Source: an optimization exercise on an open RTL-to-GDS flow (aim: small area and a short achievable clock period). Production flows keep margins and buffers that such runs may drop.
At most, simulation tests tie the RTL to the original design; equivalence was not proved.
The series may have gaps, and a smaller design here may also do less where the tests do not look.
For runs 2 to 4, only the layout was checked, not whether the RTL still works.
Power and IR drop assume default switching activity.

### run.sh
#!/bin/bash
# synth_recipe.tcl (not shown) runs the flow's synth.tcl, then flattens the netlist and writes it again
# the make line also repeats each setting of config.mk as NAME=value (left out here)
make -C /OpenROAD-flow-scripts/flow DESIGN_CONFIG=/design/flow/config.mk WORK_HOME=/design/flow/orfs CLKGATE_MAP_FILE= SYNTH_SCRIPT=/design/flow/synth_recipe.tcl finish
### design.v
module ALU(
    input [31:0] A,
    input [31:0] B,
    input CIN,
    input [3:0] Op,  
    output reg [31:0] Out,
    output reg Z, N, C, V
);
    always @(*) begin
        Z = 0;
        N = 0;
        C = 0;
        V = 0;
        case (Op)
            4'b0000: {C, Out} = A + B;
            4'b0001: {C, Out} = A + B + CIN;
            4'b0010: {C, Out} = A - B;
            4'b0011: {C, Out} = A - B - CIN;
            4'b0100: {C, Out} = B - A;
            4'b0101: {C, Out} = B - A - CIN;
            4'b0110: Out = A & B;
            4'b0111: Out = A | B;
            4'b1000: Out = A ^ B;
            4'b1001: Out = ~A;
            4'b1010: Out = B;
            4'b1011: Out = ~B;
            4'b1100: Out = A & ~B;
            default: Out = 32'b0;  
        endcase
        Z = (Out == 32'b0) ? 1 : 0;  
        N = Out[31];  
        V = ((Op == 4'b0000 || Op == 4'b0001) && (~(A[31] ^ B[31]) & (A[31] ^ Out[31]))) ||
            ((Op == 4'b0010 || Op == 4'b0011) && (A[31] ^ B[31]) & (A[31] ^ Out[31])) ||
            ((Op == 4'b0100 || Op == 4'b0101) && (B[31] ^ A[31]) & (B[31] ^ Out[31]));  
        if (Op == 4'b0010 || Op == 4'b0011 || Op == 4'b0100 || Op == 4'b0101) begin
            C = (A < B) ? 1 : 0;  
        end
    end
endmodule
module ShifterSignExtender(
    input [31:0] Rm,
    input [11:0] I,
    input [1:0] AM,
    output reg [31:0] N
);
    integer positions;
    always @(*) begin
        case (AM)
            2'b00: begin
                positions = 2 * I[11:8];
                N = ({24'b0, I[7:0]} >> positions) | ({24'b0, I[7:0]} << (32 - positions));  
            end
            2'b01: begin
                N = Rm;  
            end
            2'b10: begin
                N = {20'b0, I};
            end
            2'b11: begin
                case (I[6:5])
                    2'b00: N = Rm << I[11:7];  
                    2'b01: N = Rm >> I[11:7];  
                    2'b10: N = $signed(Rm) >>> I[11:7];  
                    2'b11: N = (Rm >> I[11:7]) | (Rm << (32 - I[11:7]));
                endcase
            end
            default: N = 32'b0;
        endcase
    end
endmodule
module ex_datapath(
    input  wire        CLK,
    input  wire [31:0] A,
    input  wire [31:0] Rm,
    input  wire [11:0] I,
    input  wire [1:0]  AM,
    input  wire        CIN,
    input  wire [3:0]  Op,
    output reg  [31:0] Out,
    output reg         Z,
    output reg         N,
    output reg         C,
    output reg         V
);
    reg [31:0] a_q, rm_q;
    reg [11:0] i_q;
    reg [1:0]  am_q;
    reg        cin_q;
    reg [3:0]  op_q;
    wire [31:0] operand_b;
    wire [31:0] alu_out;
    wire        alu_z, alu_n, alu_c, alu_v;
    always @(posedge CLK) begin
        a_q   <= A;
        rm_q  <= Rm;
        i_q   <= I;
        am_q  <= AM;
        cin_q <= CIN;
        op_q  <= Op;
    end
    ShifterSignExtender shifter(
        .Rm(rm_q),
        .I(i_q),
        .AM(am_q),
        .N(operand_b)
    );
    ALU alu(
        .A(a_q),
        .B(operand_b),
        .CIN(cin_q),
        .Op(op_q),
        .Out(alu_out),
        .Z(alu_z),
        .N(alu_n),
        .C(alu_c),
        .V(alu_v)
    );
    always @(posedge CLK) begin
        Out <= alu_out;
        Z   <= alu_z;
        N   <= alu_n;
        C   <= alu_c;
        V   <= alu_v;
    end
endmodule
### constraint.sdc
create_clock -name core_clock -period 9.0 [get_ports {CLK}]
set_input_delay 1.8000 -clock core_clock [delete_from_list [all_inputs] [get_ports {CLK}]]
set_output_delay 1.8000 -clock core_clock [all_outputs]
set_load 0.01 [all_outputs]
### config.mk
export PLATFORM = sky130hd
export DESIGN_NAME = ex_datapath
export DESIGN_NICKNAME = ex_datapath
export VERILOG_FILES = /design/flow/design.v
export SDC_FILE = /design/flow/constraint.sdc
export NUM_CORES = 4
export LEC_CHECK = 0
export CAP_MARGIN = 20
export CORE_MARGIN = 2
export CORE_UTILIZATION = 40
export SETUP_SLACK_MARGIN = 0.6
export SLEW_MARGIN = 20
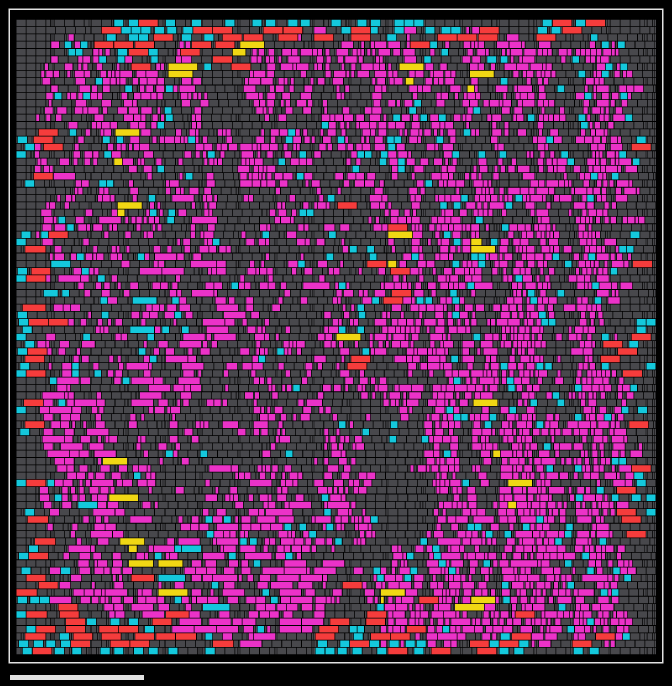
Fig. 1. Placement by cell class (run 1).
The bar under the picture is 50 um long. Fill, decap, tap and diode cells in gray.
| class | color | cells | share of their area |
|---|---|---|---|
| other buffers and delay cells | cyan | 406 | 13% |
| all other logic | magenta | 2721 | 75% |
| clock drivers and dummy loads | yellow | 32 | 2.4% |
| flip-flops | red | 118 | 9.1% |

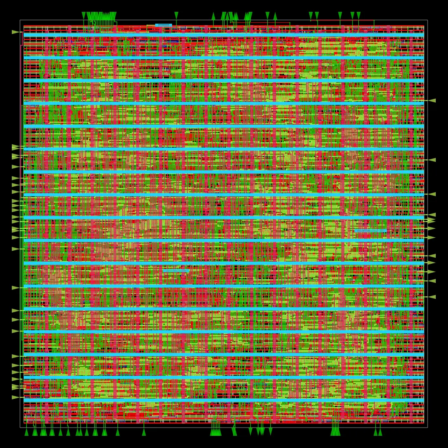
Fig. 2. Final layout (run 1).
Routed WL: 146000 um
Non-Filler Instances: 4039
die area: 59000 um^2
Finished Core Util: 0.484
std cell rows: 87

==> notes.md, run 1 <==
status timing/DRC/antenna clean; Starting Density 0.405; Lkg Pwr 10.5 nW; total gr overflow 0; final instance area 27300 um^2; Total Routing Usage GR 0.476; CTS tree built; RSZ-0062 raised after global routing false; Initial DRC Count 5174; multi-input logic area 19400 um^2; Placed Cells 3997; Worst path most repeated cell buf_4; slowest CP cell or4b_2; Post-synth top flop dfxtp_1; Post-synth EDFFs 0; normalized max-slew margin 0.150; crit path from i_q[10]; clock-pin slew of the registers on the worst-case setup and hold paths 60 ps; fmax 120 MHz; distinct cell type count after synthesis 106; Avg Cell Area, Syn 7.40 um^2; Worst EP arrival 8760 ps; endpoints failing hold 0; Hold Crit Class reg -> reg; drt wl/cell 36.1 um; antenna-violating nets left 0; worst slack at placement 279 ps; busiest grt layer met2; WP data required 9400 ps; PortBufs 119; clock sink count 118; DP HPWL 111000 um; Tightest Pin Transition 1260 ps; pin count of the biggest net entering global routing 133; core area 56400 um^2; setup_tns 0 ps; crit start category flip-flop; Synth top area share 0.104; Final period util 0.929; R2R Path End Z; minimum clock period 8360 ps; H-Tree Depth 4; Clock Tree Buf Depth 2; synthesis-to-finish area growth 19.5%; most frequent cell after synthesis nor2_1; CTS Buf Count 17; worst setup path class reg -> reg; post_cts resized 10; vias 29.9k; PD cells 153 nW/um^2; met2 global-route usage 0.716; setup bufs post-CTS 0; register area 2380 um^2; sequential share of the synthesized area 0.104; Final #Nets 3491; Synth Cell Area 22800 um^2; Max-Cap Viols 0; die height 243 um; hold path start a_q[3]; Critical R2R Launch i_q[10]; flop and latch count out of synthesis 118; slowest stage delay, CP 630 ps; global-route wire length before repair 206000 um; share of cells above drive strength 1 0.180; R2R cell count 24; Cells after Synth 3084; Final Setup Violations 0; # IOs 120; hold depth 3; DRC Markers 0; clock latency reported for the late side of the worst-skew pair 510 ps; Die Wd 243 um; DRT Pass-1 Iters 9; DP Area 26200 um^2; initial antenna violation count 9; most area-consuming cells after synthesis dfxtp_1 (10%), ha_1 (7.7%), mux4_2 (6.9%); Slew Viols, Final 0; R2R setup slack 640 ps; Yosys Warn Count 3; CP Cell Sequence buf_4 -> nor2_2 -> buf_4 -> buf_4 -> a21oi_1 -> a21oi_1 -> o31ai_4 -> buf_4 -> fa_1 -> a21o_1 -> o2bb2ai_1 -> or3_4 -> a211oi_1 -> buf_4 -> nand3_1 -> or4_1 -> nor4b_1 -> buf_4 -> xnor2_1 -> o2111ai_1 -> a211o_1 -> nor4_1 -> or4b_2 -> nor4_2; Post-CTS Hold Fix Bufs 0; Crit. End Element flip-flop; vias per inst 7.40; GR Layer Usage met1 0.570; Pwr Total 4.18 mW; met3 Usage GRT 0.148; Peak VDD IR 169 uV; Routability Congestion 1.12; Post-Syn Nets 3311; Yosys top cell by area dfxtp_1; vias in the first global route 28.4k; Worst Path Max Fanout 15; Hold EP Out[3]; CTS root buf clkbuf_16; asr flop ratio synth 0; Fillers 5767; most frequent cells after synthesis nor2_1 (245), a21oi_1 (242), nand2_1 (232); PnR worst setup slack 639 ps; Final Hold Slack 803 ps
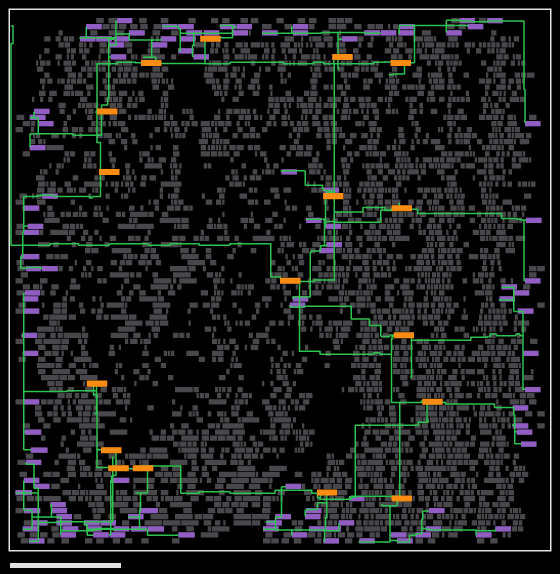
Fig. 3. Clock network drawn from the DEF (run 1).
The bar under the picture is 50 um long.
[flip-flops] purple | count: 118
[cells driving clock nets] orange | count: 17
[clock wires] green | length: 2860 um
routed clock nets: 18
clock share of power: 0.193
Final Skew: 21.5 ps

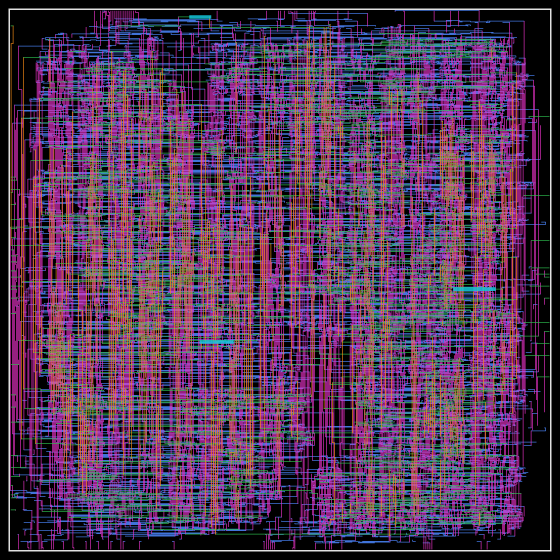
Fig. 4. Signal wires by layer (run 1).
| layer | color | wire length |
|---|---|---|
| met4 | orange | 14500 um |
| met2 | magenta | 60.6 mm |
| met5 | cyan | 39.6 um |
| met3 | green | 18600 um |
| met1 | blue | 52.1 mm |

## run 1: kinds of logic after synthesis
group,share of synthesized area
AOI/OAI and AO/OA,0.305
DFF,0.104
adders and majority gates,0.0794
and+or+nand+nor,0.228
xor gates and xnor gates,0.0552
buffers and inverters,0.0651
muxes,0.164
## run 1: layout make-up
cell class,count,area share
antenna,6,0.000551
clock buffer,19,0.0162
clock inverter,13,0.00725
inverter,119,0.0165
multi-input combinational,2602,0.710
sequential,118,0.0874
tap,756,0.0347
timing repair buffer,406,0.127
## run 1: flip-flops by register name (all words and copies together) (netlist names), 2 cells and up
name,flops
i_q,12
rm_q,32
op_q,4
am_q,2
a_q,32
Out,31
## run 1: critical path: cells and delay by family, from the launching register on
family | cells | cell delay (ps)
adder cells (fa/ha/maj) | 1 | 480
AND/OR/NAND/NOR | 8 | 3200
buffers and inverters | 6 | 1620
flip-flops | 1 | 510
AO/OA/AOI/OAI | 8 | 2290
XOR/XNOR | 1 | 130
## run 1: metal layers
metal	up-vias	share of wire
met5	-	0.00027
met4	6	0.099
met3	810	0.13
met2	2738	0.42
met1	14200	0.36
li1	12100	-
## run 1: cell usage in the layout, fill, tap and decap left out, types with 27 or more instances in the layout
cell type / instances
o211ai_1: 53
and3_1: 27
a31oi_1: 34
a21oi_1: 238
inv_1: 109
nor3_1: 76
a221oi_1: 29
o22ai_1: 60
mux2_2: 55
xor2_1: 31
nand2b_1: 35
a22oi_1: 29
a21o_1: 29
o21ai_0: 187
mux2i_1: 152
dfxtp_1: 107
nand4_1: 38
xnor2_1: 104
nand3_1: 80
nand2_1: 230
and2_1: 31
clkdlybuf4s50_1: 119
a211oi_1: 49
nor2b_1: 41
buf_4: 279
mux4_2: 70
ha_1: 134
nor4_1: 43
or3_1: 28
nor2_1: 237
## run 1: worst max-delay path by stage
| stage | endpoint | slack [ps] | depth (start not counted) |
|---|---|---|---|
| after floorplan | Z | 860 | 29 |
| after global placement | Z | 320 | 26 |
| after detailed placement | Z | 280 | 26 |
| after CTS | Z | 660 | 26 |
| after global routing | Z | 480 | 25 |
| final | Z | 640 | 24 |
## run 1: where the power goes
group	internal [mW]	total (mW)	leakage, nW	switching, mW
logic	0.998	2.69	9.24	1.69
clock network	0.474	0.807	0.302	0.333
registers	0.580	0.688	0.995	0.108
total	2.05	4.18	10.5	2.13
Fig. 5: run 1, PDN straps and rails
The bar under the picture is 50 um long. Pins as bars on the die edge. Tap cells in gray.
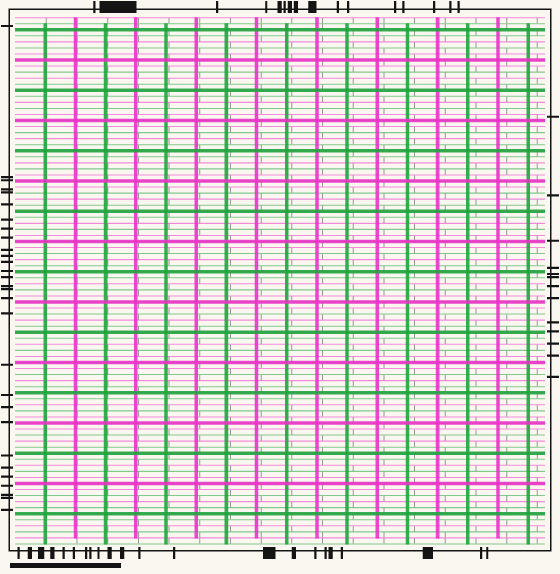

==> inputs of run 2 (changes only) <==
==> design.v (replaced) <==
module ALU(
    input [31:0] A,
    input [31:0] B,
    input CIN,
    input [3:0] Op,
    output [31:0] Out,
    output C, V
);
    wire add  = (Op[3:1] == 3'b000);
    wire fwd  = (Op[3:1] == 3'b001);
    wire rev  = (Op[3:1] == 3'b010);
    wire arith = add | fwd | rev;
    wire cin  = Op[0] ? (add ? CIN : ~CIN) : ~add;
    wire [31:0] X = A ^ {32{rev}};
    wire [31:0] Y = B ^ {32{fwd}};
    wire [32:0] s = {1'b0, X} + {1'b0, Y} + {32'b0, cin};
    wire cout = s[32];
    wire pall = &(X ^ Y);
    reg [31:0] L;
    always @(*) begin
        case (Op)
            4'b0110: L = A & B;
            4'b0111: L = A | B;
            4'b1000: L = A ^ B;
            4'b1001: L = ~A;
            4'b1010: L = B;
            4'b1011: L = ~B;
            4'b1100: L = A & ~B;
            default: L = 32'b0;
        endcase
    end
    assign Out = arith ? s[31:0] : L;
    assign C = add ? cout : fwd ? ~(cout | pall) : rev ? (cout & ~pall) : 1'b0;
    assign V = arith & ~(X[31] ^ Y[31]) & (s[31] ^ X[31]);
endmodule
module ShifterSignExtender(
    input [31:0] Rm,
    input [11:0] I,
    input [1:0] AM,
    output [31:0] N
);
    wire        am_sh  = AM[1] & AM[0];
    wire [4:0]  sh     = I[11:7];
    wire [1:0]  ty     = I[6:5];
    wire        lsl    = am_sh & (ty == 2'b00);
    wire        rsh    = am_sh & ~ty[1] & ty[0] | am_sh & ty[1] & ~ty[0];
    wire        fill   = am_sh & ty[1] & ~ty[0] & Rm[31];
    wire [31:0] src;
    assign src[7:0]   = AM[0] ? Rm[7:0] : I[7:0];
    assign src[11:8]  = AM[0] ? Rm[11:8] : (AM[1] ? I[11:8] : 4'b0);
    assign src[31:12] = AM[0] ? Rm[31:12] : 20'b0;
    wire [4:0] amt = am_sh ? (lsl ? (5'd0 - sh) : sh)
                           : (AM[1] | AM[0]) ? 5'd0 : {I[11:8], 1'b0};
    wire [63:0] dbl = {src, src} >> amt;
    wire [31:0] rot = dbl[31:0];
    wire [31:0] lmask = 32'hFFFF_FFFF << sh;
    wire [31:0] rmask = 32'hFFFF_FFFF >> sh;
    wire [31:0] keep = lsl ? lmask : rsh ? rmask : 32'hFFFF_FFFF;
    assign N = (rot & keep) | ({32{fill}} & ~keep);
endmodule
module ex_datapath(
    input  wire        CLK,
    input  wire [31:0] A,
    input  wire [31:0] Rm,
    input  wire [11:0] I,
    input  wire [1:0]  AM,
    input  wire        CIN,
    input  wire [3:0]  Op,
    output reg  [31:0] Out,
    output wire        Z,
    output wire        N,
    output reg         C,
    output reg         V
);
    wire [31:0] operand_b;
    reg  [31:0] a_q, b_q;
    reg         cin_q;
    reg  [3:0]  op_q;
    ShifterSignExtender shifter(.Rm(Rm), .I(I), .AM(AM), .N(operand_b));
    always @(posedge CLK) begin
        a_q   <= A;
        b_q   <= operand_b;
        cin_q <= CIN;
        op_q  <= Op;
    end
    wire [31:0] alu_out;
    wire        alu_c, alu_v;
    ALU alu(.A(a_q), .B(b_q), .CIN(cin_q), .Op(op_q), .Out(alu_out), .C(alu_c), .V(alu_v));
    always @(posedge CLK) begin
        Out <= alu_out;
        C   <= alu_c;
        V   <= alu_v;
    end
    assign Z = ~|Out;
    assign N = Out[31];
endmodule
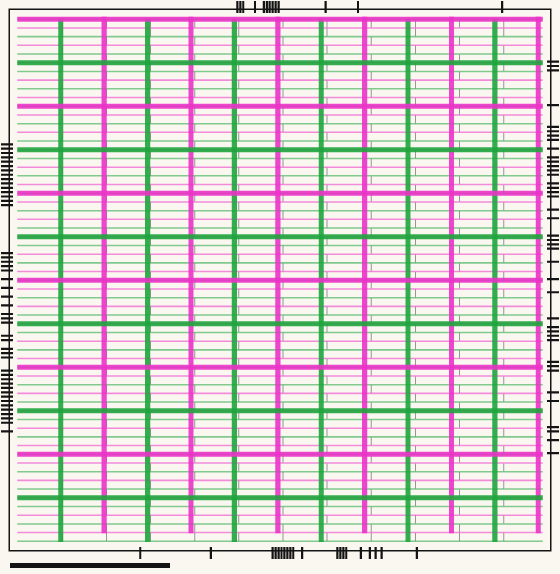
Fig. 6. PDN straps and rails (run 2).
The bar under the picture is 50 um long. Pins as bars on the die edge. Tap cells in gray.
| net | color |
|---|---|
| VDD | magenta |
| VSS | green |
tap cells: 341
met5 straps: 12
met4 straps: 12
Peak VDD IR: 88.3 uV
Die Wd: 169 um

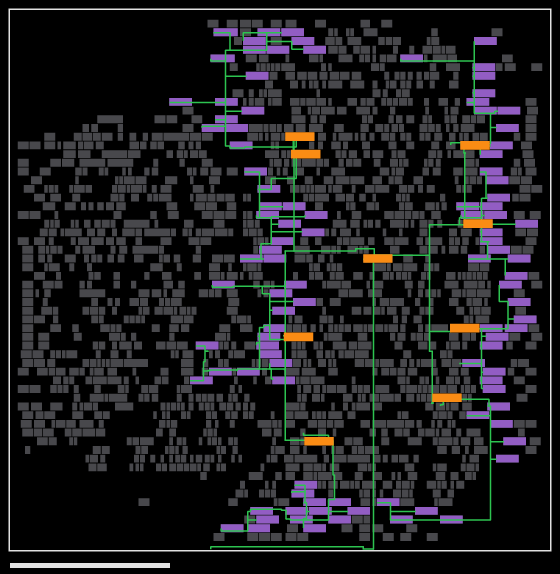
Fig. 7. Clock network drawn from the DEF (run 2).
The bar under the picture is 50 um long.
[clock wires] green | length: 1270 um
[cells driving clock nets] orange | count: 9
[flip-flops] purple | count: 103
routed clock nets: 10

==> run 2 against run 1 <==
Net effect:
- critical path depth is 14 lower
- final cell count is 54% lower
- die area is 52% lower
- global-route usage is 22 points lower
- clock-buffer cell count is 9 lower
- critical endpoint is now b_q[4]
- largest cell class unchanged
- largest power group unchanged
- highest routed layer is now met4
==> notes.md, run 2 <==
Clock Tree Buf Depth 2 (unchanged); most frequent cells in the layout o21ai_0 (123), clkdlybuf4s50_1 (118), nand2_1 (110), a21oi_1 (110), dfxtp_1 (101); PortBufs 119 (unchanged); CTS Buf Count 9 (-8); Finished Core Util 0.464 (-0.0201); crit start category input pin; normalized max-slew margin 0.256 (+0.106); PD cells 173 nW/um^2 (+13%); core area 26800 um^2 (-52%); Max-Cap Viols 0 (unchanged); CTS tree built; Tightest Pin Transition 1110 ps (-149 ps); fmax 190 MHz (+59%); Routability Congestion 0.970 (-13%); global-route wire length before repair 58500 um (-72%); DRC Markers 0 (unchanged); worst setup path class in -> reg; Cells after Synth 1461 (-53%); DRT Pass-1 Iters 5 (-4); Fillers 2666 (-54%); vias in the first global route 10.3k (-64%); Final #Nets 1652 (-53%); setup_tns 0 ps (unchanged); pin count of the biggest net entering global routing 61 (-54%); Avg Cell Area, Syn 7.44 um^2 (+0.53%); # IOs 120 (unchanged); Post-CTS Hold Fix Bufs 0 (unchanged); Crit. End Element flip-flop; most frequent cells after synthesis o21ai_0 (123), a21oi_1 (110), nand2_1 (110); antenna-violating nets left 0 (unchanged); clock-pin slew of the registers on the worst-case setup and hold paths 70 ps (about the same); Hold Crit Class reg -> reg; Critical R2R Launch op_q[2]; most frequent cell after synthesis o21ai_0; status timing/DRC/antenna clean; Routed WL 37700 um (-74%); Final Setup Violations 0 (unchanged); initial antenna violation count 0 (-9); RSZ-0062 raised after global routing false; clock sink count 103 (-13%); R2R cell count 15 (-38%); commonest non-fill, non-tap cell in the layout o21ai_0; Slew Viols, Final 0 (unchanged); share of cells above drive strength 1 0.0652 (-0.115); Yosys Warn Count 2 (-1); DP HPWL 28500 um (-74%); Worst Path Max Fanout 33 (+18); R2R Path End Out[26]; Post-synth top flop dfxtp_1; flop and latch count out of synthesis 103 (-13%); Antenna diodes 0 (-6); clock latency reported for the late side of the worst-skew pair 360 ps (-150 ps); Synth top area share 0.190 (+0.0862); total gr overflow 0 (unchanged); worst slack at placement 3480 ps (+3200 ps); hold path start a_q[16]; Final period util 0.586 (-0.343); Hold EP Out[16]; std cell rows 60 (-31%); post_cts resized 0 (-10); sequential share of the synthesized area 0.190 (+0.0862); Lkg Pwr 5.00 nW (-53%); H-Tree Depth 3 (-1); endpoints failing hold 0 (unchanged); Synth Cell Area 10900 um^2 (-52%); Pwr Total 2.15 mW (-49%); most area-consuming cells after synthesis dfxtp_1 (19%), ha_1 (7.8%), xnor2_1 (6.2%); vias per inst 6.08 (-18%); PnR worst setup slack 3730 ps (+3090 ps); Post-Syn Nets 1615 (-51%); CTS root buf clkbuf_16; Post-synth EDFFs 0 (unchanged); R2R setup slack 3980 ps (+3340 ps); minimum clock period 5270 ps (-3090 ps); die area 28500 um^2 (-52%); Final Hold Slack 505 ps (-298 ps); Initial DRC Count 1240 (-76%); Final Skew 14.3 ps (-7.24 ps); synthesis-to-finish area growth 14.4%; Starting Density 0.405 (+0.000807); Top Registers Out: 32 flops, a_q: 32 flops, b_q: 32 flops; hold depth 2 (-1); Yosys top cell by area dfxtp_1; distinct cell type count after synthesis 82 (-23%); asr flop ratio synth 0 (unchanged); setup bufs post-CTS 0 (unchanged); WP data required 9240 ps (-160 ps); Worst EP arrival 5510 ps (-3250 ps)
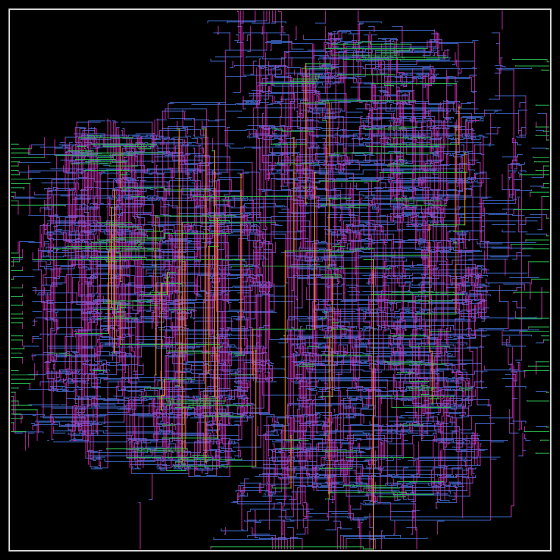
Fig. 8. Signal wires by layer (run 2).
| layer | color | wire length |
|---|---|---|
| met4 | orange | 1430 um |
| met3 | green | 2590 um |
| met1 | blue | 16700 um |
| met2 | magenta | 17000 um |
drt wl/cell: 20.5 um
vias: 11.2k
Total Routing Usage GR: 0.260

run 2: changes by cell type in the layout (fill, tap and decap cells not counted), sizes merged, moves of 64 or more:
cell and change:
a21oi -131, buf -265, ha -72, mux2i -94, nand2 -119, nor2 -152, nor3 -64, o21ai -66
run 2: routing by layer:
| metal | part of all wire | global-route usage | up-vias | wire [um] |
|---|---|---|---|---|
| li1 | - | - | 5405 | - |
| met1 | 0.44 | 0.353 | 5229 | 16700 |
| met2 | 0.45 | 0.416 | 506 | 17000 |
| met3 | 0.069 | 0.0318 | 78 | 2590 |
| met4 | 0.038 | 0.112 | 0 | 1430 |
| met5 | 0 | 0 | - | 0 |
run 2: cell families (layout without fill, tap and decap cells):
| family | Yosys count | count (layout) | synth area share |
|---|---|---|---|
| fa+ha+maj | 70 | 70 | 0.0820 |
| compound gates | 495 | 495 | 0.292 |
| xor+xnor | 107 | 107 | 0.0863 |
| mux | 89 | 89 | 0.0947 |
| simple gates | 400 | 400 | 0.180 |
| buf+inv | 197 | 239 | 0.0755 |
| flops | 103 | 103 | 0.190 |
run 2: worst max path at each step:
stage	from	end	slack [ps]	cells past startpoint
2_1_floorplan	I[7]	b_q[11]	4810	12
3_3_place_gp	AM[1]	b_q[22]	3530	10
3_5_place_dp	AM[1]	b_q[28]	3480	10
4_1_cts	I[7]	b_q[27]	3880	11
5_1_grt	I[7]	b_q[9]	3460	10
6_report	AM[1]	b_q[4]	3730	10
run 2: where the power goes:
group / switching [mW] / total, mW / internal [mW]
sequential: 0.0867 / 0.636 / 0.549
combinational: 0.631 / 1.14 / 0.509
clock: 0.175 / 0.371 / 0.196
run 2: stage by stage:
stage          cell area, um^2  std cells
2_1_floorplan            10900       1461
3_3_place_gp             12100       1828
3_5_place_dp             12100       1828
4_1_cts                  12400       1844
5_1_grt                  12400       1844
6_report                 12400       1844
run 2: final cells by class:
type | count | area, um^2 | share of cell area
clock inverters | 6 | 43.8 | 0.00353
multi-input cells | 1161 | 8000 | 0.644
well taps | 341 | 427 | 0.0343
clock buffers | 10 | 239 | 0.0192
repair buffers | 138 | 1330 | 0.107
flip-flops and latches | 103 | 2060 | 0.166
inverters | 85 | 319 | 0.0257
run 2: critical path, cell delays in order:
cell and delay [ps]:
clkdlybuf4s50_1 450, buf_4 290, and4bb_1 730, nand2_1 460, nand2_2 610, mux2_2 400
o21ai_0 320, mux2i_1 160, mux2i_1 180, mux2i_1 100
Fig. 9: run 2, final layout
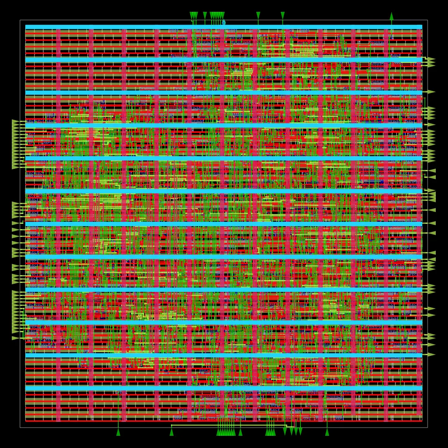

==> inputs of run 3 (changes only) <==
--- a/config.mk
+++ b/config.mk
@@ -10,3 +10,3 @@
 export CORE_UTILIZATION = 40
-export SETUP_SLACK_MARGIN = 0.6
+export SETUP_SLACK_MARGIN = 5
 export SLEW_MARGIN = 20
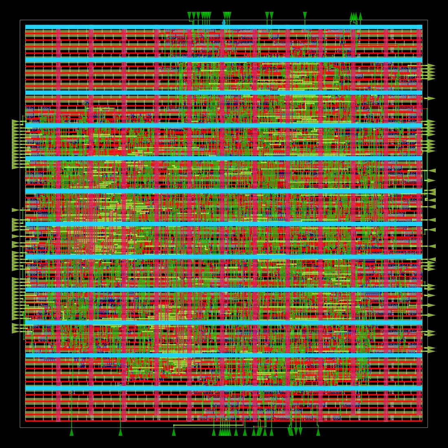
Fig. 10. Final layout (run 3).
Finished Core Util: 0.496
Non-Filler Instances: 1888
final instance area: 13300 um^2
# IOs: 120
Routed WL: 39300 um

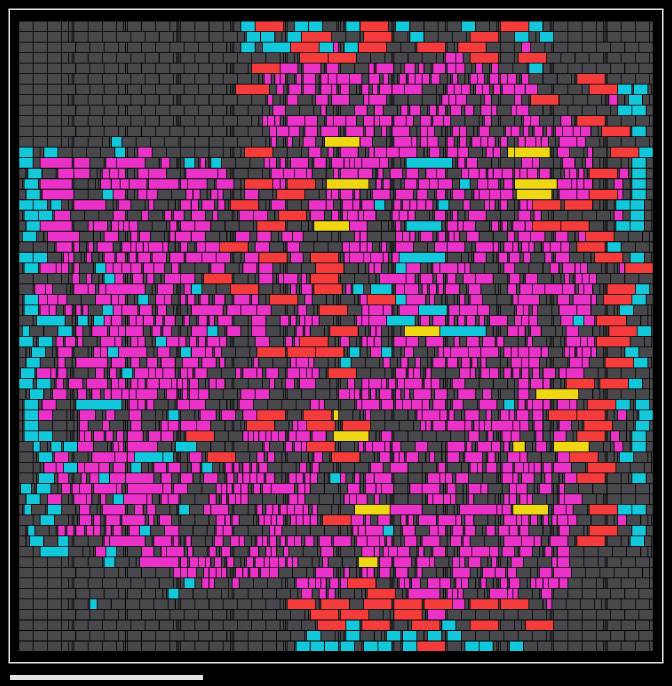
Fig. 11. Placement by cell class (run 3).
The bar under the picture is 50 um long. Fill, decap, tap and diode cells in gray.
| class | color | cells | share of their area |
|---|---|---|---|
| clock drivers and dummy loads | yellow | 16 | 2.7% |
| all other logic | magenta | 1252 | 67% |
| flip-flops | red | 103 | 16% |
| other buffers and delay cells | cyan | 176 | 14% |
std cell rows: 60
Seq/total area: 0.156
core area: 26800 um^2

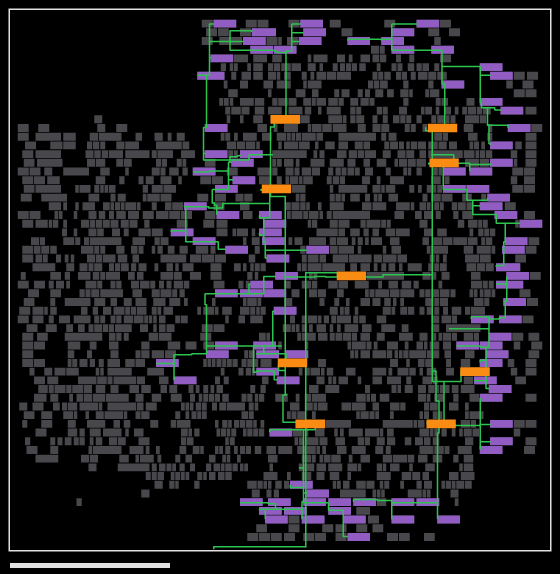
Fig. 12. Clock network drawn from the DEF (run 3).
The bar under the picture is 50 um long.
[flip-flops] purple | count: 103
[cells driving clock nets] orange | count: 9
[clock wires] green | length: 1380 um
routed clock nets: 10
Clk. pwr: 0.459 mW
clock share of power: 0.200

==> run 3 against run 2 <==
Net effect:
- clock skew shrank 2.2 ps
- wire length up 4.2%
- still clean
- critical path depth is 5 higher
- hold slack got worse by 4.9 ps
- total power up 6.8%
- via count up 3.3%
- final cell count is 2.4% higher
- worst setup slack better by 1400 ps
- sequential power about the same
==> notes.md, run 3 <==
Peak VDD IR 87.3 uV (-1.2%); synthesis-to-finish area growth 22.4%; Synth Cell Area 10900 um^2 (unchanged); antenna-violating nets left 0 (unchanged); WP data required 9240 ps (about the same); DP HPWL 28100 um (-1.3%); PnR worst setup slack 5110 ps (+1380 ps); die area 28500 um^2 (unchanged); clock latency reported for the late side of the worst-skew pair 360 ps (about the same); Hold EP Out[17]; endpoints failing hold 0 (unchanged); Final Hold Slack 500 ps (-4.86 ps); Tightest Pin Transition 877 ps (-236 ps); Total Routing Usage GR 0.268 (+0.00808); status timing/DRC/antenna clean; Antenna diodes 0 (unchanged); Yosys top cell by area dfxtp_1; DRC Markers 0 (unchanged); DP Area 12200 um^2 (+0.14%); Final period util 0.432 (-0.154); CTS root buf clkbuf_16; global-route wire length before repair 60200 um (+2.8%); PortBufs 119 (unchanged); Final Setup Violations 0 (unchanged); H-Tree Depth 3 (unchanged); Worst Path Max Fanout 13 (-61%); PD cells 172 nW/um^2 (-0.20%); most frequent cells after synthesis o21ai_0 (123), a21oi_1 (110), nand2_1 (110); most frequent cells in the layout o21ai_0 (122), clkdlybuf4s50_1 (111), nand2_1 (109), a21oi_1 (109), dfxtp_1 (99); Hold Crit Class reg -> reg; R2R cell count 15 (unchanged); distinct cell type count after synthesis 82 (unchanged); hold path start a_q[17]; vias 11.6k (+3.3%); R2R setup slack 5110 ps (+1130 ps); Slew Viols, Final 0 (unchanged); Crit. End Element flip-flop; CTS tree built; Post-synth top flop dfxtp_1; drt wl/cell 20.8 um (+1.8%); setup_tns 0 ps (unchanged); Routability Congestion 0.958 (-1.3%); Final #Nets 1696 (+2.7%); fmax 257 MHz (+36%); worst setup path class reg -> reg; vias per inst 6.14 (+0.86%); initial antenna violation count 0 (unchanged); worst slack at placement 3070 ps (-408 ps); Post-Syn Nets 1615 (unchanged); commonest non-fill, non-tap cell in the layout o21ai_0; DRT Pass-1 Iters 5 (unchanged); clock sink count 103 (unchanged); Avg Cell Area, Syn 7.44 um^2 (unchanged); Critical R2R Launch op_q[1]; crit start category flip-flop; Net Sw Power 0.920 mW (+3.1%); Worst EP arrival 4130 ps (-1380 ps); most frequent cell after synthesis o21ai_0; RSZ-0062 raised after global routing false; Starting Density 0.405 (unchanged); total internal power 1.37 mW (+9.5%); Die Wd 169 um (unchanged); flop and latch count out of synthesis 103 (unchanged); Cells after Synth 1461 (unchanged); R2R Path End Out[26]; share of cells above drive strength 1 0.118 (+0.0524); Top Registers Out: 32 flops, a_q: 32 flops, b_q: 32 flops; Final Skew 12.1 ps (-2.22 ps); normalized max-slew margin 0.415 (+0.159); Comb power frac 0.521 (-0.010); Yosys Warn Count 2 (unchanged); CTS Buf Count 9 (unchanged); clock-pin slew of the registers on the worst-case setup and hold paths 70 ps (about the same); Lkg Pwr 5.37 nW (+7.4%); Synth top area share 0.190 (unchanged); asr flop ratio synth 0 (unchanged); die height 169 um; vias in the first global route 10.6k (+3.3%); hold depth 2 (unchanged); Pwr Total 2.29 mW (+6.8%); minimum clock period 3890 ps (-1380 ps); Sw Share 0.401 (-0.0147); sequential share of power 0.279 (-0.017); pin count of the biggest net entering global routing 62 (+1.6%); Initial DRC Count 1087 (-12%); total gr overflow 0 (unchanged); Max-Cap Viols 0 (unchanged); sequential share of the synthesized area 0.190 (unchanged); most area-consuming cells after synthesis dfxtp_1 (19%), ha_1 (7.8%), xnor2_1 (6.2%); Post-synth EDFFs 0 (unchanged); Clock Tree Buf Depth 2 (unchanged)
## run 3: what timing repair did
action	4_1_cts	5_1_grt
gates resized for setup	72	36
hold buffers	0	0
cloned	10	1
pin swaps	10	7
setup buffers	21	13
endpoints found under the setup margin	54	38
## run 3: cells by family (layout without fill, tap and decap cells)
logic type	Yosys count	after routing	share of synthesized area
compound gates	495	495	0.292
xor+xnor	107	107	0.0863
fa+ha+maj	70	70	0.0820
buf+inv	197	277	0.0755
flops	103	103	0.190
mux	89	89	0.0947
simple gates	400	406	0.180
## run 3: power by group through the flow
stage	clock network (mW)	registers, mW	logic, mW
final	0.459	0.639	1.20
after global routing	0.483	0.651	1.30
after CTS	0.466	0.640	1.16
after detailed placement	0	0.650	1.12
after global placement	0	0.648	1.10
after floorplan	0	0.638	0.756
## run 3: layout make-up
class / instances / area, um^2
clock buffers: 11 / 243
clock inverters: 5 / 104
fillers: 2662 / 13500
inverters: 85 / 327
multi-input cells: 1167 / 8330
flip-flops and latches: 103 / 2070
well taps: 341 / 427
repair buffers: 176 / 1800
## run 3: worst max path at each step
stage / to / depth (start not counted) / startpoint / slack (ps)
6_report: Out[26] / 15 / op_q[1] / 5110
5_1_grt: b_q[5] / 11 / AM[0] / 5010
3_5_place_dp: b_q[22] / 9 / AM[1] / 3070
2_1_floorplan: b_q[18] / 13 / I[7] / 5000
3_3_place_gp: b_q[22] / 9 / AM[1] / 3140
4_1_cts: Out[28] / 15 / op_q[1] / 4990
## run 3: routing by layer
layer | GRT usage | vias up | wire length (um)
met5 | 0 | - | 0
met4 | 0.129 | 0 | 1840
met3 | 0.0243 | 109 | 2790
met2 | 0.453 | 570 | 18300
met1 | 0.345 | 5384 | 16400
li1 | - | 5522 | -
## run 3: worst max-delay path: stages, from the launching register on
cell and delay (ps):
dfxtp_4 400, buf_12 160, nor3b_4 260, buf_12 150, buf_8 170, xnor2_1 140, ha_1 320, nor2b_2 200
o211ai_1 390, a311o_1 300, nand3_1 150, nand3_1 120, nand3b_1 150, buf_4 190, and3_1 150, or4_1 490
## run 3: metrics by stage
step | cells | utilization
2_1_floorplan | 1461 | -
3_3_place_gp | 1827 | 0.454
3_5_place_dp | 1827 | 0.454
4_1_cts | 1874 | 0.487
5_1_grt | 1888 | 0.496
6_report | 1888 | 0.496
==> inputs of run 4 (changes only) <==
--- a/config.mk
+++ b/config.mk
@@ -7,2 +7,3 @@
 export LEC_CHECK = 0
+export ABC_CLOCK_PERIOD_IN_PS = 3500
 export CAP_MARGIN = 20
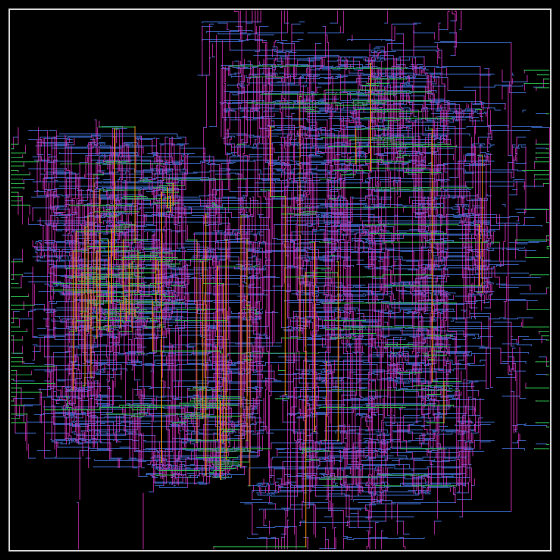
Fig. 13. Signal wires by layer (run 4).
| layer | color | wire length |
|---|---|---|
| met1 | blue | 16400 um |
| met3 | green | 2790 um |
| met2 | magenta | 18300 um |
| met4 | orange | 1840 um |
Total Routing Usage GR: 0.268
vias: 11.6k
drt wl/cell: 20.8 um

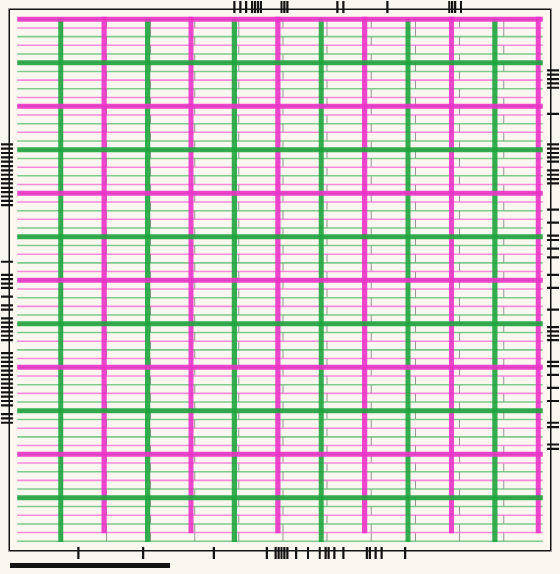
Fig. 14. PDN straps and rails (run 4).
The bar under the picture is 50 um long. Pins as bars on the die edge. Tap cells in gray.
| net | color |
|---|---|
| VSS | green |
| VDD | magenta |
met1 rails: 61
signal pins: 120
met4 straps: 12
rows: 60

==> run 4 against run 3 <==
Net effect:
- still clean
- final cell count is the same
- synthesized area did not move
- sequential share of layout area is the same
- clock power about the same
- largest power group unchanged
- highest routed layer unchanged
==> notes.md, run 4 <==
Peak VDD IR 87.3 uV (unchanged); worst setup path class reg -> reg; mux cell area share after synthesis 0.0947 (unchanged); H-Tree Depth 3 (unchanged); Initial DRC Count 1087 (unchanged); Max-Cap Viols 0 (unchanged); Worst EP arrival 4130 ps (about the same); clock-pin slew of the registers on the worst-case setup and hold paths 70 ps (about the same); Simple-Gate Fraction of Synth Area 0.180 (unchanged); fraction of the mapped netlist area in adder cells 0.0820 (unchanged); die area 28500 um^2 (unchanged); most frequent cell after synthesis o21ai_0; synthesis-to-finish area growth 22.4% (unchanged); Slew Viols, Final 0 (unchanged); Post-Syn Nets 1615 (unchanged); std cell rows 60 (unchanged); Final Setup Violations 0 (unchanged); global-route wire length before repair 60200 um (unchanged); Clock Tree Buf Depth 2 (unchanged); setup_tns 0 ps (unchanged); fmax 257 MHz (unchanged); Synth top area share 0.190 (unchanged); Die Wd 169 um (unchanged); CTS root buf clkbuf_16; Final Skew 12.1 ps (unchanged); Starting Density 0.405 (unchanged); initial antenna violation count 0 (unchanged); Final period util 0.432 (unchanged); Routability Congestion 0.958 (unchanged); Post-synth top flop dfxtp_1; Synth Cell Area 10900 um^2 (unchanged); Hold Crit Class reg -> reg; die height 169 um (unchanged); Post-synth EDFFs 0 (unchanged); most area-consuming cells after synthesis dfxtp_1 (19%), ha_1 (7.8%), xnor2_1 (6.2%); Yosys Warn Count 2 (unchanged); Placed Cells 1827 (unchanged); CTS tree built; Crit. End Element flip-flop; Worst Path Max Fanout 13 (unchanged); antenna-violating nets left 0 (unchanged); status timing/DRC/antenna clean; core area 26800 um^2 (unchanged); post-synthesis xor/xnor area fraction 0.0863 (unchanged); Pwr Total 2.29 mW (unchanged); minimum clock period 3890 ps (unchanged); PD cells 172 nW/um^2 (unchanged); endpoints failing hold 0 (unchanged); Post-CTS Hold Fix Bufs 0 (unchanged); # IOs 120 (unchanged); largest family of logic cells by synthesized area compound AO/OA/AOI/OAI gates; Non-Filler Instances 1888 (unchanged); Fillers 2662 (unchanged); Final Hold Slack 500 ps (unchanged); Cells after Synth 1461 (unchanged); Yosys top cell by area dfxtp_1; PortBufs 119 (unchanged); Finished Core Util 0.496 (unchanged); Antenna diodes 0 (unchanged); most frequent cells in the layout o21ai_0 (122), clkdlybuf4s50_1 (111), nand2_1 (109), a21oi_1 (109), dfxtp_1 (99); vias in the first global route 10.6k (unchanged); CTS Buf Count 9 (unchanged); flop and latch count out of synthesis 103 (unchanged); WP data required 9240 ps (about the same); Top Registers Out: 32 flops, a_q: 32 flops, b_q: 32 flops; DRC Markers 0 (unchanged); asr flop ratio synth 0 (unchanged); most frequent cells after synthesis o21ai_0 (123), a21oi_1 (110), nand2_1 (110); pin count of the biggest net entering global routing 62 (unchanged); Lkg Pwr 5.37 nW (unchanged); total gr overflow 0 (unchanged); Avg Cell Area, Syn 7.44 um^2 (unchanged); vias per inst 6.14 (unchanged); sequential share of the synthesized area 0.190 (unchanged); distinct cell type count after synthesis 82 (unchanged); commonest non-fill, non-tap cell in the layout o21ai_0; Synth Area in Compound Gates 0.292 (unchanged); normalized max-slew margin 0.415 (unchanged); DRT Pass-1 Iters 5 (unchanged); Final #Nets 1696 (unchanged); Tightest Pin Transition 877 ps (unchanged); clock sink count 103 (unchanged); DP HPWL 28100 um (unchanged); RSZ-0062 raised after global routing false; Routed WL 39300 um (unchanged); crit start category flip-flop; clock latency reported for the late side of the worst-skew pair 360 ps (about the same); share of cells above drive strength 1 0.118 (unchanged)
-- run 4: timing repair --
action                     CTS  global route
gates cloned                10             1
pin swaps                   10             7
resized for setup           72            36
buffers inserted            21            13
setup endpoints to repair   54            38
-- run 4: critical path, stage by stage (launching register included) --
cell      delay, ps
dfxtp_4         400
buf_12          160
nor3b_4         260
buf_12          150
buf_8           170
xnor2_1         140
ha_1            320
nor2b_2         200
o211ai_1        390
a311o_1         300
nand3_1         150
nand3_1         120
nand3b_1        150
buf_4           190
and3_1          150
or4_1           490
-- run 4: path summary, 6_finish.rpt --
kind                              start       to  slack (ps)  depth (start not counted)
worst max register to register  op_q[1]  Out[26]        5110                         15
worst min-delay path            a_q[17]  Out[17]         500                          2
worst min register to register  a_q[17]  Out[17]         500                          2
worst max-delay path            op_q[1]  Out[26]        5110                         15
-- run 4: where the power goes --
part           total [mW]  leakage [nW]  internal [mW]  switching, mW
Combinational        1.20          4.34          0.544          0.651
Clock               0.459         0.170          0.280          0.179
Sequential          0.639         0.866          0.549         0.0900
-- run 4: metal layers --
metal  vias to the layer above  global-route usage  routed length, um
met5                         -                   0                  0
met4                         0               0.129               1840
met3                       109              0.0243               2790
met2                       570               0.453              18300
met1                      5384               0.345              16400
li1                       5522                   -                  -
-- run 4: area by class of cell --
class	count	area [um^2]	area share
multi-input combinational	1167	8330	0.626
sequential	103	2070	0.156
timing repair buffer	176	1800	0.135
tap	341	427	0.0321
inverter	85	327	0.0246
clock buffer	11	243	0.0183
clock inverter	5	104	0.00781
-- run 4: cell families after synthesis --
family / count (synthesis)
adders and majority gates: 70
xor gates and xnor gates: 107
muxes: 89
AOI/OAI and AO/OA: 495
buffers and inverters: 197
DFF: 103
and+or+nand+nor: 400
-- run 4: stage by stage --
| stage | setup slack (ps) | instance area (um^2) |
|---|---|---|
| final | 5110 | 13300 |
| after global routing | 5010 | 13300 |
| after CTS | 4990 | 13100 |
| after detailed placement | 3070 | 12200 |
| after global placement | 3140 | 12200 |
| after floorplan | 5000 | 10900 |
--- run 5 (changed files replaced; the others as in run 4) ---
==> design.v <==
module ALU(
    input  [31:0] X,
    input  [31:0] R,
    input  [1:0]  amt_hi,
    input  [4:0]  msh,
    input         mleft,
    input         fill,
    input         CIN,
    input  [3:0]  Op,
    output [31:0] Out,
    output        C, V
);
    wire add   = (Op[3:1] == 3'b000);
    wire fwd   = (Op[3:1] == 3'b001);
    wire rev   = (Op[3:1] == 3'b010);
    wire arith = add | fwd | rev;
    wire cin   = Op[0] ? (add ? CIN : (fwd | rev) & ~CIN) : (fwd | rev);
    wire sg    = (Op == 4'b0110) | (Op == 4'b0111) | (Op == 4'b1100);
    wire sp    = ~((Op == 4'b0110) | (Op == 4'b1100));
    wire [31:0] r3 = amt_hi[0] ? {R[7:0],   R[31:8]}   : R;
    wire [31:0] r4 = amt_hi[1] ? {r3[15:0], r3[31:16]} : r3;
    wire [31:0] lm = 32'hFFFF_FFFF << msh;    
    wire [31:0] keep;
    genvar j;
    generate for (j = 0; j < 32; j = j + 1) begin : g_keep
        assign keep[j] = mleft ? lm[j] : lm[31 - j];
    end endgenerate
    wire [31:0] Y = (r4 & keep) | ({32{fill}} & ~keep);
    wire [31:0] p  = X ^ Y;
    wire [31:0] g  = X & Y;
    wire [31:0] gk = g & {32{arith}};
    wire [31:0] G0 = {gk[31:1], gk[0] | (p[0] & cin)};
    wire [31:0] P0 = p;
    wire [31:0] G1, P1, G2, P2, G3, P3, G4, P4, G5, P5;
    genvar i;
    generate for (i = 0; i < 32; i = i + 1) begin : g_pf
        if (i & 1) begin
            assign G1[i] = G0[i] | (P0[i] & G0[i - 1]);
            assign P1[i] = P0[i] & P0[i - 1];
        end else begin
            assign G1[i] = G0[i]; assign P1[i] = P0[i];
        end
        if (i & 2) begin
            assign G2[i] = G1[i] | (P1[i] & G1[(i & ~1) - 1]);
            assign P2[i] = P1[i] & P1[(i & ~1) - 1];
        end else begin
            assign G2[i] = G1[i]; assign P2[i] = P1[i];
        end
        if (i & 4) begin
            assign G3[i] = G2[i] | (P2[i] & G2[(i & ~3) - 1]);
            assign P3[i] = P2[i] & P2[(i & ~3) - 1];
        end else begin
            assign G3[i] = G2[i]; assign P3[i] = P2[i];
        end
        if (i & 8) begin
            assign G4[i] = G3[i] | (P3[i] & G3[(i & ~7) - 1]);
            assign P4[i] = P3[i] & P3[(i & ~7) - 1];
        end else begin
            assign G4[i] = G3[i]; assign P4[i] = P3[i];
        end
        if (i & 16) begin
            assign G5[i] = G4[i] | (P4[i] & G4[(i & ~15) - 1]);
            assign P5[i] = P4[i] & P4[(i & ~15) - 1];
        end else begin
            assign G5[i] = G4[i]; assign P5[i] = P4[i];
        end
    end endgenerate
    wire [31:0] c    = {G5[30:0], cin};
    wire        cout = G5[31];
    wire        pall = P5[31];
    wire [31:0] L    = (g & {32{sg}}) | (p & {32{sp}});
    assign Out = L ^ c;
    assign C = add ? cout : fwd ? ~(cout | pall) : rev ? (cout & ~pall) : 1'b0;
    assign V = arith & (c[31] ^ cout);
endmodule
module ShifterSignExtender(
    input  [31:0] Rm,
    input  [11:0] I,
    input  [1:0]  AM,
    input         inv,       
    input         en,        
    output [31:0] R,         
    output [1:0]  amt_hi,    
    output [4:0]  msh,       
    output        mleft,     
    output        fill       
);
    wire        am_sh = AM[1] & AM[0];
    wire [4:0]  sh    = I[11:7];
    wire [1:0]  ty    = I[6:5];
    wire        lsl   = ~ty[1] & ~ty[0];
    wire        asr   = ty[1] & ~ty[0];
    wire [31:0] src;
    assign src[7:0]   = AM[0] ? Rm[7:0] : I[7:0];
    assign src[11:8]  = AM[0] ? Rm[11:8] : (I[11:8] & {4{AM[1]}});
    assign src[31:12] = Rm[31:12] & {20{AM[0]}};
    wire [31:0] s = (src & {32{en}}) ^ {32{inv}};
    wire [4:0] nsh = 5'd0 - sh;
    wire [4:0] amt;
    assign amt[0]   = am_sh & sh[0];
    assign amt[4:1] = am_sh ? (lsl ? nsh[4:1] : sh[4:1])
                            : (I[11:8] & {4{~AM[0] & ~AM[1]}});
    wire [31:0] r0 = amt[0] ? {s[0],     s[31:1]}   : s;
    wire [31:0] r1 = amt[1] ? {r0[1:0],  r0[31:2]}  : r0;
    assign R       = amt[2] ? {r1[3:0],  r1[31:4]}  : r1;
    assign amt_hi  = amt[4:3];
    wire masked = am_sh & (ty != 2'b11);
    assign msh   = sh & {5{masked}};
    assign mleft = lsl;
    assign fill  = en & ((am_sh & asr & Rm[31]) ^ inv);
endmodule
module ex_datapath(
    input  wire        CLK,
    input  wire [31:0] A,
    input  wire [31:0] Rm,
    input  wire [11:0] I,
    input  wire [1:0]  AM,
    input  wire        CIN,
    input  wire [3:0]  Op,
    output reg  [31:0] Out,
    output wire        Z,
    output wire        N,
    output reg         C,
    output reg         V
);
    wire rev  = (Op[3:1] == 3'b010);
    wire fwd  = (Op[3:1] == 3'b001);
    wire invA = rev | (Op == 4'b1001);
    wire enA  = ~((Op == 4'b1010) | (Op == 4'b1011) | (Op[3:2] == 2'b11 & Op[1:0] != 2'b00));
    wire invB = fwd | (Op == 4'b1011) | (Op == 4'b1100);
    wire enB  = ~((Op == 4'b1001) | (Op[3:2] == 2'b11 & Op[1:0] != 2'b00));
    wire [31:0] sh_r;
    wire [1:0]  sh_amt_hi;
    wire [4:0]  sh_msh;
    wire        sh_mleft, sh_fill;
    ShifterSignExtender shifter(.Rm(Rm), .I(I), .AM(AM), .inv(invB), .en(enB),
        .R(sh_r), .amt_hi(sh_amt_hi), .msh(sh_msh), .mleft(sh_mleft), .fill(sh_fill));
    reg [31:0] x_q, r_q;
    reg [1:0]  amt_q;
    reg [4:0]  msh_q;
    reg        mleft_q, fill_q, cin_q;
    reg [3:0]  op_q;
    always @(posedge CLK) begin
        x_q     <= (A & {32{enA}}) ^ {32{invA}};
        r_q     <= sh_r;
        amt_q   <= sh_amt_hi;
        msh_q   <= sh_msh;
        mleft_q <= sh_mleft;
        fill_q  <= sh_fill;
        cin_q   <= CIN;
        op_q    <= Op;
    end
    wire [31:0] alu_out;
    wire        alu_c, alu_v;
    ALU alu(.X(x_q), .R(r_q), .amt_hi(amt_q), .msh(msh_q), .mleft(mleft_q), .fill(fill_q),
            .CIN(cin_q), .Op(op_q), .Out(alu_out), .C(alu_c), .V(alu_v));
    always @(posedge CLK) begin
        Out <= alu_out;
        C   <= alu_c;
        V   <= alu_v;
    end
    assign Z = ~|Out;
    assign N = Out[31];
endmodule
==> config.mk <==
export PLATFORM = sky130hd
export DESIGN_NAME = ex_datapath
export DESIGN_NICKNAME = ex_datapath
export VERILOG_FILES = /design/flow/design.v
export SDC_FILE = /design/flow/constraint.sdc
export NUM_CORES = 4
export LEC_CHECK = 0
export CAP_MARGIN = 20
export CORE_MARGIN = 2
export CORE_UTILIZATION = 40
export SETUP_SLACK_MARGIN = 5
export SLEW_MARGIN = 20
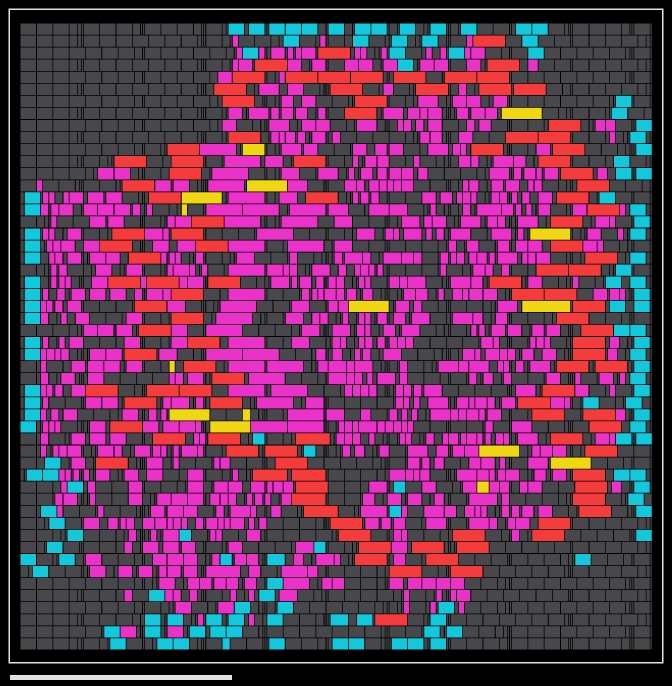
Fig. 15. Placement by cell class (run 5).
The bar under the picture is 50 um long. Fill, decap, tap and diode cells in gray.
| class | color | cells | share of their area |
|---|---|---|---|
| flip-flops | red | 112 | 24% |
| other buffers and delay cells | cyan | 127 | 13% |
| clock drivers and dummy loads | yellow | 15 | 3.0% |
| all other logic | magenta | 756 | 60% |
core area: 20200 um^2
Seq/total area: 0.229

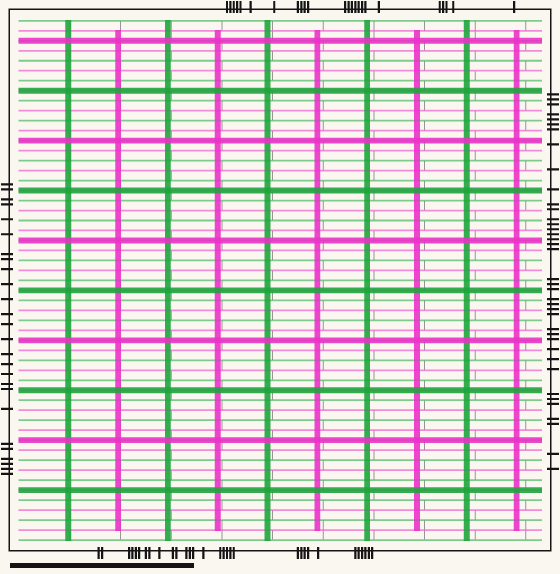
Fig. 16. PDN straps and rails (run 5).
The bar under the picture is 50 um long. Pins as bars on the die edge. Tap cells in gray.
| net | color |
|---|---|
| VSS | green |
| VDD | magenta |
met5 straps: 10
met1 rails: 53
Peak VDD IR: 93.5 uV
die height: 147 um
Die Wd: 147 um

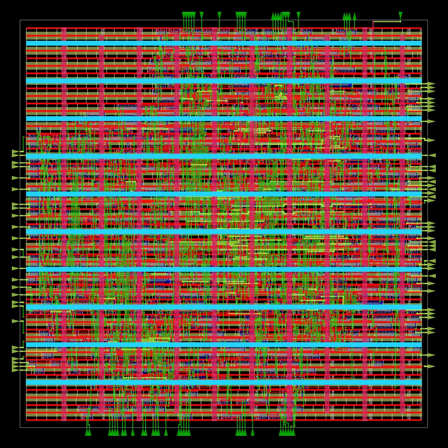
Fig. 17. Final layout (run 5).
std cell rows: 52
Finished Core Util: 0.487
die area: 21600 um^2
Non-Filler Instances: 1280
final instance area: 9830 um^2

==> run 5 against run 4 <==
Net effect:
- wire length decreased by 46%
- highest routed layer unchanged
- synthesized cell count decreased by 36%
- worst setup slack improved by 34 ps
- non-clock buffer count decreased by 49
- still clean
- hold slack improved by 120 ps
- die area shrank 24%
- clock power shrank 15%
- critical path depth shrank 7
- combinational power decreased by about 20%
- synthesized area shrank 25%
- core utilization is 0.90 points lower
==> notes.md, run 5 <==
minimum clock period 3860 ps (-33.8 ps); DRC Markers 0 (unchanged); antenna-violating nets left 0 (unchanged); Worst Path Max Fanout 19 (+6); Yosys top cell by area dfxtp_1; WP data required 9200 ps (-40 ps); multi-input logic area 5640 um^2 (-32%); Post-Syn Nets 1051 (-35%); Total Routing Usage GR 0.196 (-0.0719); Avg Cell Area, Syn 8.77 um^2 (+18%); Slew Viols, Final 0 (unchanged); vias in the first global route 6561 (-38%); Final Skew 10.3 ps (-1.79 ps); pin count of the biggest net entering global routing 37 (-40%); PortBufs 119 (unchanged); vias 6942 (-40%); Clock Tree Buf Depth 2 (unchanged); Routed WL 21200 um (-46%); share of cells above drive strength 1 0.121 (+0.00315); most frequent cells after synthesis nand2_1 (146), dfxtp_1 (112), xnor2_1 (84); Final #Nets 1123 (-34%); CTS tree built; CP Cell Sequence clkdlybuf4s50_1 -> mux2_2 -> nand2_1 -> nand2_2 -> a21oi_1 -> xnor2_1 -> o21ai_0 -> o21ai_0; DP Area 9490 um^2 (-22%); DRT Pass-1 Iters 6 (+1); RSZ-0062 raised after global routing true; Antenna diodes 0 (unchanged); Tightest Pin Transition 947 ps (+70.2 ps); status timing/DRC/antenna clean; Hold Crit Class reg -> reg; Crit. End Element flip-flop; global-route wire length before repair 34100 um (-43%); DP HPWL 16400 um (-42%); fmax 259 MHz (+0.88%); clock latency reported for the late side of the worst-skew pair 360 ps (about the same); PD cells 211 nW/um^2 (+23%); Worst EP arrival 4060 ps (-70 ps); crit start category input pin; H-Tree Depth 3 (unchanged); Final period util 0.429 (-0.00375); Synth top area share 0.274 (+0.0839); worst setup path class in -> reg; Cells after Synth 934 (-36%); drt wl/cell 16.6 um (-20%); Pwr Total 2.08 mW (-9.5%); most frequent cells in the layout nand2_1 (144), clkdlybuf4s50_1 (117), dfxtp_1 (107); Starting Density 0.406 (+0.000773); asr flop ratio synth 0 (unchanged); commonest non-fill, non-tap cell in the layout nand2_1; Final Hold Slack 621 ps (+121 ps); normalized max-slew margin 0.368 (-0.0470); flop and latch count out of synthesis 112 (+8.7%); slowest stage delay, CP 630 ps (+140 ps); Routability Congestion 0.920 (-4.0%); register area 2250 um^2 (+8.5%); total gr overflow 0 (unchanged); R2R setup slack 5290 ps (+180 ps); slowest CP cell clkdlybuf4s50_1; Top Registers Out: 32 flops, r_q: 32 flops, x_q: 32 flops; Final Setup Violations 0 (unchanged); Synth Cell Area 8190 um^2 (-25%); setup_tns 0 ps (unchanged); synthesis-to-finish area growth 20.0%; clock-pin slew of the registers on the worst-case setup and hold paths 70 ps (about the same); Worst path most repeated cell o21ai_0; endpoints failing hold 0 (unchanged); vias per inst 5.42 (-12%); clock sink count 112 (+8.7%); Max-Cap Viols 0 (unchanged); CTS Buf Count 9 (unchanged); most area-consuming cells after synthesis dfxtp_1 (27%), xnor2_1 (9.0%), mux2i_1 (8.3%); Lkg Pwr 3.83 nW (-29%); Initial DRC Count 433 (-60%); initial antenna violation count 0 (unchanged); Fillers 2000 (-25%); Post-synth top flop dfxtp_1; Post-synth EDFFs 0 (unchanged); most frequent cell after synthesis nand2_1; setup bufs post-CTS 0 (-100%); distinct cell type count after synthesis 64 (-22%); sequential share of the synthesized area 0.274 (+0.0839); Yosys Warn Count 1 (-1); CTS root buf clkbuf_16; # IOs 120 (unchanged)
run 5: cell count changes in the layout (fill, tap and decap cells not counted), sizes merged, moves of 23 or more:
cell    previous run  this run
nand2            115       146
nor2              96        27
a211oi            32         6
ha                68        33
inv               84        16
buf               56         8
o21ai            134        50
o22ai             37         6
nand3             61        16
a31oi             29         6
a21oi            113        82
run 5: final timing paths:
path              endpoint  startpoint  cells past startpoint
hold reg to reg          C     op_q[3]                      1
setup reg to reg   Out[19]    msh_q[4]                     11
setup / recovery   r_q[29]       Op[1]                      8
hold / removal           C     op_q[3]                      1
run 5: worst max-delay path, delay by kind of cell:
| kind | cells | cell delay, ps |
|---|---|---|
| AOI/OAI and AO/OA | 3 | 650 |
| xor gates and xnor gates | 1 | 110 |
| buffers and inverters | 1 | 630 |
| muxes | 1 | 500 |
| and+or+nand+nor | 2 | 340 |
run 5: area by class of cell:
cell class              instances  share of cell area
inverters                      16             0.00611
well taps                     270              0.0344
multi-input cells             740               0.574
flip-flops and latches        112               0.229
repair buffers                127               0.127
clock buffers                  12              0.0251
clock inverters                 3             0.00433
run 5: kinds of logic after synthesis:
group | share of synthesized area
xor+xnor | 0.104
mux | 0.218
flops | 0.274
buf+inv | 0.0451
compound gates | 0.173
fa+ha+maj | 0.0504
simple gates | 0.136
run 5: timing repair:
item                                    4_1_cts  5_1_grt
gates resized for setup                       8       11
hold buffers                                  0        0
endpoints found under the setup margin       40       55
run 5: power by group:
part	leakage, nW	switching, mW	internal, mW	total, mW
combinational	2.75	0.467	0.496	0.963
clock	0.139	0.170	0.222	0.391
sequential	0.943	0.0921	0.630	0.722
total	3.83	0.728	1.35	2.08
run 5: through the flow:
stage | worst slack [ps] | cells
final | 5140 | 1280
after global routing | 4980 | 1280
after CTS | 5050 | 1280
after detailed placement | 4110 | 1265
after global placement | 4160 | 1265
after floorplan | 5420 | 934
run 5: routing by layer:
metal,vias up,share of wire,track usage,wire length [um]
li1,3528,-,-,-
met1,3180,0.46,0.264,9710
met2,214,0.48,0.329,10100
met3,20,0.047,0.0280,1000
met4,0,0.020,0.0587,427
met5,-,0,0,0
Fig. 18: run 5, clock network drawn from the DEF
The bar under the picture is 50 um long.
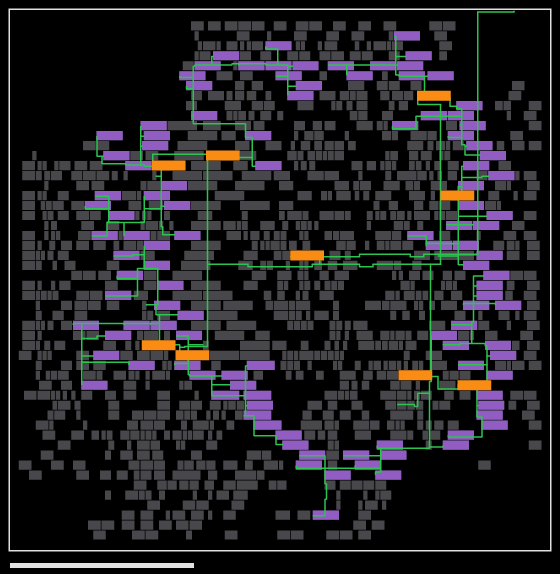

==> inputs of run 6 (changes only) <==
==> flow/run.sh (new file) <==
#!/bin/bash
set -euo pipefail
MARGIN=6
sed "s|\"\${@:-finish}\"|SETUP_SLACK_MARGIN=${MARGIN} \"\${@:-finish}\"|" standard.sh > standard_margin.sh
grep -q "SETUP_SLACK_MARGIN=${MARGIN}" standard_margin.sh
bash standard_margin.sh > flow_make.log 2>&1
==> standard.sh (new file) <==
#!/bin/bash
# synth_recipe.tcl (not shown) runs the flow's synth.tcl, then flattens the netlist and writes it again
# the make line also repeats each setting of config.mk as NAME=value (left out here)
make -C /OpenROAD-flow-scripts/flow DESIGN_CONFIG=/design/flow/config.mk WORK_HOME=/design/flow/orfs CLKGATE_MAP_FILE= SYNTH_SCRIPT=/design/flow/synth_recipe.tcl "${@:-finish}"
--- a/config.mk
+++ b/config.mk
@@ -10,3 +10,2 @@
 export CORE_UTILIZATION = 40
-export SETUP_SLACK_MARGIN = 5
 export SLEW_MARGIN = 20
removed: run.sh
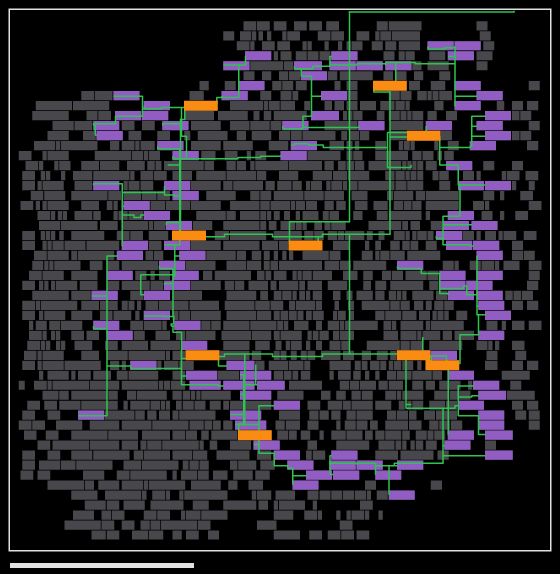
Fig. 19. Clock network drawn from the DEF (run 6).
The bar under the picture is 50 um long.
[clock wires] green | length: 1440 um
[cells driving clock nets] orange | count: 9
[flip-flops] purple | count: 112
routed clock nets: 10
flops lie: widely spread

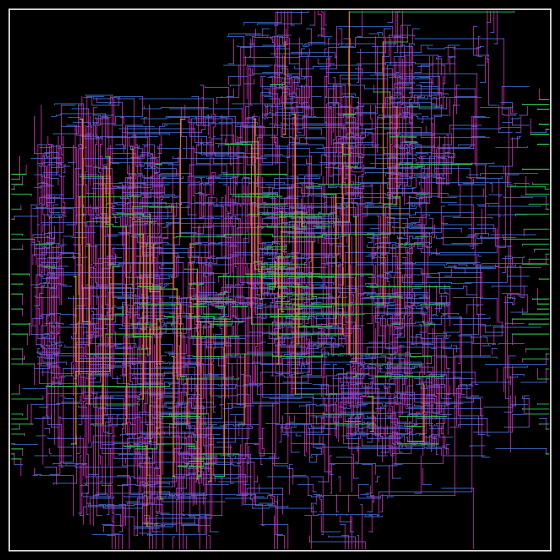
Fig. 20. Signal wires by layer (run 6).
| layer | color | wire length |
|---|---|---|
| met1 | blue | 11500 um |
| met3 | green | 1650 um |
| met4 | orange | 1840 um |
| met2 | magenta | 15200 um |

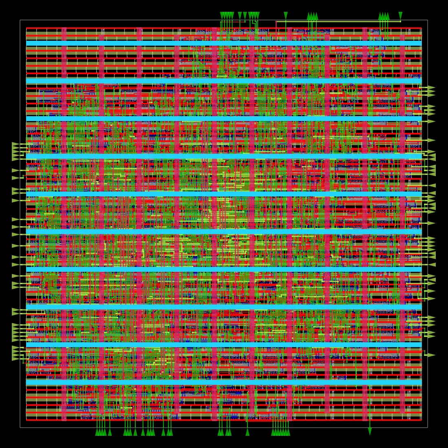
Fig. 21. Final layout (run 6).
Finished Core Util: 0.665
Routed WL: 30200 um

==> run 6 against run 5 <==
Net effect:
- die area unchanged
- hold slack better by 17 ps
- clock skew hardly changed
- combinational power grew 45%
- still clean on timing, DRC and antenna
- non-clock buffer count increased by 108
- critical path type unchanged
- critical endpoint is now r_q[6]
- largest cell class unchanged
==> notes.md, run 6 <==
slowest CP cell clkdlybuf4s15_1; Final Hold Slack 639 ps (+17.4 ps); core area 20200 um^2 (unchanged); clock latency reported for the late side of the worst-skew pair 370 ps (about the same); Yosys Warn Count 1 (unchanged); normalized max-slew margin 0.377 (+0.00944); drt wl/cell 21.6 um (+30%); Worst path most repeated cell mux2i_1; Critical R2R Launch mleft_q; fmax 309 MHz (+19%); endpoints failing hold 0 (unchanged); Tightest Pin Transition 932 ps (-14.9 ps); Routability Congestion 0.899 (-2.2%); Final Skew 10.4 ps (+0.159 ps); Cells after Synth 934 (unchanged); Non-Filler Instances 1397 (+9.1%); crit start category input pin; Net Sw Power 0.972 mW (+33%); CP Cell Sequence clkdlybuf4s15_1 -> nand3b_1 -> a22oi_2 -> xnor2_4 -> mux2i_1 -> mux2i_1 -> nand2_1 -> o21ai_1; Post-synth EDFFs 0 (unchanged); clock sink count 112 (unchanged); R2R cell count 14 (+3); Final period util 0.359 (-0.0692); minimum clock period 3230 ps (-623 ps); initial antenna violation count 0 (unchanged); CTS tree built; hold path start x_q[1]; DRC Markers 0 (unchanged); DP HPWL 16600 um (+1.5%); Max-Cap Viols 0 (unchanged); Fillers 1500 (-25%); R2R setup slack 5790 ps (+500 ps); WP data required 9290 ps (+90 ps); Sw Share 0.380 (+0.0295); most frequent cell after synthesis nand2_1; total internal power 1.58 mW (+17%); DRT Pass-1 Iters 7 (+1); Die Wd 147 um (unchanged); slowest stage delay, CP 400 ps (-230 ps); Hold Crit Class reg -> reg; wl on met1 11500 um (+18%); synthesis-to-finish area growth 63.8%; Worst Path Max Fanout 5 (-14); PD cells 190 nW/um^2 (-9.9%); most area-consuming cells after synthesis dfxtp_1 (27%), xnor2_1 (9.0%), mux2i_1 (8.3%); antenna-violating nets left 0 (unchanged); vias in the first global route 7690 (+17%); met2 WL 15200 um (+50%); Synth top area share 0.274 (unchanged); sequential share of the synthesized area 0.274 (unchanged); clock share of power 0.159 (-0.029); Peak VDD IR 79.3 uV (-15%); Synth Cell Area 8190 um^2 (unchanged); flop and latch count out of synthesis 112 (unchanged); pin count of the biggest net entering global routing 34 (-8.1%); most frequent cells after synthesis nand2_1 (146), dfxtp_1 (112), xnor2_1 (84); Yosys top cell by area dfxtp_1; Crit. End Element flip-flop; sequential share of power 0.294 (-0.054); DR WL met3 1650 um (+65%); Total Routing Usage GR 0.243 (+0.0470); commonest non-fill, non-tap cell in the layout nand2_1; share of cells above drive strength 1 0.429 (+0.308); Top Registers Out: 32 flops, r_q: 32 flops, x_q: 32 flops; vias per inst 5.90 (+8.8%); highest metal used met4; asr flop ratio synth 0 (unchanged); Starting Density 0.406 (unchanged); Worst EP arrival 3520 ps (-540 ps); crit path from I[9]; Critical Path Sink r_q[6]; clock-pin slew of the registers on the worst-case setup and hold paths 80 ps (about the same); worst setup path class in -> reg; distinct cell type count after synthesis 64 (unchanged); Slew Viols, Final 0 (unchanged); Final #Nets 1240 (+10%); Post-synth top flop dfxtp_1; # IOs 120 (unchanged); register area 2280 um^2 (+1.3%); PortBufs 119 (unchanged); CTS root buf clkbuf_16; Placed Cells 1268 (+0.24%); H-Tree Depth 3 (unchanged); CTS Buf Count 9 (unchanged); std cell rows 52 (unchanged); total gr overflow 0 (unchanged); multi-input logic area 7910 um^2 (+40%); setup_tns 0 ps (unchanged); status timing/DRC/antenna clean; RSZ-0062 raised after global routing true; die area 21600 um^2 (unchanged); Initial DRC Count 493 (+14%); R2R Path End V; Lkg Pwr 5.19 nW (+35%); Comb power frac 0.547 (+0.083); Post-Syn Nets 1051 (unchanged); Antenna diodes 0 (unchanged); Final Setup Violations 0 (unchanged); die height 147 um (unchanged); vias 8247 (+19%); global-route wire length before repair 41900 um (+23%); Clock Tree Buf Depth 2 (unchanged); Post-CTS Hold Fix Bufs 0 (unchanged); most frequent cells in the layout nand2_1 (132), dfxtp_1 (98), clkdlybuf4s50_1 (69); Avg Cell Area, Syn 8.77 um^2 (unchanged)
[run 6: cell counts after synthesis]
Identical to the previous run, type by type.
[run 6: worst min path at each step]
stage,end,cells past startpoint
6_report,Out[1],2
5_1_grt,Out[0],2
4_1_cts,Out[0],2
3_5_place_dp,C,1
3_3_place_gp,C,1
2_1_floorplan,C,2
[run 6: cell families after synthesis]
family                   count (synthesis)  synth area share
AO/OA/AOI/OAI                          226             0.173
XOR/XNOR                                97             0.104
adder cells (fa/ha/maj)                 33            0.0504
buffers and inverters                   82            0.0451
flip-flops                             112             0.274
multiplexers                           136             0.218
AND/OR/NAND/NOR                        248             0.136
[run 6: layer usage]
metal | global-route usage | vias to the layer above
met2 | 0.418 | 385
met3 | 0.0342 | 123
met4 | 0.107 | 0
met1 | 0.305 | 3950
met5 | 0 | -
li1 | - | 3789
[run 6: power by group through the flow]
| stage | registers [mW] | logic [mW] | clock network [mW] |
|---|---|---|---|
| 2_1_floorplan | 0.738 | 0.631 | 0 |
| 3_3_place_gp | 0.730 | 0.980 | 0 |
| 3_5_place_dp | 0.731 | 0.986 | 0 |
| 4_1_cts | 0.738 | 1.22 | 0.405 |
| 5_1_grt | 0.768 | 1.48 | 0.429 |
| 6_report | 0.752 | 1.40 | 0.407 |
[run 6: area by class of cell]
class,instances,share of cell area
repair buffers,235,0.188
repair inverters,1,0.000560
clock buffers,12,0.0184
multi-input cells,748,0.590
flip-flops and latches,112,0.170
clock inverters,3,0.00317
inverters,16,0.00504
well taps,270,0.0252
[run 6: repair_timing]
item | 4_1_cts | 5_1_grt
resized for setup | 363 | 175
setup buffers | 69 | 23
pin swaps | 60 | 75
cloned | 14 | 8
endpoints found under the setup margin | 138 | 61
[run 6: worst max-delay path: cells and delay by family]
| kind | cells | cell delay (ps) |
|---|---|---|
| mux | 2 | 410 |
| buf+inv | 1 | 400 |
| compound gates | 2 | 430 |
| xor+xnor | 1 | 190 |
| simple gates | 2 | 290 |
[run 6: stage by stage]
stage	util	worst slack (ps)	area (um^2)	total power, mW
floorplan	-	5900	8580	1.37
global placement	0.481	4100	9700	1.71
detailed placement	0.482	4030	9720	1.72
CTS	0.606	5760	12200	2.36
global route	0.665	5660	13400	2.68
finish	0.665	5770	13400	2.56
Fig. 22: run 6, placement by cell class
The bar under the picture is 50 um long. Fill, decap, tap and diode cells in gray.
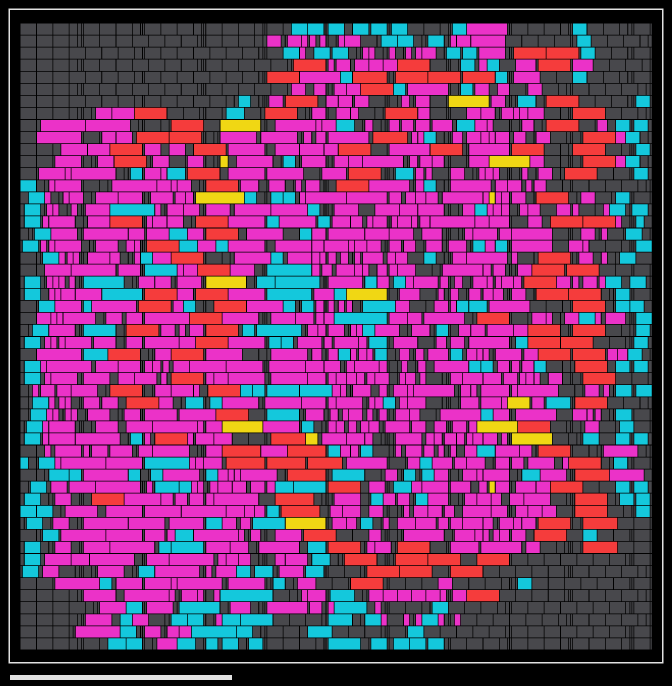

==> inputs of run 7 (changes only) <==
--- a/flow/run.sh
+++ b/flow/run.sh
@@ -2,3 +2,3 @@
 set -euo pipefail
-MARGIN=6
+MARGIN=6.5
 sed "s|\"\${@:-finish}\"|SETUP_SLACK_MARGIN=${MARGIN} \"\${@:-finish}\"|" standard.sh > standard_margin.sh
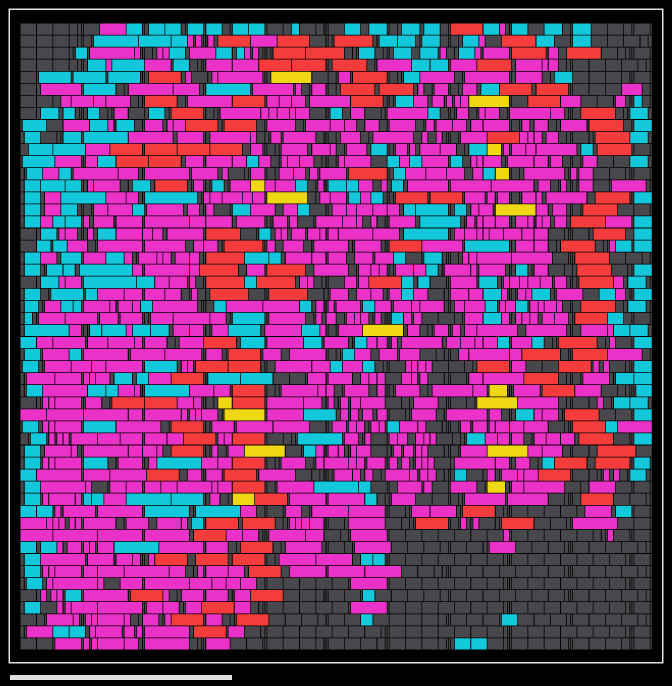
Fig. 23. Placement by cell class (run 7).
The bar under the picture is 50 um long. Fill, decap, tap and diode cells in gray.
| class | color | cells | share of their area |
|---|---|---|---|
| clock drivers and dummy loads | yellow | 16 | 2.1% |
| all other logic | magenta | 762 | 60% |
| other buffers and delay cells | cyan | 252 | 21% |
| flip-flops | red | 112 | 17% |

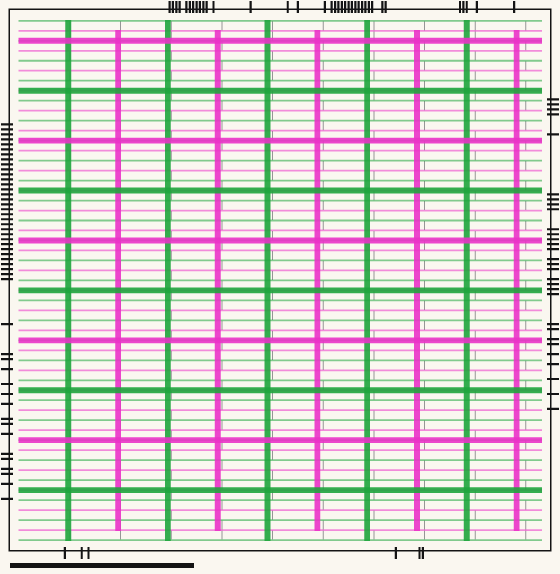
Fig. 24. PDN straps and rails (run 7).
The bar under the picture is 50 um long. Pins as bars on the die edge. Tap cells in gray.
| net | color |
|---|---|
| VDD | magenta |
| VSS | green |
rows: 52
met1 rails: 53
met5 straps: 10

==> run 7 against run 6 <==
Net effect:
- still clean on timing, DRC and antenna
- sequential share of layout area shrank 0.59 points
- worst setup slack lost 74 ps
- wire length grew 2.4%
- critical path depth grew 2
- largest cell class unchanged
- largest power group unchanged
- highest routed layer unchanged
==> notes.md, run 7 <==
endpoints failing hold 0 (unchanged); PortBufs 119 (unchanged); Tightest Pin Transition 975 ps (+42.9 ps); status timing/DRC/antenna clean; Avg Cell Area, Syn 8.77 um^2 (unchanged); Slew Viols, Final 0 (unchanged); # IOs 120 (unchanged); Post-synth EDFFs 0 (unchanged); Yosys top cell by area dfxtp_1; Starting Density 0.406 (unchanged); fmax 302 MHz (-2.2%); Worst EP arrival 3600 ps (+80 ps); Post-synth top flop dfxtp_1; normalized max-slew margin 0.348 (-0.0287); most area-consuming cells after synthesis dfxtp_1 (27%), xnor2_1 (9.0%), mux2i_1 (8.3%); distinct cell type count after synthesis 64 (unchanged); clock latency reported for the late side of the worst-skew pair 370 ps (about the same); setup_tns 0 ps (unchanged); sequential share of the synthesized area 0.274 (unchanged); Final Skew 11.8 ps (+1.39 ps); synthesis-to-finish area growth 73.5%; most frequent cells in the layout nand2_1 (137), dfxtp_1 (71), clkdlybuf4s50_1 (69); vias in the first global route 8066 (+4.9%); minimum clock period 3310 ps (+74.2 ps); Fillers 1360 (-9.3%); CTS Buf Count 9 (unchanged); commonest non-fill, non-tap cell in the layout nand2_1; DP Area 9980 um^2 (+2.7%); antenna-violating nets left 0 (unchanged); PD cells 191 nW/um^2 (+0.35%); most frequent cells after synthesis nand2_1 (146), dfxtp_1 (112), xnor2_1 (84); RSZ-0062 raised after global routing true; WP data required 9290 ps (about the same); Lkg Pwr 5.59 nW (+7.8%); Final Setup Violations 0 (unchanged); Peak VDD IR 87.5 uV (+10%); Final #Nets 1254 (+1.1%); total gr overflow 0 (unchanged); Die Wd 147 um (unchanged); CTS tree built; clock-pin slew of the registers on the worst-case setup and hold paths 80 ps (about the same); Antenna diodes 0 (unchanged); crit start category input pin; DRC Markers 0 (unchanged); std cell rows 52 (unchanged); CTS root buf clkbuf_16; asr flop ratio synth 0 (unchanged); multi-input logic area 8210 um^2 (+3.8%); Cells after Synth 934 (unchanged); Routability Congestion 0.885 (-1.6%); Crit. End Element flip-flop; DRT Pass-1 Iters 5 (-2); die area 21600 um^2 (unchanged); Final period util 0.368 (+0.00825); final instance area 14200 um^2 (+5.9%); Yosys Warn Count 1 (unchanged); worst slack at placement 4010 ps (-26.8 ps); vias per inst 5.88 (-0.43%); Pwr Total 2.72 mW (+6.3%); core area 20200 um^2 (unchanged); pin count of the biggest net entering global routing 34 (unchanged); flop and latch count out of synthesis 112 (unchanged); DP HPWL 17700 um (+6.2%); Clock Tree Buf Depth 2 (unchanged); Worst Path Max Fanout 6 (+1); H-Tree Depth 3 (unchanged); Hold Crit Class reg -> reg; Synth Cell Area 8190 um^2 (unchanged); clock sink count 112 (unchanged); register area 2330 um^2 (+2.3%); global-route wire length before repair 45700 um (+8.9%); most frequent cell after synthesis nand2_1; Top Registers Out: 32 flops, r_q: 32 flops, x_q: 32 flops; initial antenna violation count 0 (unchanged); PnR worst setup slack 5690 ps (-74.2 ps); worst setup path class in -> reg; Post-Syn Nets 1051 (unchanged); Synth top area share 0.274 (unchanged); Initial DRC Count 543 (+10%); Max-Cap Viols 0 (unchanged); die height 147 um (unchanged); share of cells above drive strength 1 0.518 (+0.0889)
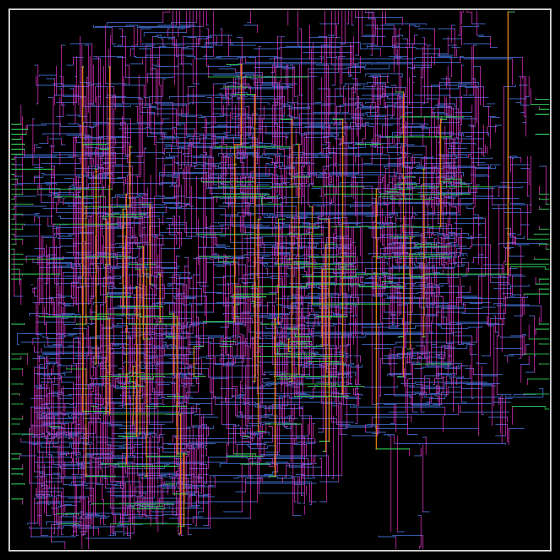
Fig. 25. Signal wires by layer (run 7).
| layer | color | wire length |
|---|---|---|
| met4 | orange | 1770 um |
| met2 | magenta | 15100 um |
| met3 | green | 1640 um |
| met1 | blue | 12400 um |
vias: 8300
Routed WL: 30900 um
drt wl/cell: 21.9 um
Total Routing Usage GR: 0.270

==> run 7: critical path, stage by stage <==
cell	delay (ps)
buf_12	110
nor4bb_4	330
a21oi_4	80
buf_12	150
buf_4	140
xnor2_2	200
mux2i_1	130
buf_4	160
mux2_4	290
mux2i_1	180
==> run 7: cell type report <==
| class | instances | area share |
|---|---|---|
| flip-flops and latches | 112 | 0.164 |
| well taps | 270 | 0.0238 |
| multi-input cells | 746 | 0.578 |
| clock inverters | 6 | 0.00405 |
| inverters | 16 | 0.00493 |
| clock buffers | 10 | 0.0168 |
| repair buffers | 252 | 0.209 |
==> run 7: power by group <==
group / internal [mW] / total (mW) / switching [mW]
Combinational: 0.824 / 1.51 / 0.685
Sequential: 0.651 / 0.793 / 0.142
Clock: 0.203 / 0.414 / 0.211
==> run 7: worst paths after layout <==
path | slack, ps | depth (start not counted) | end | from
hold / removal | 670 | 2 | Out[1] | x_q[1]
setup reg to reg | 5820 | 14 | Out[31] | amt_q[1]
setup / recovery | 5690 | 10 | r_q[27] | Op[1]
hold reg to reg | 670 | 2 | Out[1] | x_q[1]
==> run 7: what timing repair did <==
item	CTS	global route
hold buffers	0	0
gates resized for setup	609	112
setup endpoints to repair	141	133
pin swaps	87	57
buffers inserted	86	20
cloned	23	1
==> run 7: cell families after synthesis <==
logic type,Yosys count,synth area share
compound gates,226,0.173
xor+xnor,97,0.104
fa+ha+maj,33,0.0504
buf+inv,82,0.0451
flops,112,0.274
mux,136,0.218
simple gates,248,0.136
==> run 7: through the flow <==
stage	hold WS, ps	instances	util
3_3_place_gp	646	1266	0.495
5_1_grt	685	1412	0.705
4_1_cts	660	1391	0.664
2_1_floorplan	511	934	-
3_5_place_dp	645	1266	0.495
6_report	672	1412	0.705
==> run 7: layer usage <==
metal | part of all wire | track usage | routed length (um)
met5 | 0 | 0 | 0
met4 | 0.057 | 0.146 | 1770
met3 | 0.053 | 0.0252 | 1640
met2 | 0.49 | 0.453 | 15100
met1 | 0.40 | 0.345 | 12400
Fig. 26: run 7, final layout
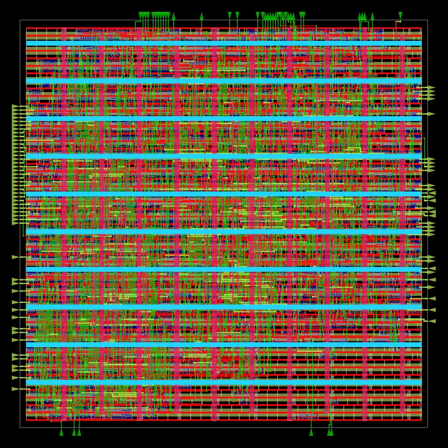

==> inputs of run 8 (changes only) <==
--- a/flow/run.sh
+++ b/flow/run.sh
@@ -2,3 +2,4 @@
 set -euo pipefail
-MARGIN=6.5
+MARGIN=5
+export BUFFER_PORTS_ARGS="-buffer_cell sky130_fd_sc_hd__buf_1"
 sed "s|\"\${@:-finish}\"|SETUP_SLACK_MARGIN=${MARGIN} \"\${@:-finish}\"|" standard.sh > standard_margin.sh
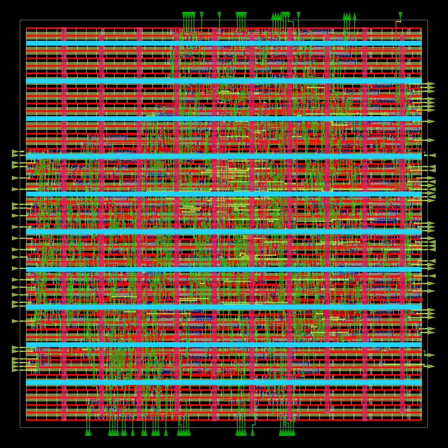
Fig. 27. Final layout (run 8).
Finished Core Util: 0.450
Routed WL: 21400 um
final instance area: 9080 um^2
Non-Filler Instances: 1283

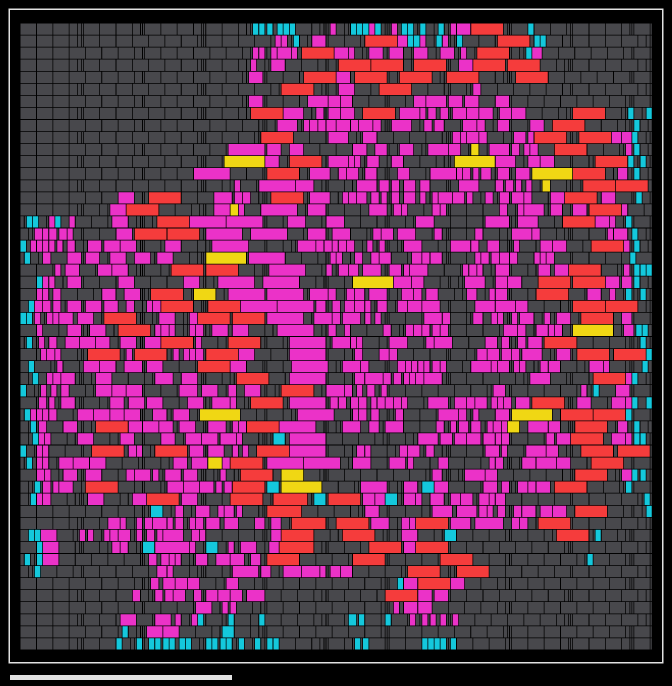
Fig. 28. Placement by cell class (run 8).
The bar under the picture is 50 um long. Fill, decap, tap and diode cells in gray.
| class | color | cells | share of their area |
|---|---|---|---|
| other buffers and delay cells | cyan | 129 | 6.0% |
| all other logic | magenta | 756 | 65% |
| clock drivers and dummy loads | yellow | 16 | 3.2% |
| flip-flops | red | 112 | 26% |

==> run 8 against run 7 <==
Net effect:
- still clean on timing, DRC and antenna
- global-route usage decreased by 7.2 points
- final cell count down 9.1%
- critical path type is now reg -> reg
- combinational power shrank 44%
- first-iteration DRC count down 17%
- wire length fell by 31%
- core utilization decreased by 25 points
==> notes.md, run 8 <==
most frequent cell after synthesis nand2_1; Final Hold Slack 632 ps (-40.3 ps); core area 20200 um^2 (unchanged); register area 2250 um^2 (-3.5%); Clock Tree Buf Depth 2 (unchanged); Yosys top cell by area dfxtp_1; worst slack at placement 4640 ps (+633 ps); CTS tree built; worst setup path class reg -> reg; status timing/DRC/antenna clean; Simple-Gate Fraction of Synth Area 0.136 (unchanged); clock share of power 0.196 (+0.044); die height 147 um (unchanged); Sw Share 0.380 (-0.00235); flop and latch count out of synthesis 112 (unchanged); most frequent cells after synthesis nand2_1 (146), dfxtp_1 (112), xnor2_1 (84); H-Tree Depth 3 (unchanged); Synth top area share 0.274 (unchanged); fmax 260 MHz (-14%); normalized max-slew margin 0.346 (-0.00224); sequential share of the synthesized area 0.274 (unchanged); total gr overflow 0 (unchanged); clock sink count 112 (unchanged); Die Wd 147 um (unchanged); vias in the first global route 6324 (-22%); endpoints failing hold 0 (unchanged); Fillers 2051 (+51%); DRC Markers 0 (unchanged); Lkg Pwr 3.53 nW (-37%); setup bufs post-CTS 0 (-100%); Yosys Warn Count 1 (unchanged); Slew Viols, Final 0 (unchanged); initial antenna violation count 0 (unchanged); Post-synth top flop dfxtp_1; clock-pin slew of the registers on the worst-case setup and hold paths 70 ps (about the same); # IOs 120 (unchanged); share of cells above drive strength 1 0.119 (-0.398); PnR worst setup slack 5150 ps (-542 ps); most frequent cells in the layout nand2_1 (145), buf_1 (118), dfxtp_1 (108); sequential share of power 0.370 (+0.078); Max-Cap Viols 0 (unchanged); most area-consuming cells after synthesis dfxtp_1 (27%), xnor2_1 (9.0%), mux2i_1 (8.3%); Final #Nets 1125 (-10%); Worst EP arrival 4080 ps (+480 ps); distinct cell type count after synthesis 64 (unchanged); total internal power 1.21 mW (-28%); antenna-violating nets left 0 (unchanged); WP data required 9220 ps (-70 ps); commonest non-fill, non-tap cell in the layout nand2_1; RSZ-0062 raised after global routing true; Starting Density 0.406 (unchanged); crit start category flip-flop; asr flop ratio synth 0 (unchanged); Final Setup Violations 0 (unchanged); Worst Path Max Fanout 34 (+28); Tightest Pin Transition 979 ps (+4.20 ps); PortBufs 119 (unchanged); Avg Cell Area, Syn 8.77 um^2 (unchanged); minimum clock period 3850 ps (+542 ps); Cells after Synth 934 (unchanged); fraction of the mapped netlist area in adder cells 0.0504 (unchanged); CTS root buf clkbuf_16; DRT Pass-1 Iters 5 (unchanged); Synth Area in Compound Gates 0.173 (unchanged)
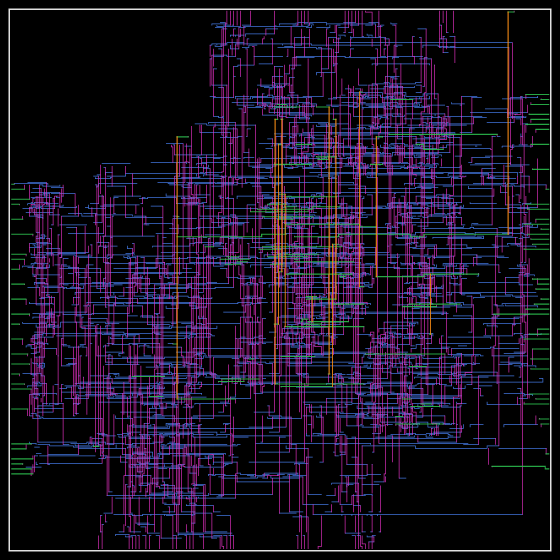
Fig. 29. Signal wires by layer (run 8).
| layer | color | wire length |
|---|---|---|
| met4 | orange | 605 um |
| met1 | blue | 9870 um |
| met3 | green | 957 um |
| met2 | magenta | 10000 um |
vias: 6982
drt wl/cell: 16.7 um
Total Routing Usage GR: 0.198

## run 8: cell count changes in the layout (fill, tap and decap cells not counted), sizes merged, moves of 2 or more
| cell | previous run | this run |
|---|---|---|
| clkinv | 2 | 4 |
| clkdlybuf4s50 | 69 | 0 |
| dlygate4sd2 | 3 | 0 |
| inv | 18 | 16 |
| bufbuf | 3 | 0 |
| nand2 | 149 | 146 |
| buf | 175 | 128 |
## run 8: path summary, 6_finish.rpt
check | start | endpoint | slack (ps) | cells after the start
setup / recovery | amt_q[1] | Out[6] | 5150 | 11
hold / removal | op_q[3] | C | 630 | 1
setup reg to reg | amt_q[1] | Out[6] | 5150 | 11
hold reg to reg | op_q[3] | C | 630 | 1
## run 8: timing repair
action | CTS | global route
resized for setup | 1 | 8
endpoints found under the setup margin | 2 | 50
hold buffers | 0 | 0
hold endpoints to repair | 0 | 0
## run 8: layout make-up
| class | instances | share of cell area |
|---|---|---|
| sequential | 112 | 0.248 |
| inverter | 16 | 0.00662 |
| timing repair buffer | 129 | 0.0576 |
| clock inverter | 5 | 0.00345 |
| multi-input combinational | 740 | 0.620 |
| clock buffer | 11 | 0.0278 |
| tap | 270 | 0.0372 |
## run 8: stage by stage
step,std cells,total power [mW]
detailed placement,1267,1.57
global placement,1267,1.57
finish,1283,1.95
floorplan,934,1.33
CTS,1283,1.95
global route,1283,2.08
## run 8: per-layer routing
metal  share of wire  wire (um)  vias to the layer above  track usage
li1                -          -                     3528            -
met5               0          0                        -            0
met4           0.028        605                        0       0.0702
met1            0.46       9870                     3218        0.269
met2            0.47       9990                      206        0.321
met3           0.045        957                       30       0.0276
## run 8: critical path, cell delays in order (launching register included)
cell,delay (ps)
dfxtp_1,320
buf_4,400
mux4_2,570
mux2_2,310
ha_1,360
nand4_1,270
nor2_1,200
o21ai_0,270
a21boi_0,420
a21o_1,170
a22oi_1,70
a21boi_0,350
## run 8: power by group through the flow
stage          sequential, mW  clock (mW)  combinational, mW
6_report                0.721       0.382              0.848
5_1_grt                 0.740       0.407              0.933
4_1_cts                 0.721       0.390              0.843
3_5_place_dp            0.733           0              0.840
3_3_place_gp            0.729           0              0.838
2_1_floorplan           0.737           0              0.595
Fig. 30: run 8, clock network drawn from the DEF
The bar under the picture is 50 um long.
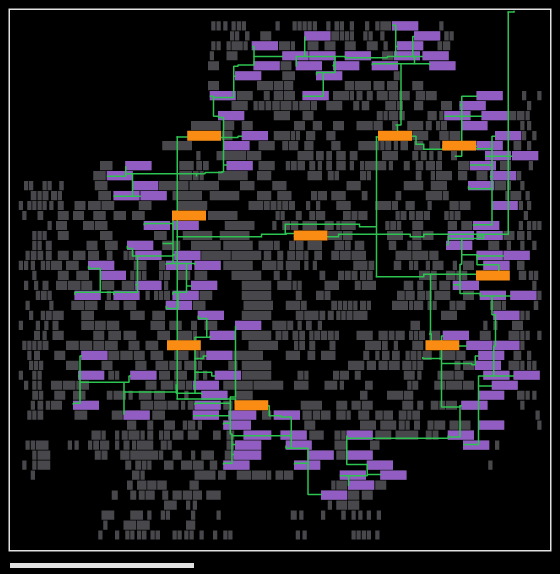

==> inputs of run 9 (changes only) <==
--- a/flow/run.sh
+++ b/flow/run.sh
@@ -2,3 +2,3 @@
 set -euo pipefail
-MARGIN=5
+MARGIN=5.5
 export BUFFER_PORTS_ARGS="-buffer_cell sky130_fd_sc_hd__buf_1"
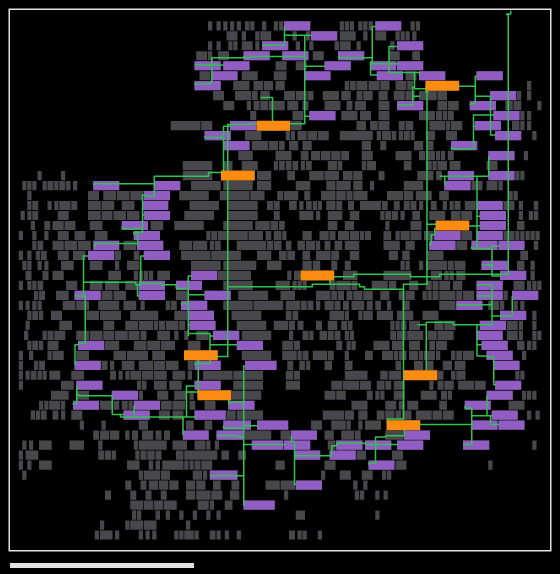
Fig. 31. Clock network drawn from the DEF (run 9).
The bar under the picture is 50 um long.
[cells driving clock nets] orange | count: 9
[clock wires] green | length: 1320 um
[flip-flops] purple | count: 112
flops lie: widely spread
Final Skew: 10.6 ps
clock share of power: 0.191
clock latency reported for the late side of the worst-skew pair: 360 ps

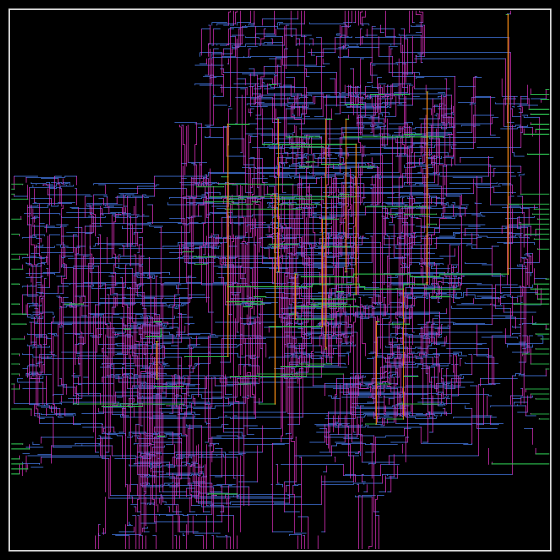
Fig. 32. Signal wires by layer (run 9).
| layer | color | wire length |
|---|---|---|
| met2 | magenta | 11000 um |
| met4 | orange | 545 um |
| met3 | green | 980 um |
| met1 | blue | 10100 um |
vias: 7199
Total Routing Usage GR: 0.199

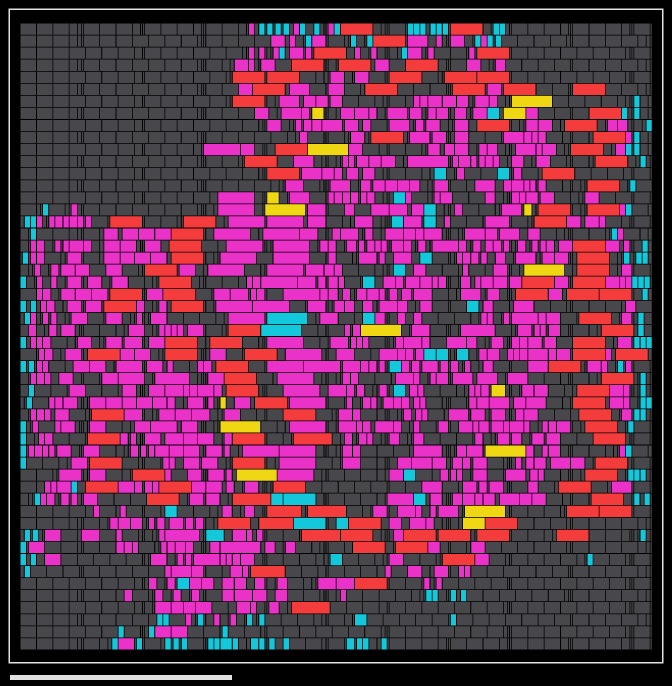
Fig. 33. Placement by cell class (run 9).
The bar under the picture is 50 um long. Fill, decap, tap and diode cells in gray.
| class | color | cells | share of their area |
|---|---|---|---|
| other buffers and delay cells | cyan | 149 | 8.1% |
| flip-flops | red | 112 | 25% |
| clock drivers and dummy loads | yellow | 16 | 3.1% |
| all other logic | magenta | 757 | 64% |
final instance area: 9480 um^2
Seq/total area: 0.239
Finished Core Util: 0.470

==> run 9 against run 8 <==
Net effect:
- worst setup slack better by 390 ps
- fmax increased by 11%
- die area did not move
- largest cell class unchanged
- critical path depth rose by 1
- register-to-register slack gained 390 ps
- wire length up 5.5%
- non-clock buffer count rose by 20
- still clean
==> notes.md, run 9 <==
largest delay contributor family on the critical path simple AND/OR/NAND/NOR gates; slowest stage delay, CP 450 ps (-120 ps); setup_tns 0 ps; crit path from msh_q[2]; clock-pin slew of the registers on the worst-case setup and hold paths 70 ps (about the same); DP Area 8750 um^2; fmax 289 MHz (+11%); most frequent cell after synthesis nand2_1; antenna-violating nets left 0 (unchanged); Cells after Synth 934 (unchanged); core area 20200 um^2 (unchanged); Worst path most repeated cell nand4_1; die area 21600 um^2; vias per inst 5.52; status timing/DRC/antenna clean; DP HPWL 16700 um; Peak VDD IR 85.0 uV; Critical R2R Launch msh_q[2]; std cell rows 52; Starting Density 0.406 (unchanged); Routed WL 22600 um (+5.5%); R2R cell count 12 (+1); Routability Congestion 0.917; CTS Buf Count 9; Post-Syn Nets 1051; H-Tree Depth 3 (unchanged); total gr overflow 0 (unchanged); WP data required 9280 ps (+60 ps); PD cells 211 nW/um^2; Synth top area share 0.274 (unchanged); most frequent cells in the layout nand2_1 (142), buf_1 (116), dfxtp_1 (104); normalized max-slew margin 0.366 (+0.0200); Antenna diodes 0; Worst Path Buf+Inv 0 (-1); drt wl/cell 17.3 um (+3.8%); CTS root buf clkbuf_16; RSZ-0062 raised after global routing true; global-route wire length before repair 34200 um; # IOs 120 (unchanged); initial antenna violation count 0 (unchanged); Yosys top cell by area dfxtp_1; DRT Pass-1 Iters 6 (+1); Post-synth EDFFs 0; Tightest Pin Transition 949 ps (-29.9 ps); Die Wd 147 um (unchanged); Fillers 1989 (-3.0%); Slew Viols, Final 0 (unchanged); Initial DRC Count 561; Clock Tree Buf Depth 2 (unchanged); Final #Nets 1146 (+1.9%); distinct cell type count after synthesis 64 (unchanged); Worst Path Max Fanout 21 (-38%); Hold Crit Class reg -> reg; asr flop ratio synth 0 (unchanged); Final Setup Violations 0 (unchanged); flop and latch count out of synthesis 112 (unchanged); R2R setup slack 5540 ps (+390 ps); commonest non-fill, non-tap cell in the layout nand2_1; Final period util 0.384; most frequent cells after synthesis nand2_1 (146), dfxtp_1 (112), xnor2_1 (84); Final Hold Slack 653 ps (+21.7 ps); Critical Path Sink V; R2R Path End V; minimum clock period 3460 ps (-394 ps); CP Cell Sequence or3_1 -> a21oi_1 -> o21ai_0 -> mux2_2 -> ha_1 -> nand4_1 -> nor3_1 -> a32oi_2 -> nand4_4 -> nand4_1 -> a211o_1 -> a21oi_2; share of cells above drive strength 1 0.165 (+0.0459); slowest CP cell or3_1; vias in the first global route 6413 (+1.4%); pin count of the biggest net entering global routing 37; clock sink count 112 (unchanged); die height 147 um (unchanged); most area-consuming cells after synthesis dfxtp_1 (27%), xnor2_1 (9.0%), mux2i_1 (8.3%); critical path depth 12 (+1); Yosys Warn Count 1 (unchanged); Post-synth top flop dfxtp_1; CTS tree built; crit start category flip-flop; Top Registers Out: 32 flops, r_q: 32 flops, x_q: 32 flops; sequential share of the synthesized area 0.274 (unchanged); DRC Markers 0 (unchanged); worst setup path class reg -> reg; Crit. End Element flip-flop; Worst EP arrival 3740 ps (-340 ps); endpoints failing hold 0 (unchanged); Avg Cell Area, Syn 8.77 um^2 (unchanged); PortBufs 119 (unchanged); Lkg Pwr 3.70 nW (+4.7%); synthesis-to-finish area growth 15.8%; Max-Cap Viols 0 (unchanged); Synth Cell Area 8190 um^2
## run 9: cell counts after synthesis
Identical to the previous run, type by type.
## run 9: cell families after synthesis
kind of cell | after synthesis | synth area share
and+or+nand+nor | 248 | 0.136
AOI/OAI and AO/OA | 226 | 0.173
adders and majority gates | 33 | 0.0504
muxes | 136 | 0.218
buffers and inverters | 82 | 0.0451
xor gates and xnor gates | 97 | 0.104
DFF | 112 | 0.274
## run 9: layout make-up
class                      instances  area (um^2)  area share
clock buffer                      12          256      0.0270
clock inverter                     4         28.8     0.00303
timing repair buffer             149          742      0.0782
inverter                          16         63.8     0.00673
multi-input combinational        741         5790       0.611
sequential                       112         2260       0.239
tap                              270          338      0.0356
## run 9: what timing repair did
item                                    CTS  global route
hold buffers                              0             0
gates cloned                              0             3
gates resized for setup                  22            45
buffers inserted                          8            11
endpoints found under the setup margin   94            59
pin swaps                                 5            10
## run 9: per-layer routing
layer  share of wire  vias up  global-route usage
met2            0.49      228               0.328
met3           0.043       30              0.0224
li1                -     3582                   -
met4           0.024        0              0.0697
met1            0.45     3359               0.272
met5               0        -                   0
## run 9: through the flow
step,std cells,setup WS [ps],power (mW)
floorplan,934,5530,1.33
global placement,1266,4770,1.57
detailed placement,1266,4720,1.57
CTS,1290,5500,1.97
global route,1304,5420,2.13
finish,1304,5540,2.00
## run 9: worst min path at each step
stage	to	cells after the start	startpoint	slack [ps]
6_report	C	1	op_q[3]	650
4_1_cts	C	1	op_q[3]	660
3_5_place_dp	Out[1]	2	x_q[1]	650
3_3_place_gp	Out[1]	2	x_q[1]	640
2_1_floorplan	C	2	op_q[3]	510
5_1_grt	Out[2]	2	x_q[2]	690
## run 9: where the power goes
| part | leakage [nW] | total [mW] | switching (mW) | internal [mW] |
|---|---|---|---|---|
| sequential | 0.945 | 0.729 | 0.0995 | 0.629 |
| clock | 0.135 | 0.383 | 0.180 | 0.203 |
| combinational | 2.62 | 0.892 | 0.486 | 0.406 |
| total | 3.70 | 2.00 | 0.765 | 1.24 |
Fig. 34: run 9, final layout
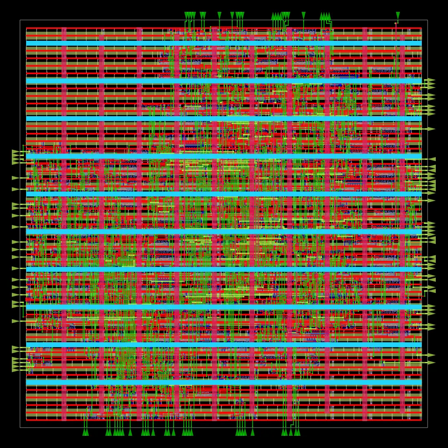

==> inputs of run 10 (changes only) <==
--- a/config.mk
+++ b/config.mk
@@ -11 +11,2 @@
 export SLEW_MARGIN = 20
+export TNS_END_PERCENT = 5
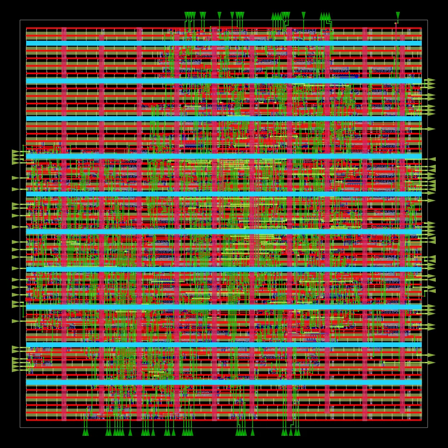
Fig. 35. Final layout (run 10).
Non-Filler Instances: 1299
final instance area: 9350 um^2
Routed WL: 22100 um
Finished Core Util: 0.463

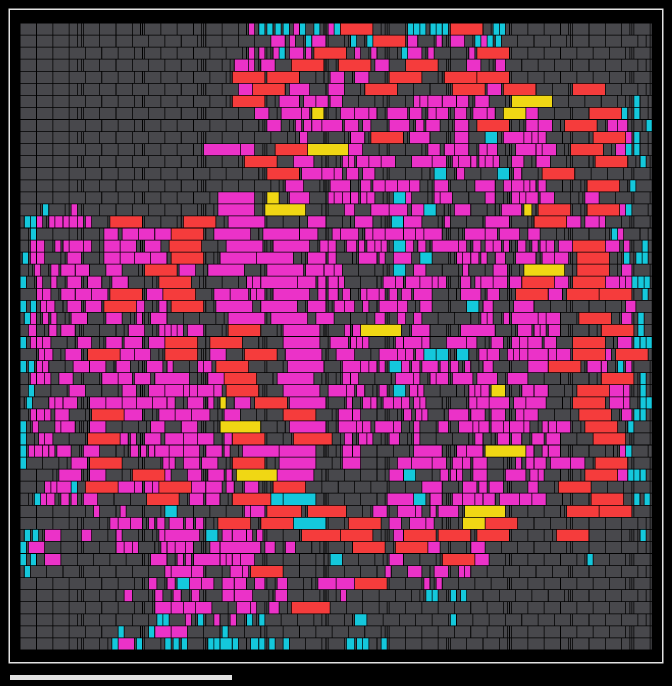
Fig. 36. Placement by cell class (run 10).
The bar under the picture is 50 um long. Fill, decap, tap and diode cells in gray.
| class | color | cells | share of their area |
|---|---|---|---|
| clock drivers and dummy loads | yellow | 16 | 3.2% |
| flip-flops | red | 112 | 25% |
| other buffers and delay cells | cyan | 144 | 7.4% |
| all other logic | magenta | 757 | 64% |

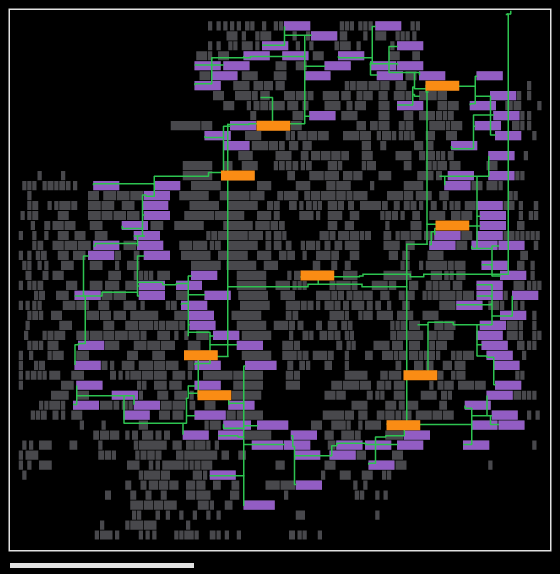
Fig. 37. Clock network drawn from the DEF (run 10).
The bar under the picture is 50 um long.
[cells driving clock nets] orange | count: 9
[clock wires] green | length: 1330 um
[flip-flops] purple | count: 112
routed clock nets: 10
Final Skew: 10.2 ps
clock share of power: 0.193
Clk. pwr: 0.383 mW

==> run 10 against run 9 <==
Net effect:
- worst setup slack lost 11 ps
- sequential power shrank 0.8%
- total power shrank 1.1%
- clock-buffer cell count is the same
- first-iteration DRC count shrank 8.6%
- clock power is essentially flat
- largest cell class unchanged
- via count shrank 0.35%
- final cell count shrank 0.38%
- register-to-register slack is essentially flat
- global-route usage is essentially flat
- core utilization shrank 0.68 points
==> notes.md, run 10 <==
CTS tree built; std cell rows 52 (unchanged); Clock Tree Buf Depth 2 (unchanged); asr flop ratio synth 0 (unchanged); Placed Cells 1266 (unchanged); flop and latch count out of synthesis 112 (unchanged); most frequent cells in the layout nand2_1 (144), buf_1 (116), dfxtp_1 (106); Avg Cell Area, Syn 8.77 um^2 (unchanged); slowest CP cell or3_1; PnR worst setup slack 5530 ps (-10.7 ps); Cells after Synth 934 (unchanged); Initial DRC Count 513 (-8.6%); Pwr Total 1.98 mW (-1.1%); Tightest Pin Transition 1010 ps (+61.5 ps); Antenna diodes 0 (unchanged); Starting Density 0.406 (unchanged); vias 7174 (-0.35%); distinct cell type count after synthesis 64 (unchanged); Worst path most repeated cell nand4_1; normalized max-slew margin 0.325 (-0.0410); setup_tns 0 ps (unchanged); Top Registers Out: 32 flops, r_q: 32 flops, x_q: 32 flops; Final #Nets 1141 (-0.44%); Post-synth top flop dfxtp_1; Lkg Pwr 3.63 nW (-1.8%); share of cells above drive strength 1 0.151 (-0.0147); vias in the first global route 6401 (-0.19%); drt wl/cell 17.0 um (-1.7%); DP HPWL 16700 um (unchanged); worst setup path class reg -> reg; Post-Syn Nets 1051 (unchanged); Final period util 0.385 (+0.00118); Crit. End Element flip-flop; CP Cell Sequence or3_1 -> a21oi_1 -> o21ai_0 -> mux2_2 -> ha_1 -> nand4_1 -> nor3_1 -> o211ai_1 -> nand4_4 -> nand4_1 -> a211o_1 -> a21oi_2; fmax 288 MHz (-0.31%); RSZ-0062 raised after global routing true; Post-CTS Hold Fix Bufs 0 (unchanged); worst slack at placement 4720 ps (unchanged); endpoints failing hold 0 (unchanged); H-Tree Depth 3 (unchanged); Synth top area share 0.274 (unchanged); PortBufs 119 (unchanged); minimum clock period 3470 ps (+10.7 ps); CTS root buf clkbuf_16; Synth Cell Area 8190 um^2 (unchanged); Final Setup Violations 0 (unchanged); die area 21600 um^2 (unchanged); Die Wd 147 um (unchanged); DRT Pass-1 Iters 5 (-1); core area 20200 um^2 (unchanged); status timing/DRC/antenna clean; clock-pin slew of the registers on the worst-case setup and hold paths 70 ps (about the same); Final Hold Slack 660 ps (+6.66 ps); Peak VDD IR 84.6 uV (-0.46%); antenna-violating nets left 0 (unchanged); Total Routing Usage GR 0.199 (about the same); Post-synth EDFFs 0 (unchanged); clock sink count 112 (unchanged); synthesis-to-finish area growth 14.1%; Routability Congestion 0.917 (unchanged); die height 147 um (unchanged); global-route wire length before repair 34200 um (about the same); DP Area 8750 um^2 (unchanged); Hold Crit Class reg -> reg; initial antenna violation count 0 (unchanged); most area-consuming cells after synthesis dfxtp_1 (27%), xnor2_1 (9.0%), mux2i_1 (8.3%); commonest non-fill, non-tap cell in the layout nand2_1; Yosys top cell by area dfxtp_1; pin count of the biggest net entering global routing 37 (unchanged); DRC Markers 0 (unchanged); sequential share of the synthesized area 0.274 (unchanged); PD cells 212 nW/um^2 (+0.38%); WP data required 9280 ps (about the same); most frequent cell after synthesis nand2_1; most frequent cells after synthesis nand2_1 (146), dfxtp_1 (112), xnor2_1 (84); Worst Path Max Fanout 21 (unchanged); Max-Cap Viols 0 (unchanged); Slew Viols, Final 0 (unchanged); clock latency reported for the late side of the worst-skew pair 360 ps (about the same); Yosys Warn Count 1 (unchanged); crit start category flip-flop; slowest stage delay, CP 450 ps (about the same); # IOs 120 (unchanged); Worst EP arrival 3750 ps (about the same); total gr overflow 0 (unchanged); vias per inst 5.52 (about the same); CTS Buf Count 9 (unchanged)
==> run 10: cell types whose count changed in the layout (fill, tap and decap cells not counted), sizes merged <==
cell / change
buf: -4
clkbuf: -1
==> run 10: routing by layer <==
metal	up-vias	global-route usage	wire length, um	part of all wire
li1	3575	-	-	-
met1	3376	0.272	9970	0.45
met2	196	0.328	10600	0.48
met3	27	0.0224	1000	0.045
met4	0	0.0697	518	0.023
met5	-	0	0	0
==> run 10: cell type report <==
class | instances | area, um^2
timing repair buffer | 144 | 666
multi-input combinational | 741 | 5730
tap | 270 | 338
clock buffer | 12 | 256
fill | 2010 | 10800
inverter | 16 | 63.8
clock inverter | 4 | 28.8
sequential | 112 | 2260
==> run 10: where the power goes <==
part	leakage (nW)	switching, mW	internal (mW)
clock	0.135	0.180	0.203
combinational	2.55	0.481	0.396
sequential	0.945	0.0946	0.629
total	3.63	0.755	1.23
==> run 10: critical path, delay by kind of cell (launching register included) <==
kind,cells,cell delay (ps)
simple gates,5,1280
flops,1,420
fa+ha+maj,1,400
mux,1,310
compound gates,5,940
==> run 10: logic make-up after synthesis <==
family / after synthesis / share of synthesized area
adder cells (fa/ha/maj): 33 / 0.0504
AND/OR/NAND/NOR: 248 / 0.136
AO/OA/AOI/OAI: 226 / 0.173
multiplexers: 136 / 0.218
buffers and inverters: 82 / 0.0451
flip-flops: 112 / 0.274
XOR/XNOR: 97 / 0.104
==> run 10: final timing paths <==
path / startpoint / to / slack [ps] / depth (start not counted)
max: msh_q[2] / V / 5530 / 12
min: op_q[3] / C / 660 / 1
max reg2reg: msh_q[2] / V / 5530 / 12
min reg2reg: op_q[3] / C / 660 / 1
==> run 10: timing repair <==
action	CTS	global route
gates resized for setup	19	33
pin swaps	4	9
setup endpoints to repair	94	59
setup buffers	7	9
gates cloned	0	1
Fig. 38: run 10, signal wires by layer
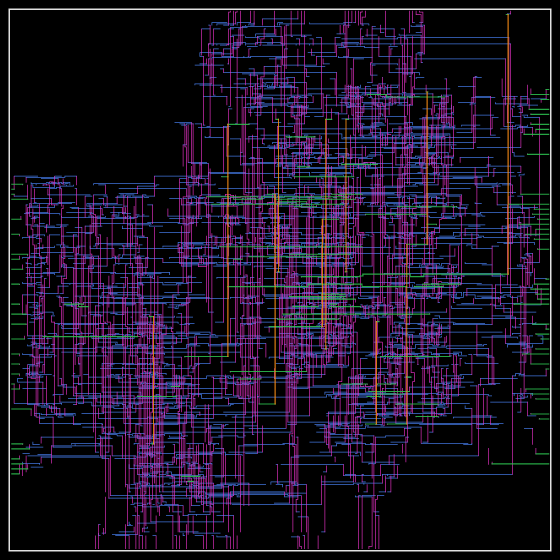

==> inputs of run 11 (changes only) <==
--- a/config.mk
+++ b/config.mk
@@ -10,2 +10,3 @@
 export CORE_UTILIZATION = 40
+export CTS_BUF_LIST = sky130_fd_sc_hd__clkbuf_4 sky130_fd_sc_hd__clkbuf_8
 export SLEW_MARGIN = 20
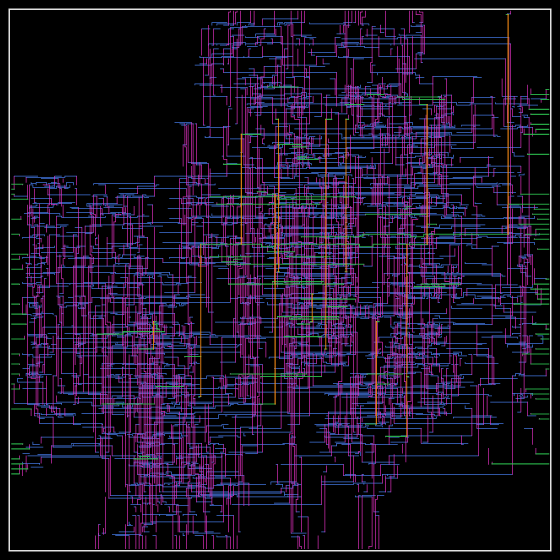
Fig. 39. Signal wires by layer (run 11).
| layer | color | wire length |
|---|---|---|
| met3 | green | 889 um |
| met2 | magenta | 10600 um |
| met4 | orange | 467 um |
| met1 | blue | 10100 um |
Routed WL: 22100 um
vias: 7096
drt wl/cell: 17.0 um
Total Routing Usage GR: 0.199

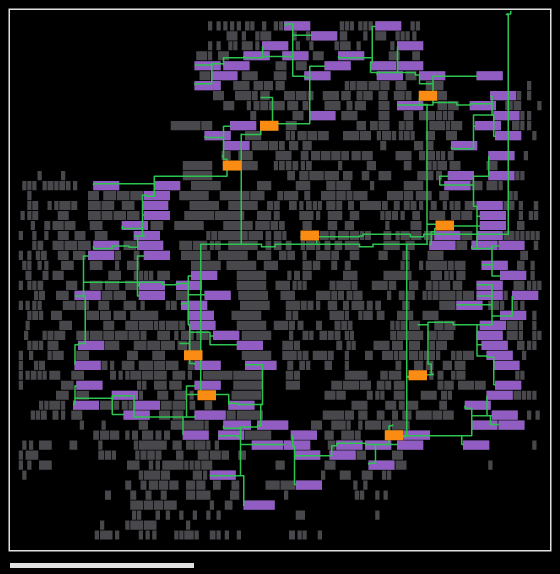
Fig. 40. Clock network drawn from the DEF (run 11).
The bar under the picture is 50 um long.
[flip-flops] purple | count: 112
[clock wires] green | length: 1340 um
[cells driving clock nets] orange | count: 9
routed clock nets: 10
flops lie: widely spread

==> run 11 against run 10 <==
Net effect:
- still clean on timing, DRC and antenna
- sequential cell count unchanged
- final cell count decreased by 0.15%
- first-iteration DRC count decreased by 3.3%
==> notes.md, run 11 <==
status timing/DRC/antenna clean; Yosys Warn Count 1 (unchanged); vias in the first global route 6385 (-0.25%); Tightest Pin Transition 1010 ps (-1.12 ps); H-Tree Depth 3 (unchanged); critical path depth 12 (unchanged); CTS tree built; most frequent cells in the layout nand2_1 (144), buf_1 (116), dfxtp_1 (106); Post-synth EDFFs 0 (unchanged); Critical R2R Launch msh_q[2]; Final #Nets 1139 (-0.18%); most frequent cells after synthesis nand2_1 (146), dfxtp_1 (112), xnor2_1 (84); Synth top area share 0.274 (unchanged); Top Registers Out: 32 flops, r_q: 32 flops, x_q: 32 flops; Starting Density 0.406 (unchanged); crit start category flip-flop; largest delay contributor family on the critical path simple AND/OR/NAND/NOR gates; Slew Viols, Final 0 (unchanged); die height 147 um (unchanged); Initial DRC Count 496 (-3.3%); pin count of the biggest net entering global routing 37 (unchanged); R2R setup slack 5550 ps (about the same); Worst Path Buf+Inv 0 (unchanged); Post-synth top flop dfxtp_1; RSZ-0062 raised after global routing true; Post-CTS Hold Fix Bufs 0 (unchanged); die area 21600 um^2 (unchanged); std cell rows 52 (unchanged); asr flop ratio synth 0 (unchanged); slowest CP cell or3_1; Post-Syn Nets 1051 (unchanged); CTS root buf clkbuf_8; setup_tns 0 ps (unchanged); Final Setup Violations 0 (unchanged); Yosys top cell by area dfxtp_1; most frequent cell after synthesis nand2_1; minimum clock period 3450 ps (-13.9 ps); Final period util 0.384 (-0.00154); Routability Congestion 0.917 (unchanged); initial antenna violation count 0 (unchanged); Worst EP arrival 3780 ps (+30 ps); Crit. End Element flip-flop; Worst path most repeated cell nand4_1; R2R cell count 12 (unchanged); Cells after Synth 934 (unchanged); core area 20200 um^2 (unchanged); Synth Cell Area 8190 um^2 (unchanged); WP data required 9320 ps (+40 ps); slowest stage delay, CP 450 ps (about the same); global-route wire length before repair 34100 um (-0.18%); Antenna diodes 0 (unchanged); R2R Path End V; most area-consuming cells after synthesis dfxtp_1 (27%), xnor2_1 (9.0%), mux2i_1 (8.3%); CP Cell Sequence or3_1 -> a21oi_1 -> o21ai_0 -> mux2_2 -> ha_1 -> nand4_1 -> nor3_1 -> o211ai_1 -> nand4_4 -> nand4_1 -> a211o_1 -> a21oi_2; DRT Pass-1 Iters 5 (unchanged); Clock Tree Buf Depth 2 (unchanged); distinct cell type count after synthesis 64 (unchanged); PortBufs 119 (unchanged); normalized max-slew margin 0.326 (+0.000746); worst setup path class reg -> reg; synthesis-to-finish area growth 12.6%; Worst Path Max Fanout 21 (unchanged); clock-pin slew of the registers on the worst-case setup and hold paths 110 ps (+40 ps); share of cells above drive strength 1 0.149 (-0.00165); antenna-violating nets left 0 (unchanged); vias per inst 5.47 (-0.93%); Critical Path Sink V; Pwr Total 1.88 mW (-5.0%); total gr overflow 0 (unchanged); Die Wd 147 um (unchanged); DP HPWL 16700 um (unchanged); flop and latch count out of synthesis 112 (unchanged); commonest non-fill, non-tap cell in the layout nand2_1; CTS Buf Count 9 (unchanged); Hold Crit Class reg -> reg; Lkg Pwr 3.58 nW (-1.4%); clock sink count 112 (unchanged); fmax 290 MHz (+0.40%); Avg Cell Area, Syn 8.77 um^2 (unchanged); Max-Cap Viols 0 (unchanged); Final Skew 17.8 ps (+7.58 ps); PD cells 204 nW/um^2 (-3.7%); clock latency reported for the late side of the worst-skew pair 400 ps (+40 ps); DRC Markers 0 (unchanged); sequential share of the synthesized area 0.274 (unchanged); # IOs 120 (unchanged); Peak VDD IR 68.6 uV (-19%); crit path from msh_q[2]; endpoints failing hold 0 (unchanged)
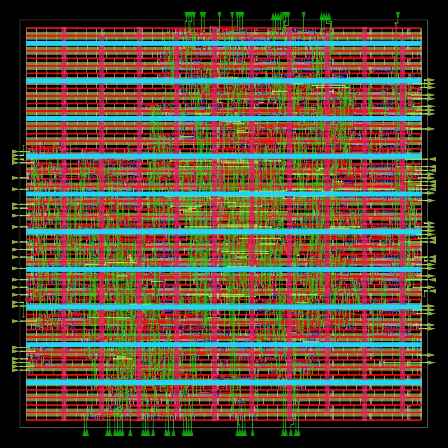
Fig. 41. Final layout (run 11).
final instance area: 9230 um^2
Non-Filler Instances: 1297
Finished Core Util: 0.457

## run 11: stage by stage
| step | instance area [um^2] | hold slack [ps] | cells | setup WS [ps] |
|---|---|---|---|---|
| finish | 9230 | 663 | 1297 | 5550 |
| global route | 9230 | 691 | 1297 | 5410 |
| detailed placement | 8750 | 645 | 1266 | 4720 |
| CTS | 9020 | 668 | 1285 | 5340 |
| floorplan | 8200 | 511 | 934 | 5530 |
| global placement | 8750 | 642 | 1266 | 4770 |
## run 11: worst register-to-register path, cell delays in order, from the launching register on
cell      delay, ps
dfxtp_4         440
or3_1           460
a21oi_1         200
o21ai_0         100
mux2_2          310
ha_1            390
nand4_1         250
nor3_1          210
o211ai_1        220
nand4_4         190
nand4_1         170
a211o_1         300
a21oi_2         140
## run 11: cell families after synthesis
| kind of cell | after synthesis | share of synthesized area |
|---|---|---|
| simple gates | 248 | 0.136 |
| buf+inv | 82 | 0.0451 |
| xor+xnor | 97 | 0.104 |
| flops | 112 | 0.274 |
| mux | 136 | 0.218 |
| compound gates | 226 | 0.173 |
| fa+ha+maj | 33 | 0.0504 |
## run 11: report_power, final
part	switching [mW]	internal, mW
Sequential	0.0945	0.628
Combinational	0.479	0.393
Clock	0.170	0.119
Total	0.743	1.14
## run 11: final cells by class
type / instances / area (um^2)
flip-flops and latches: 112 / 2260
repair buffers: 142 / 651
fillers: 2026 / 10900
well taps: 270 / 338
clock inverters: 4 / 28.8
clock buffers: 12 / 159
inverters: 16 / 63.8
multi-input cells: 741 / 5720
## run 11: routing by layer
layer  GRT usage  routed length, um  vias up  share of wire
met5           0                  0        -              0
met1       0.272              10100     3325           0.46
met2       0.328              10600      176           0.48
met4      0.0659                467        0          0.021
li1            -                  -     3567              -
met3      0.0224                889       28          0.040
## run 11: worst min-delay path by stage
stage                     cells after the start  slack, ps      to     from
after global routing                          2        690  Out[2]   x_q[2]
after global placement                        2        640  Out[1]   x_q[1]
after detailed placement                      2        650  Out[1]   x_q[1]
after floorplan                               2        510       C  op_q[3]
final                                         1        660       C  op_q[3]
after CTS                                     1        670       C  op_q[3]
## run 11: timing repair
item / CTS / global route
gates resized for setup: 16 / 33
pin swaps: 1 / 8
cloned: 0 / 1
endpoints found under the setup margin: 79 / 60
setup buffers: 3 / 11

==> re-timing with driven ports <==
No port has a modelled driver above. Below, the same layouts with a new extraction and two added sets of constraints.
Step 1: set_driving_cell puts a clkbuf_16 on CLK and a buf_2 on each other input, an assumption about the parent block.
Step 2 adds t to the input delays and takes it off the output delays; t is the mean of the earliest and latest rising clock arrival at the registers after step 1. Input paths then give back, and output paths get back, about the clock's delay inside the block.
Three values: no drivers, after step 1, after step 2; two values: the first two.
run	t (ns)	slack for setup (ns)	hold slack, ns	worst setup path after step 2
run 1	0.561	0.639 / 0.639 / 0.639	0.803 / 0.803 / 0.803	register to register
run 2	0.405	3.727 / 3.752 / 3.347	0.505 / 0.505 / 0.505	input to register
run 3	0.402	5.110 / 5.110 / 4.744	0.500 / 0.500 / 0.500	input to register
run 4	0.402	5.110 / 5.110 / 4.744	0.500 / 0.500 / 0.500	input to register
run 5	0.394	5.143 / 5.159 / 4.766	0.621 / 0.621 / 0.621	input to register
run 6	0.403	5.766 / 5.773 / 5.384	0.639 / 0.639 / 0.639	input to register
run 7	0.410	5.692 / 5.693 / 5.283	0.672 / 0.672 / 0.672	input to register
run 8	0.402	5.150 / 5.150 / 4.865	0.632 / 0.632 / 0.632	input to register
run 9	0.401	5.544 / 5.544 / 5.224	0.653 / 0.653 / 0.653	input to register
run 10	0.401	5.533 / 5.533 / 5.224	0.660 / 0.660 / 0.660	input to register
run 11	0.433	5.547 / 5.522 / 5.165	0.663 / 0.663 / 0.663	input to register
After both steps every run listed still meets setup and hold. For run 7, which loses most, drivers alone change the setup slack by +0.001 ns; drivers and shift together by -0.409 ns.
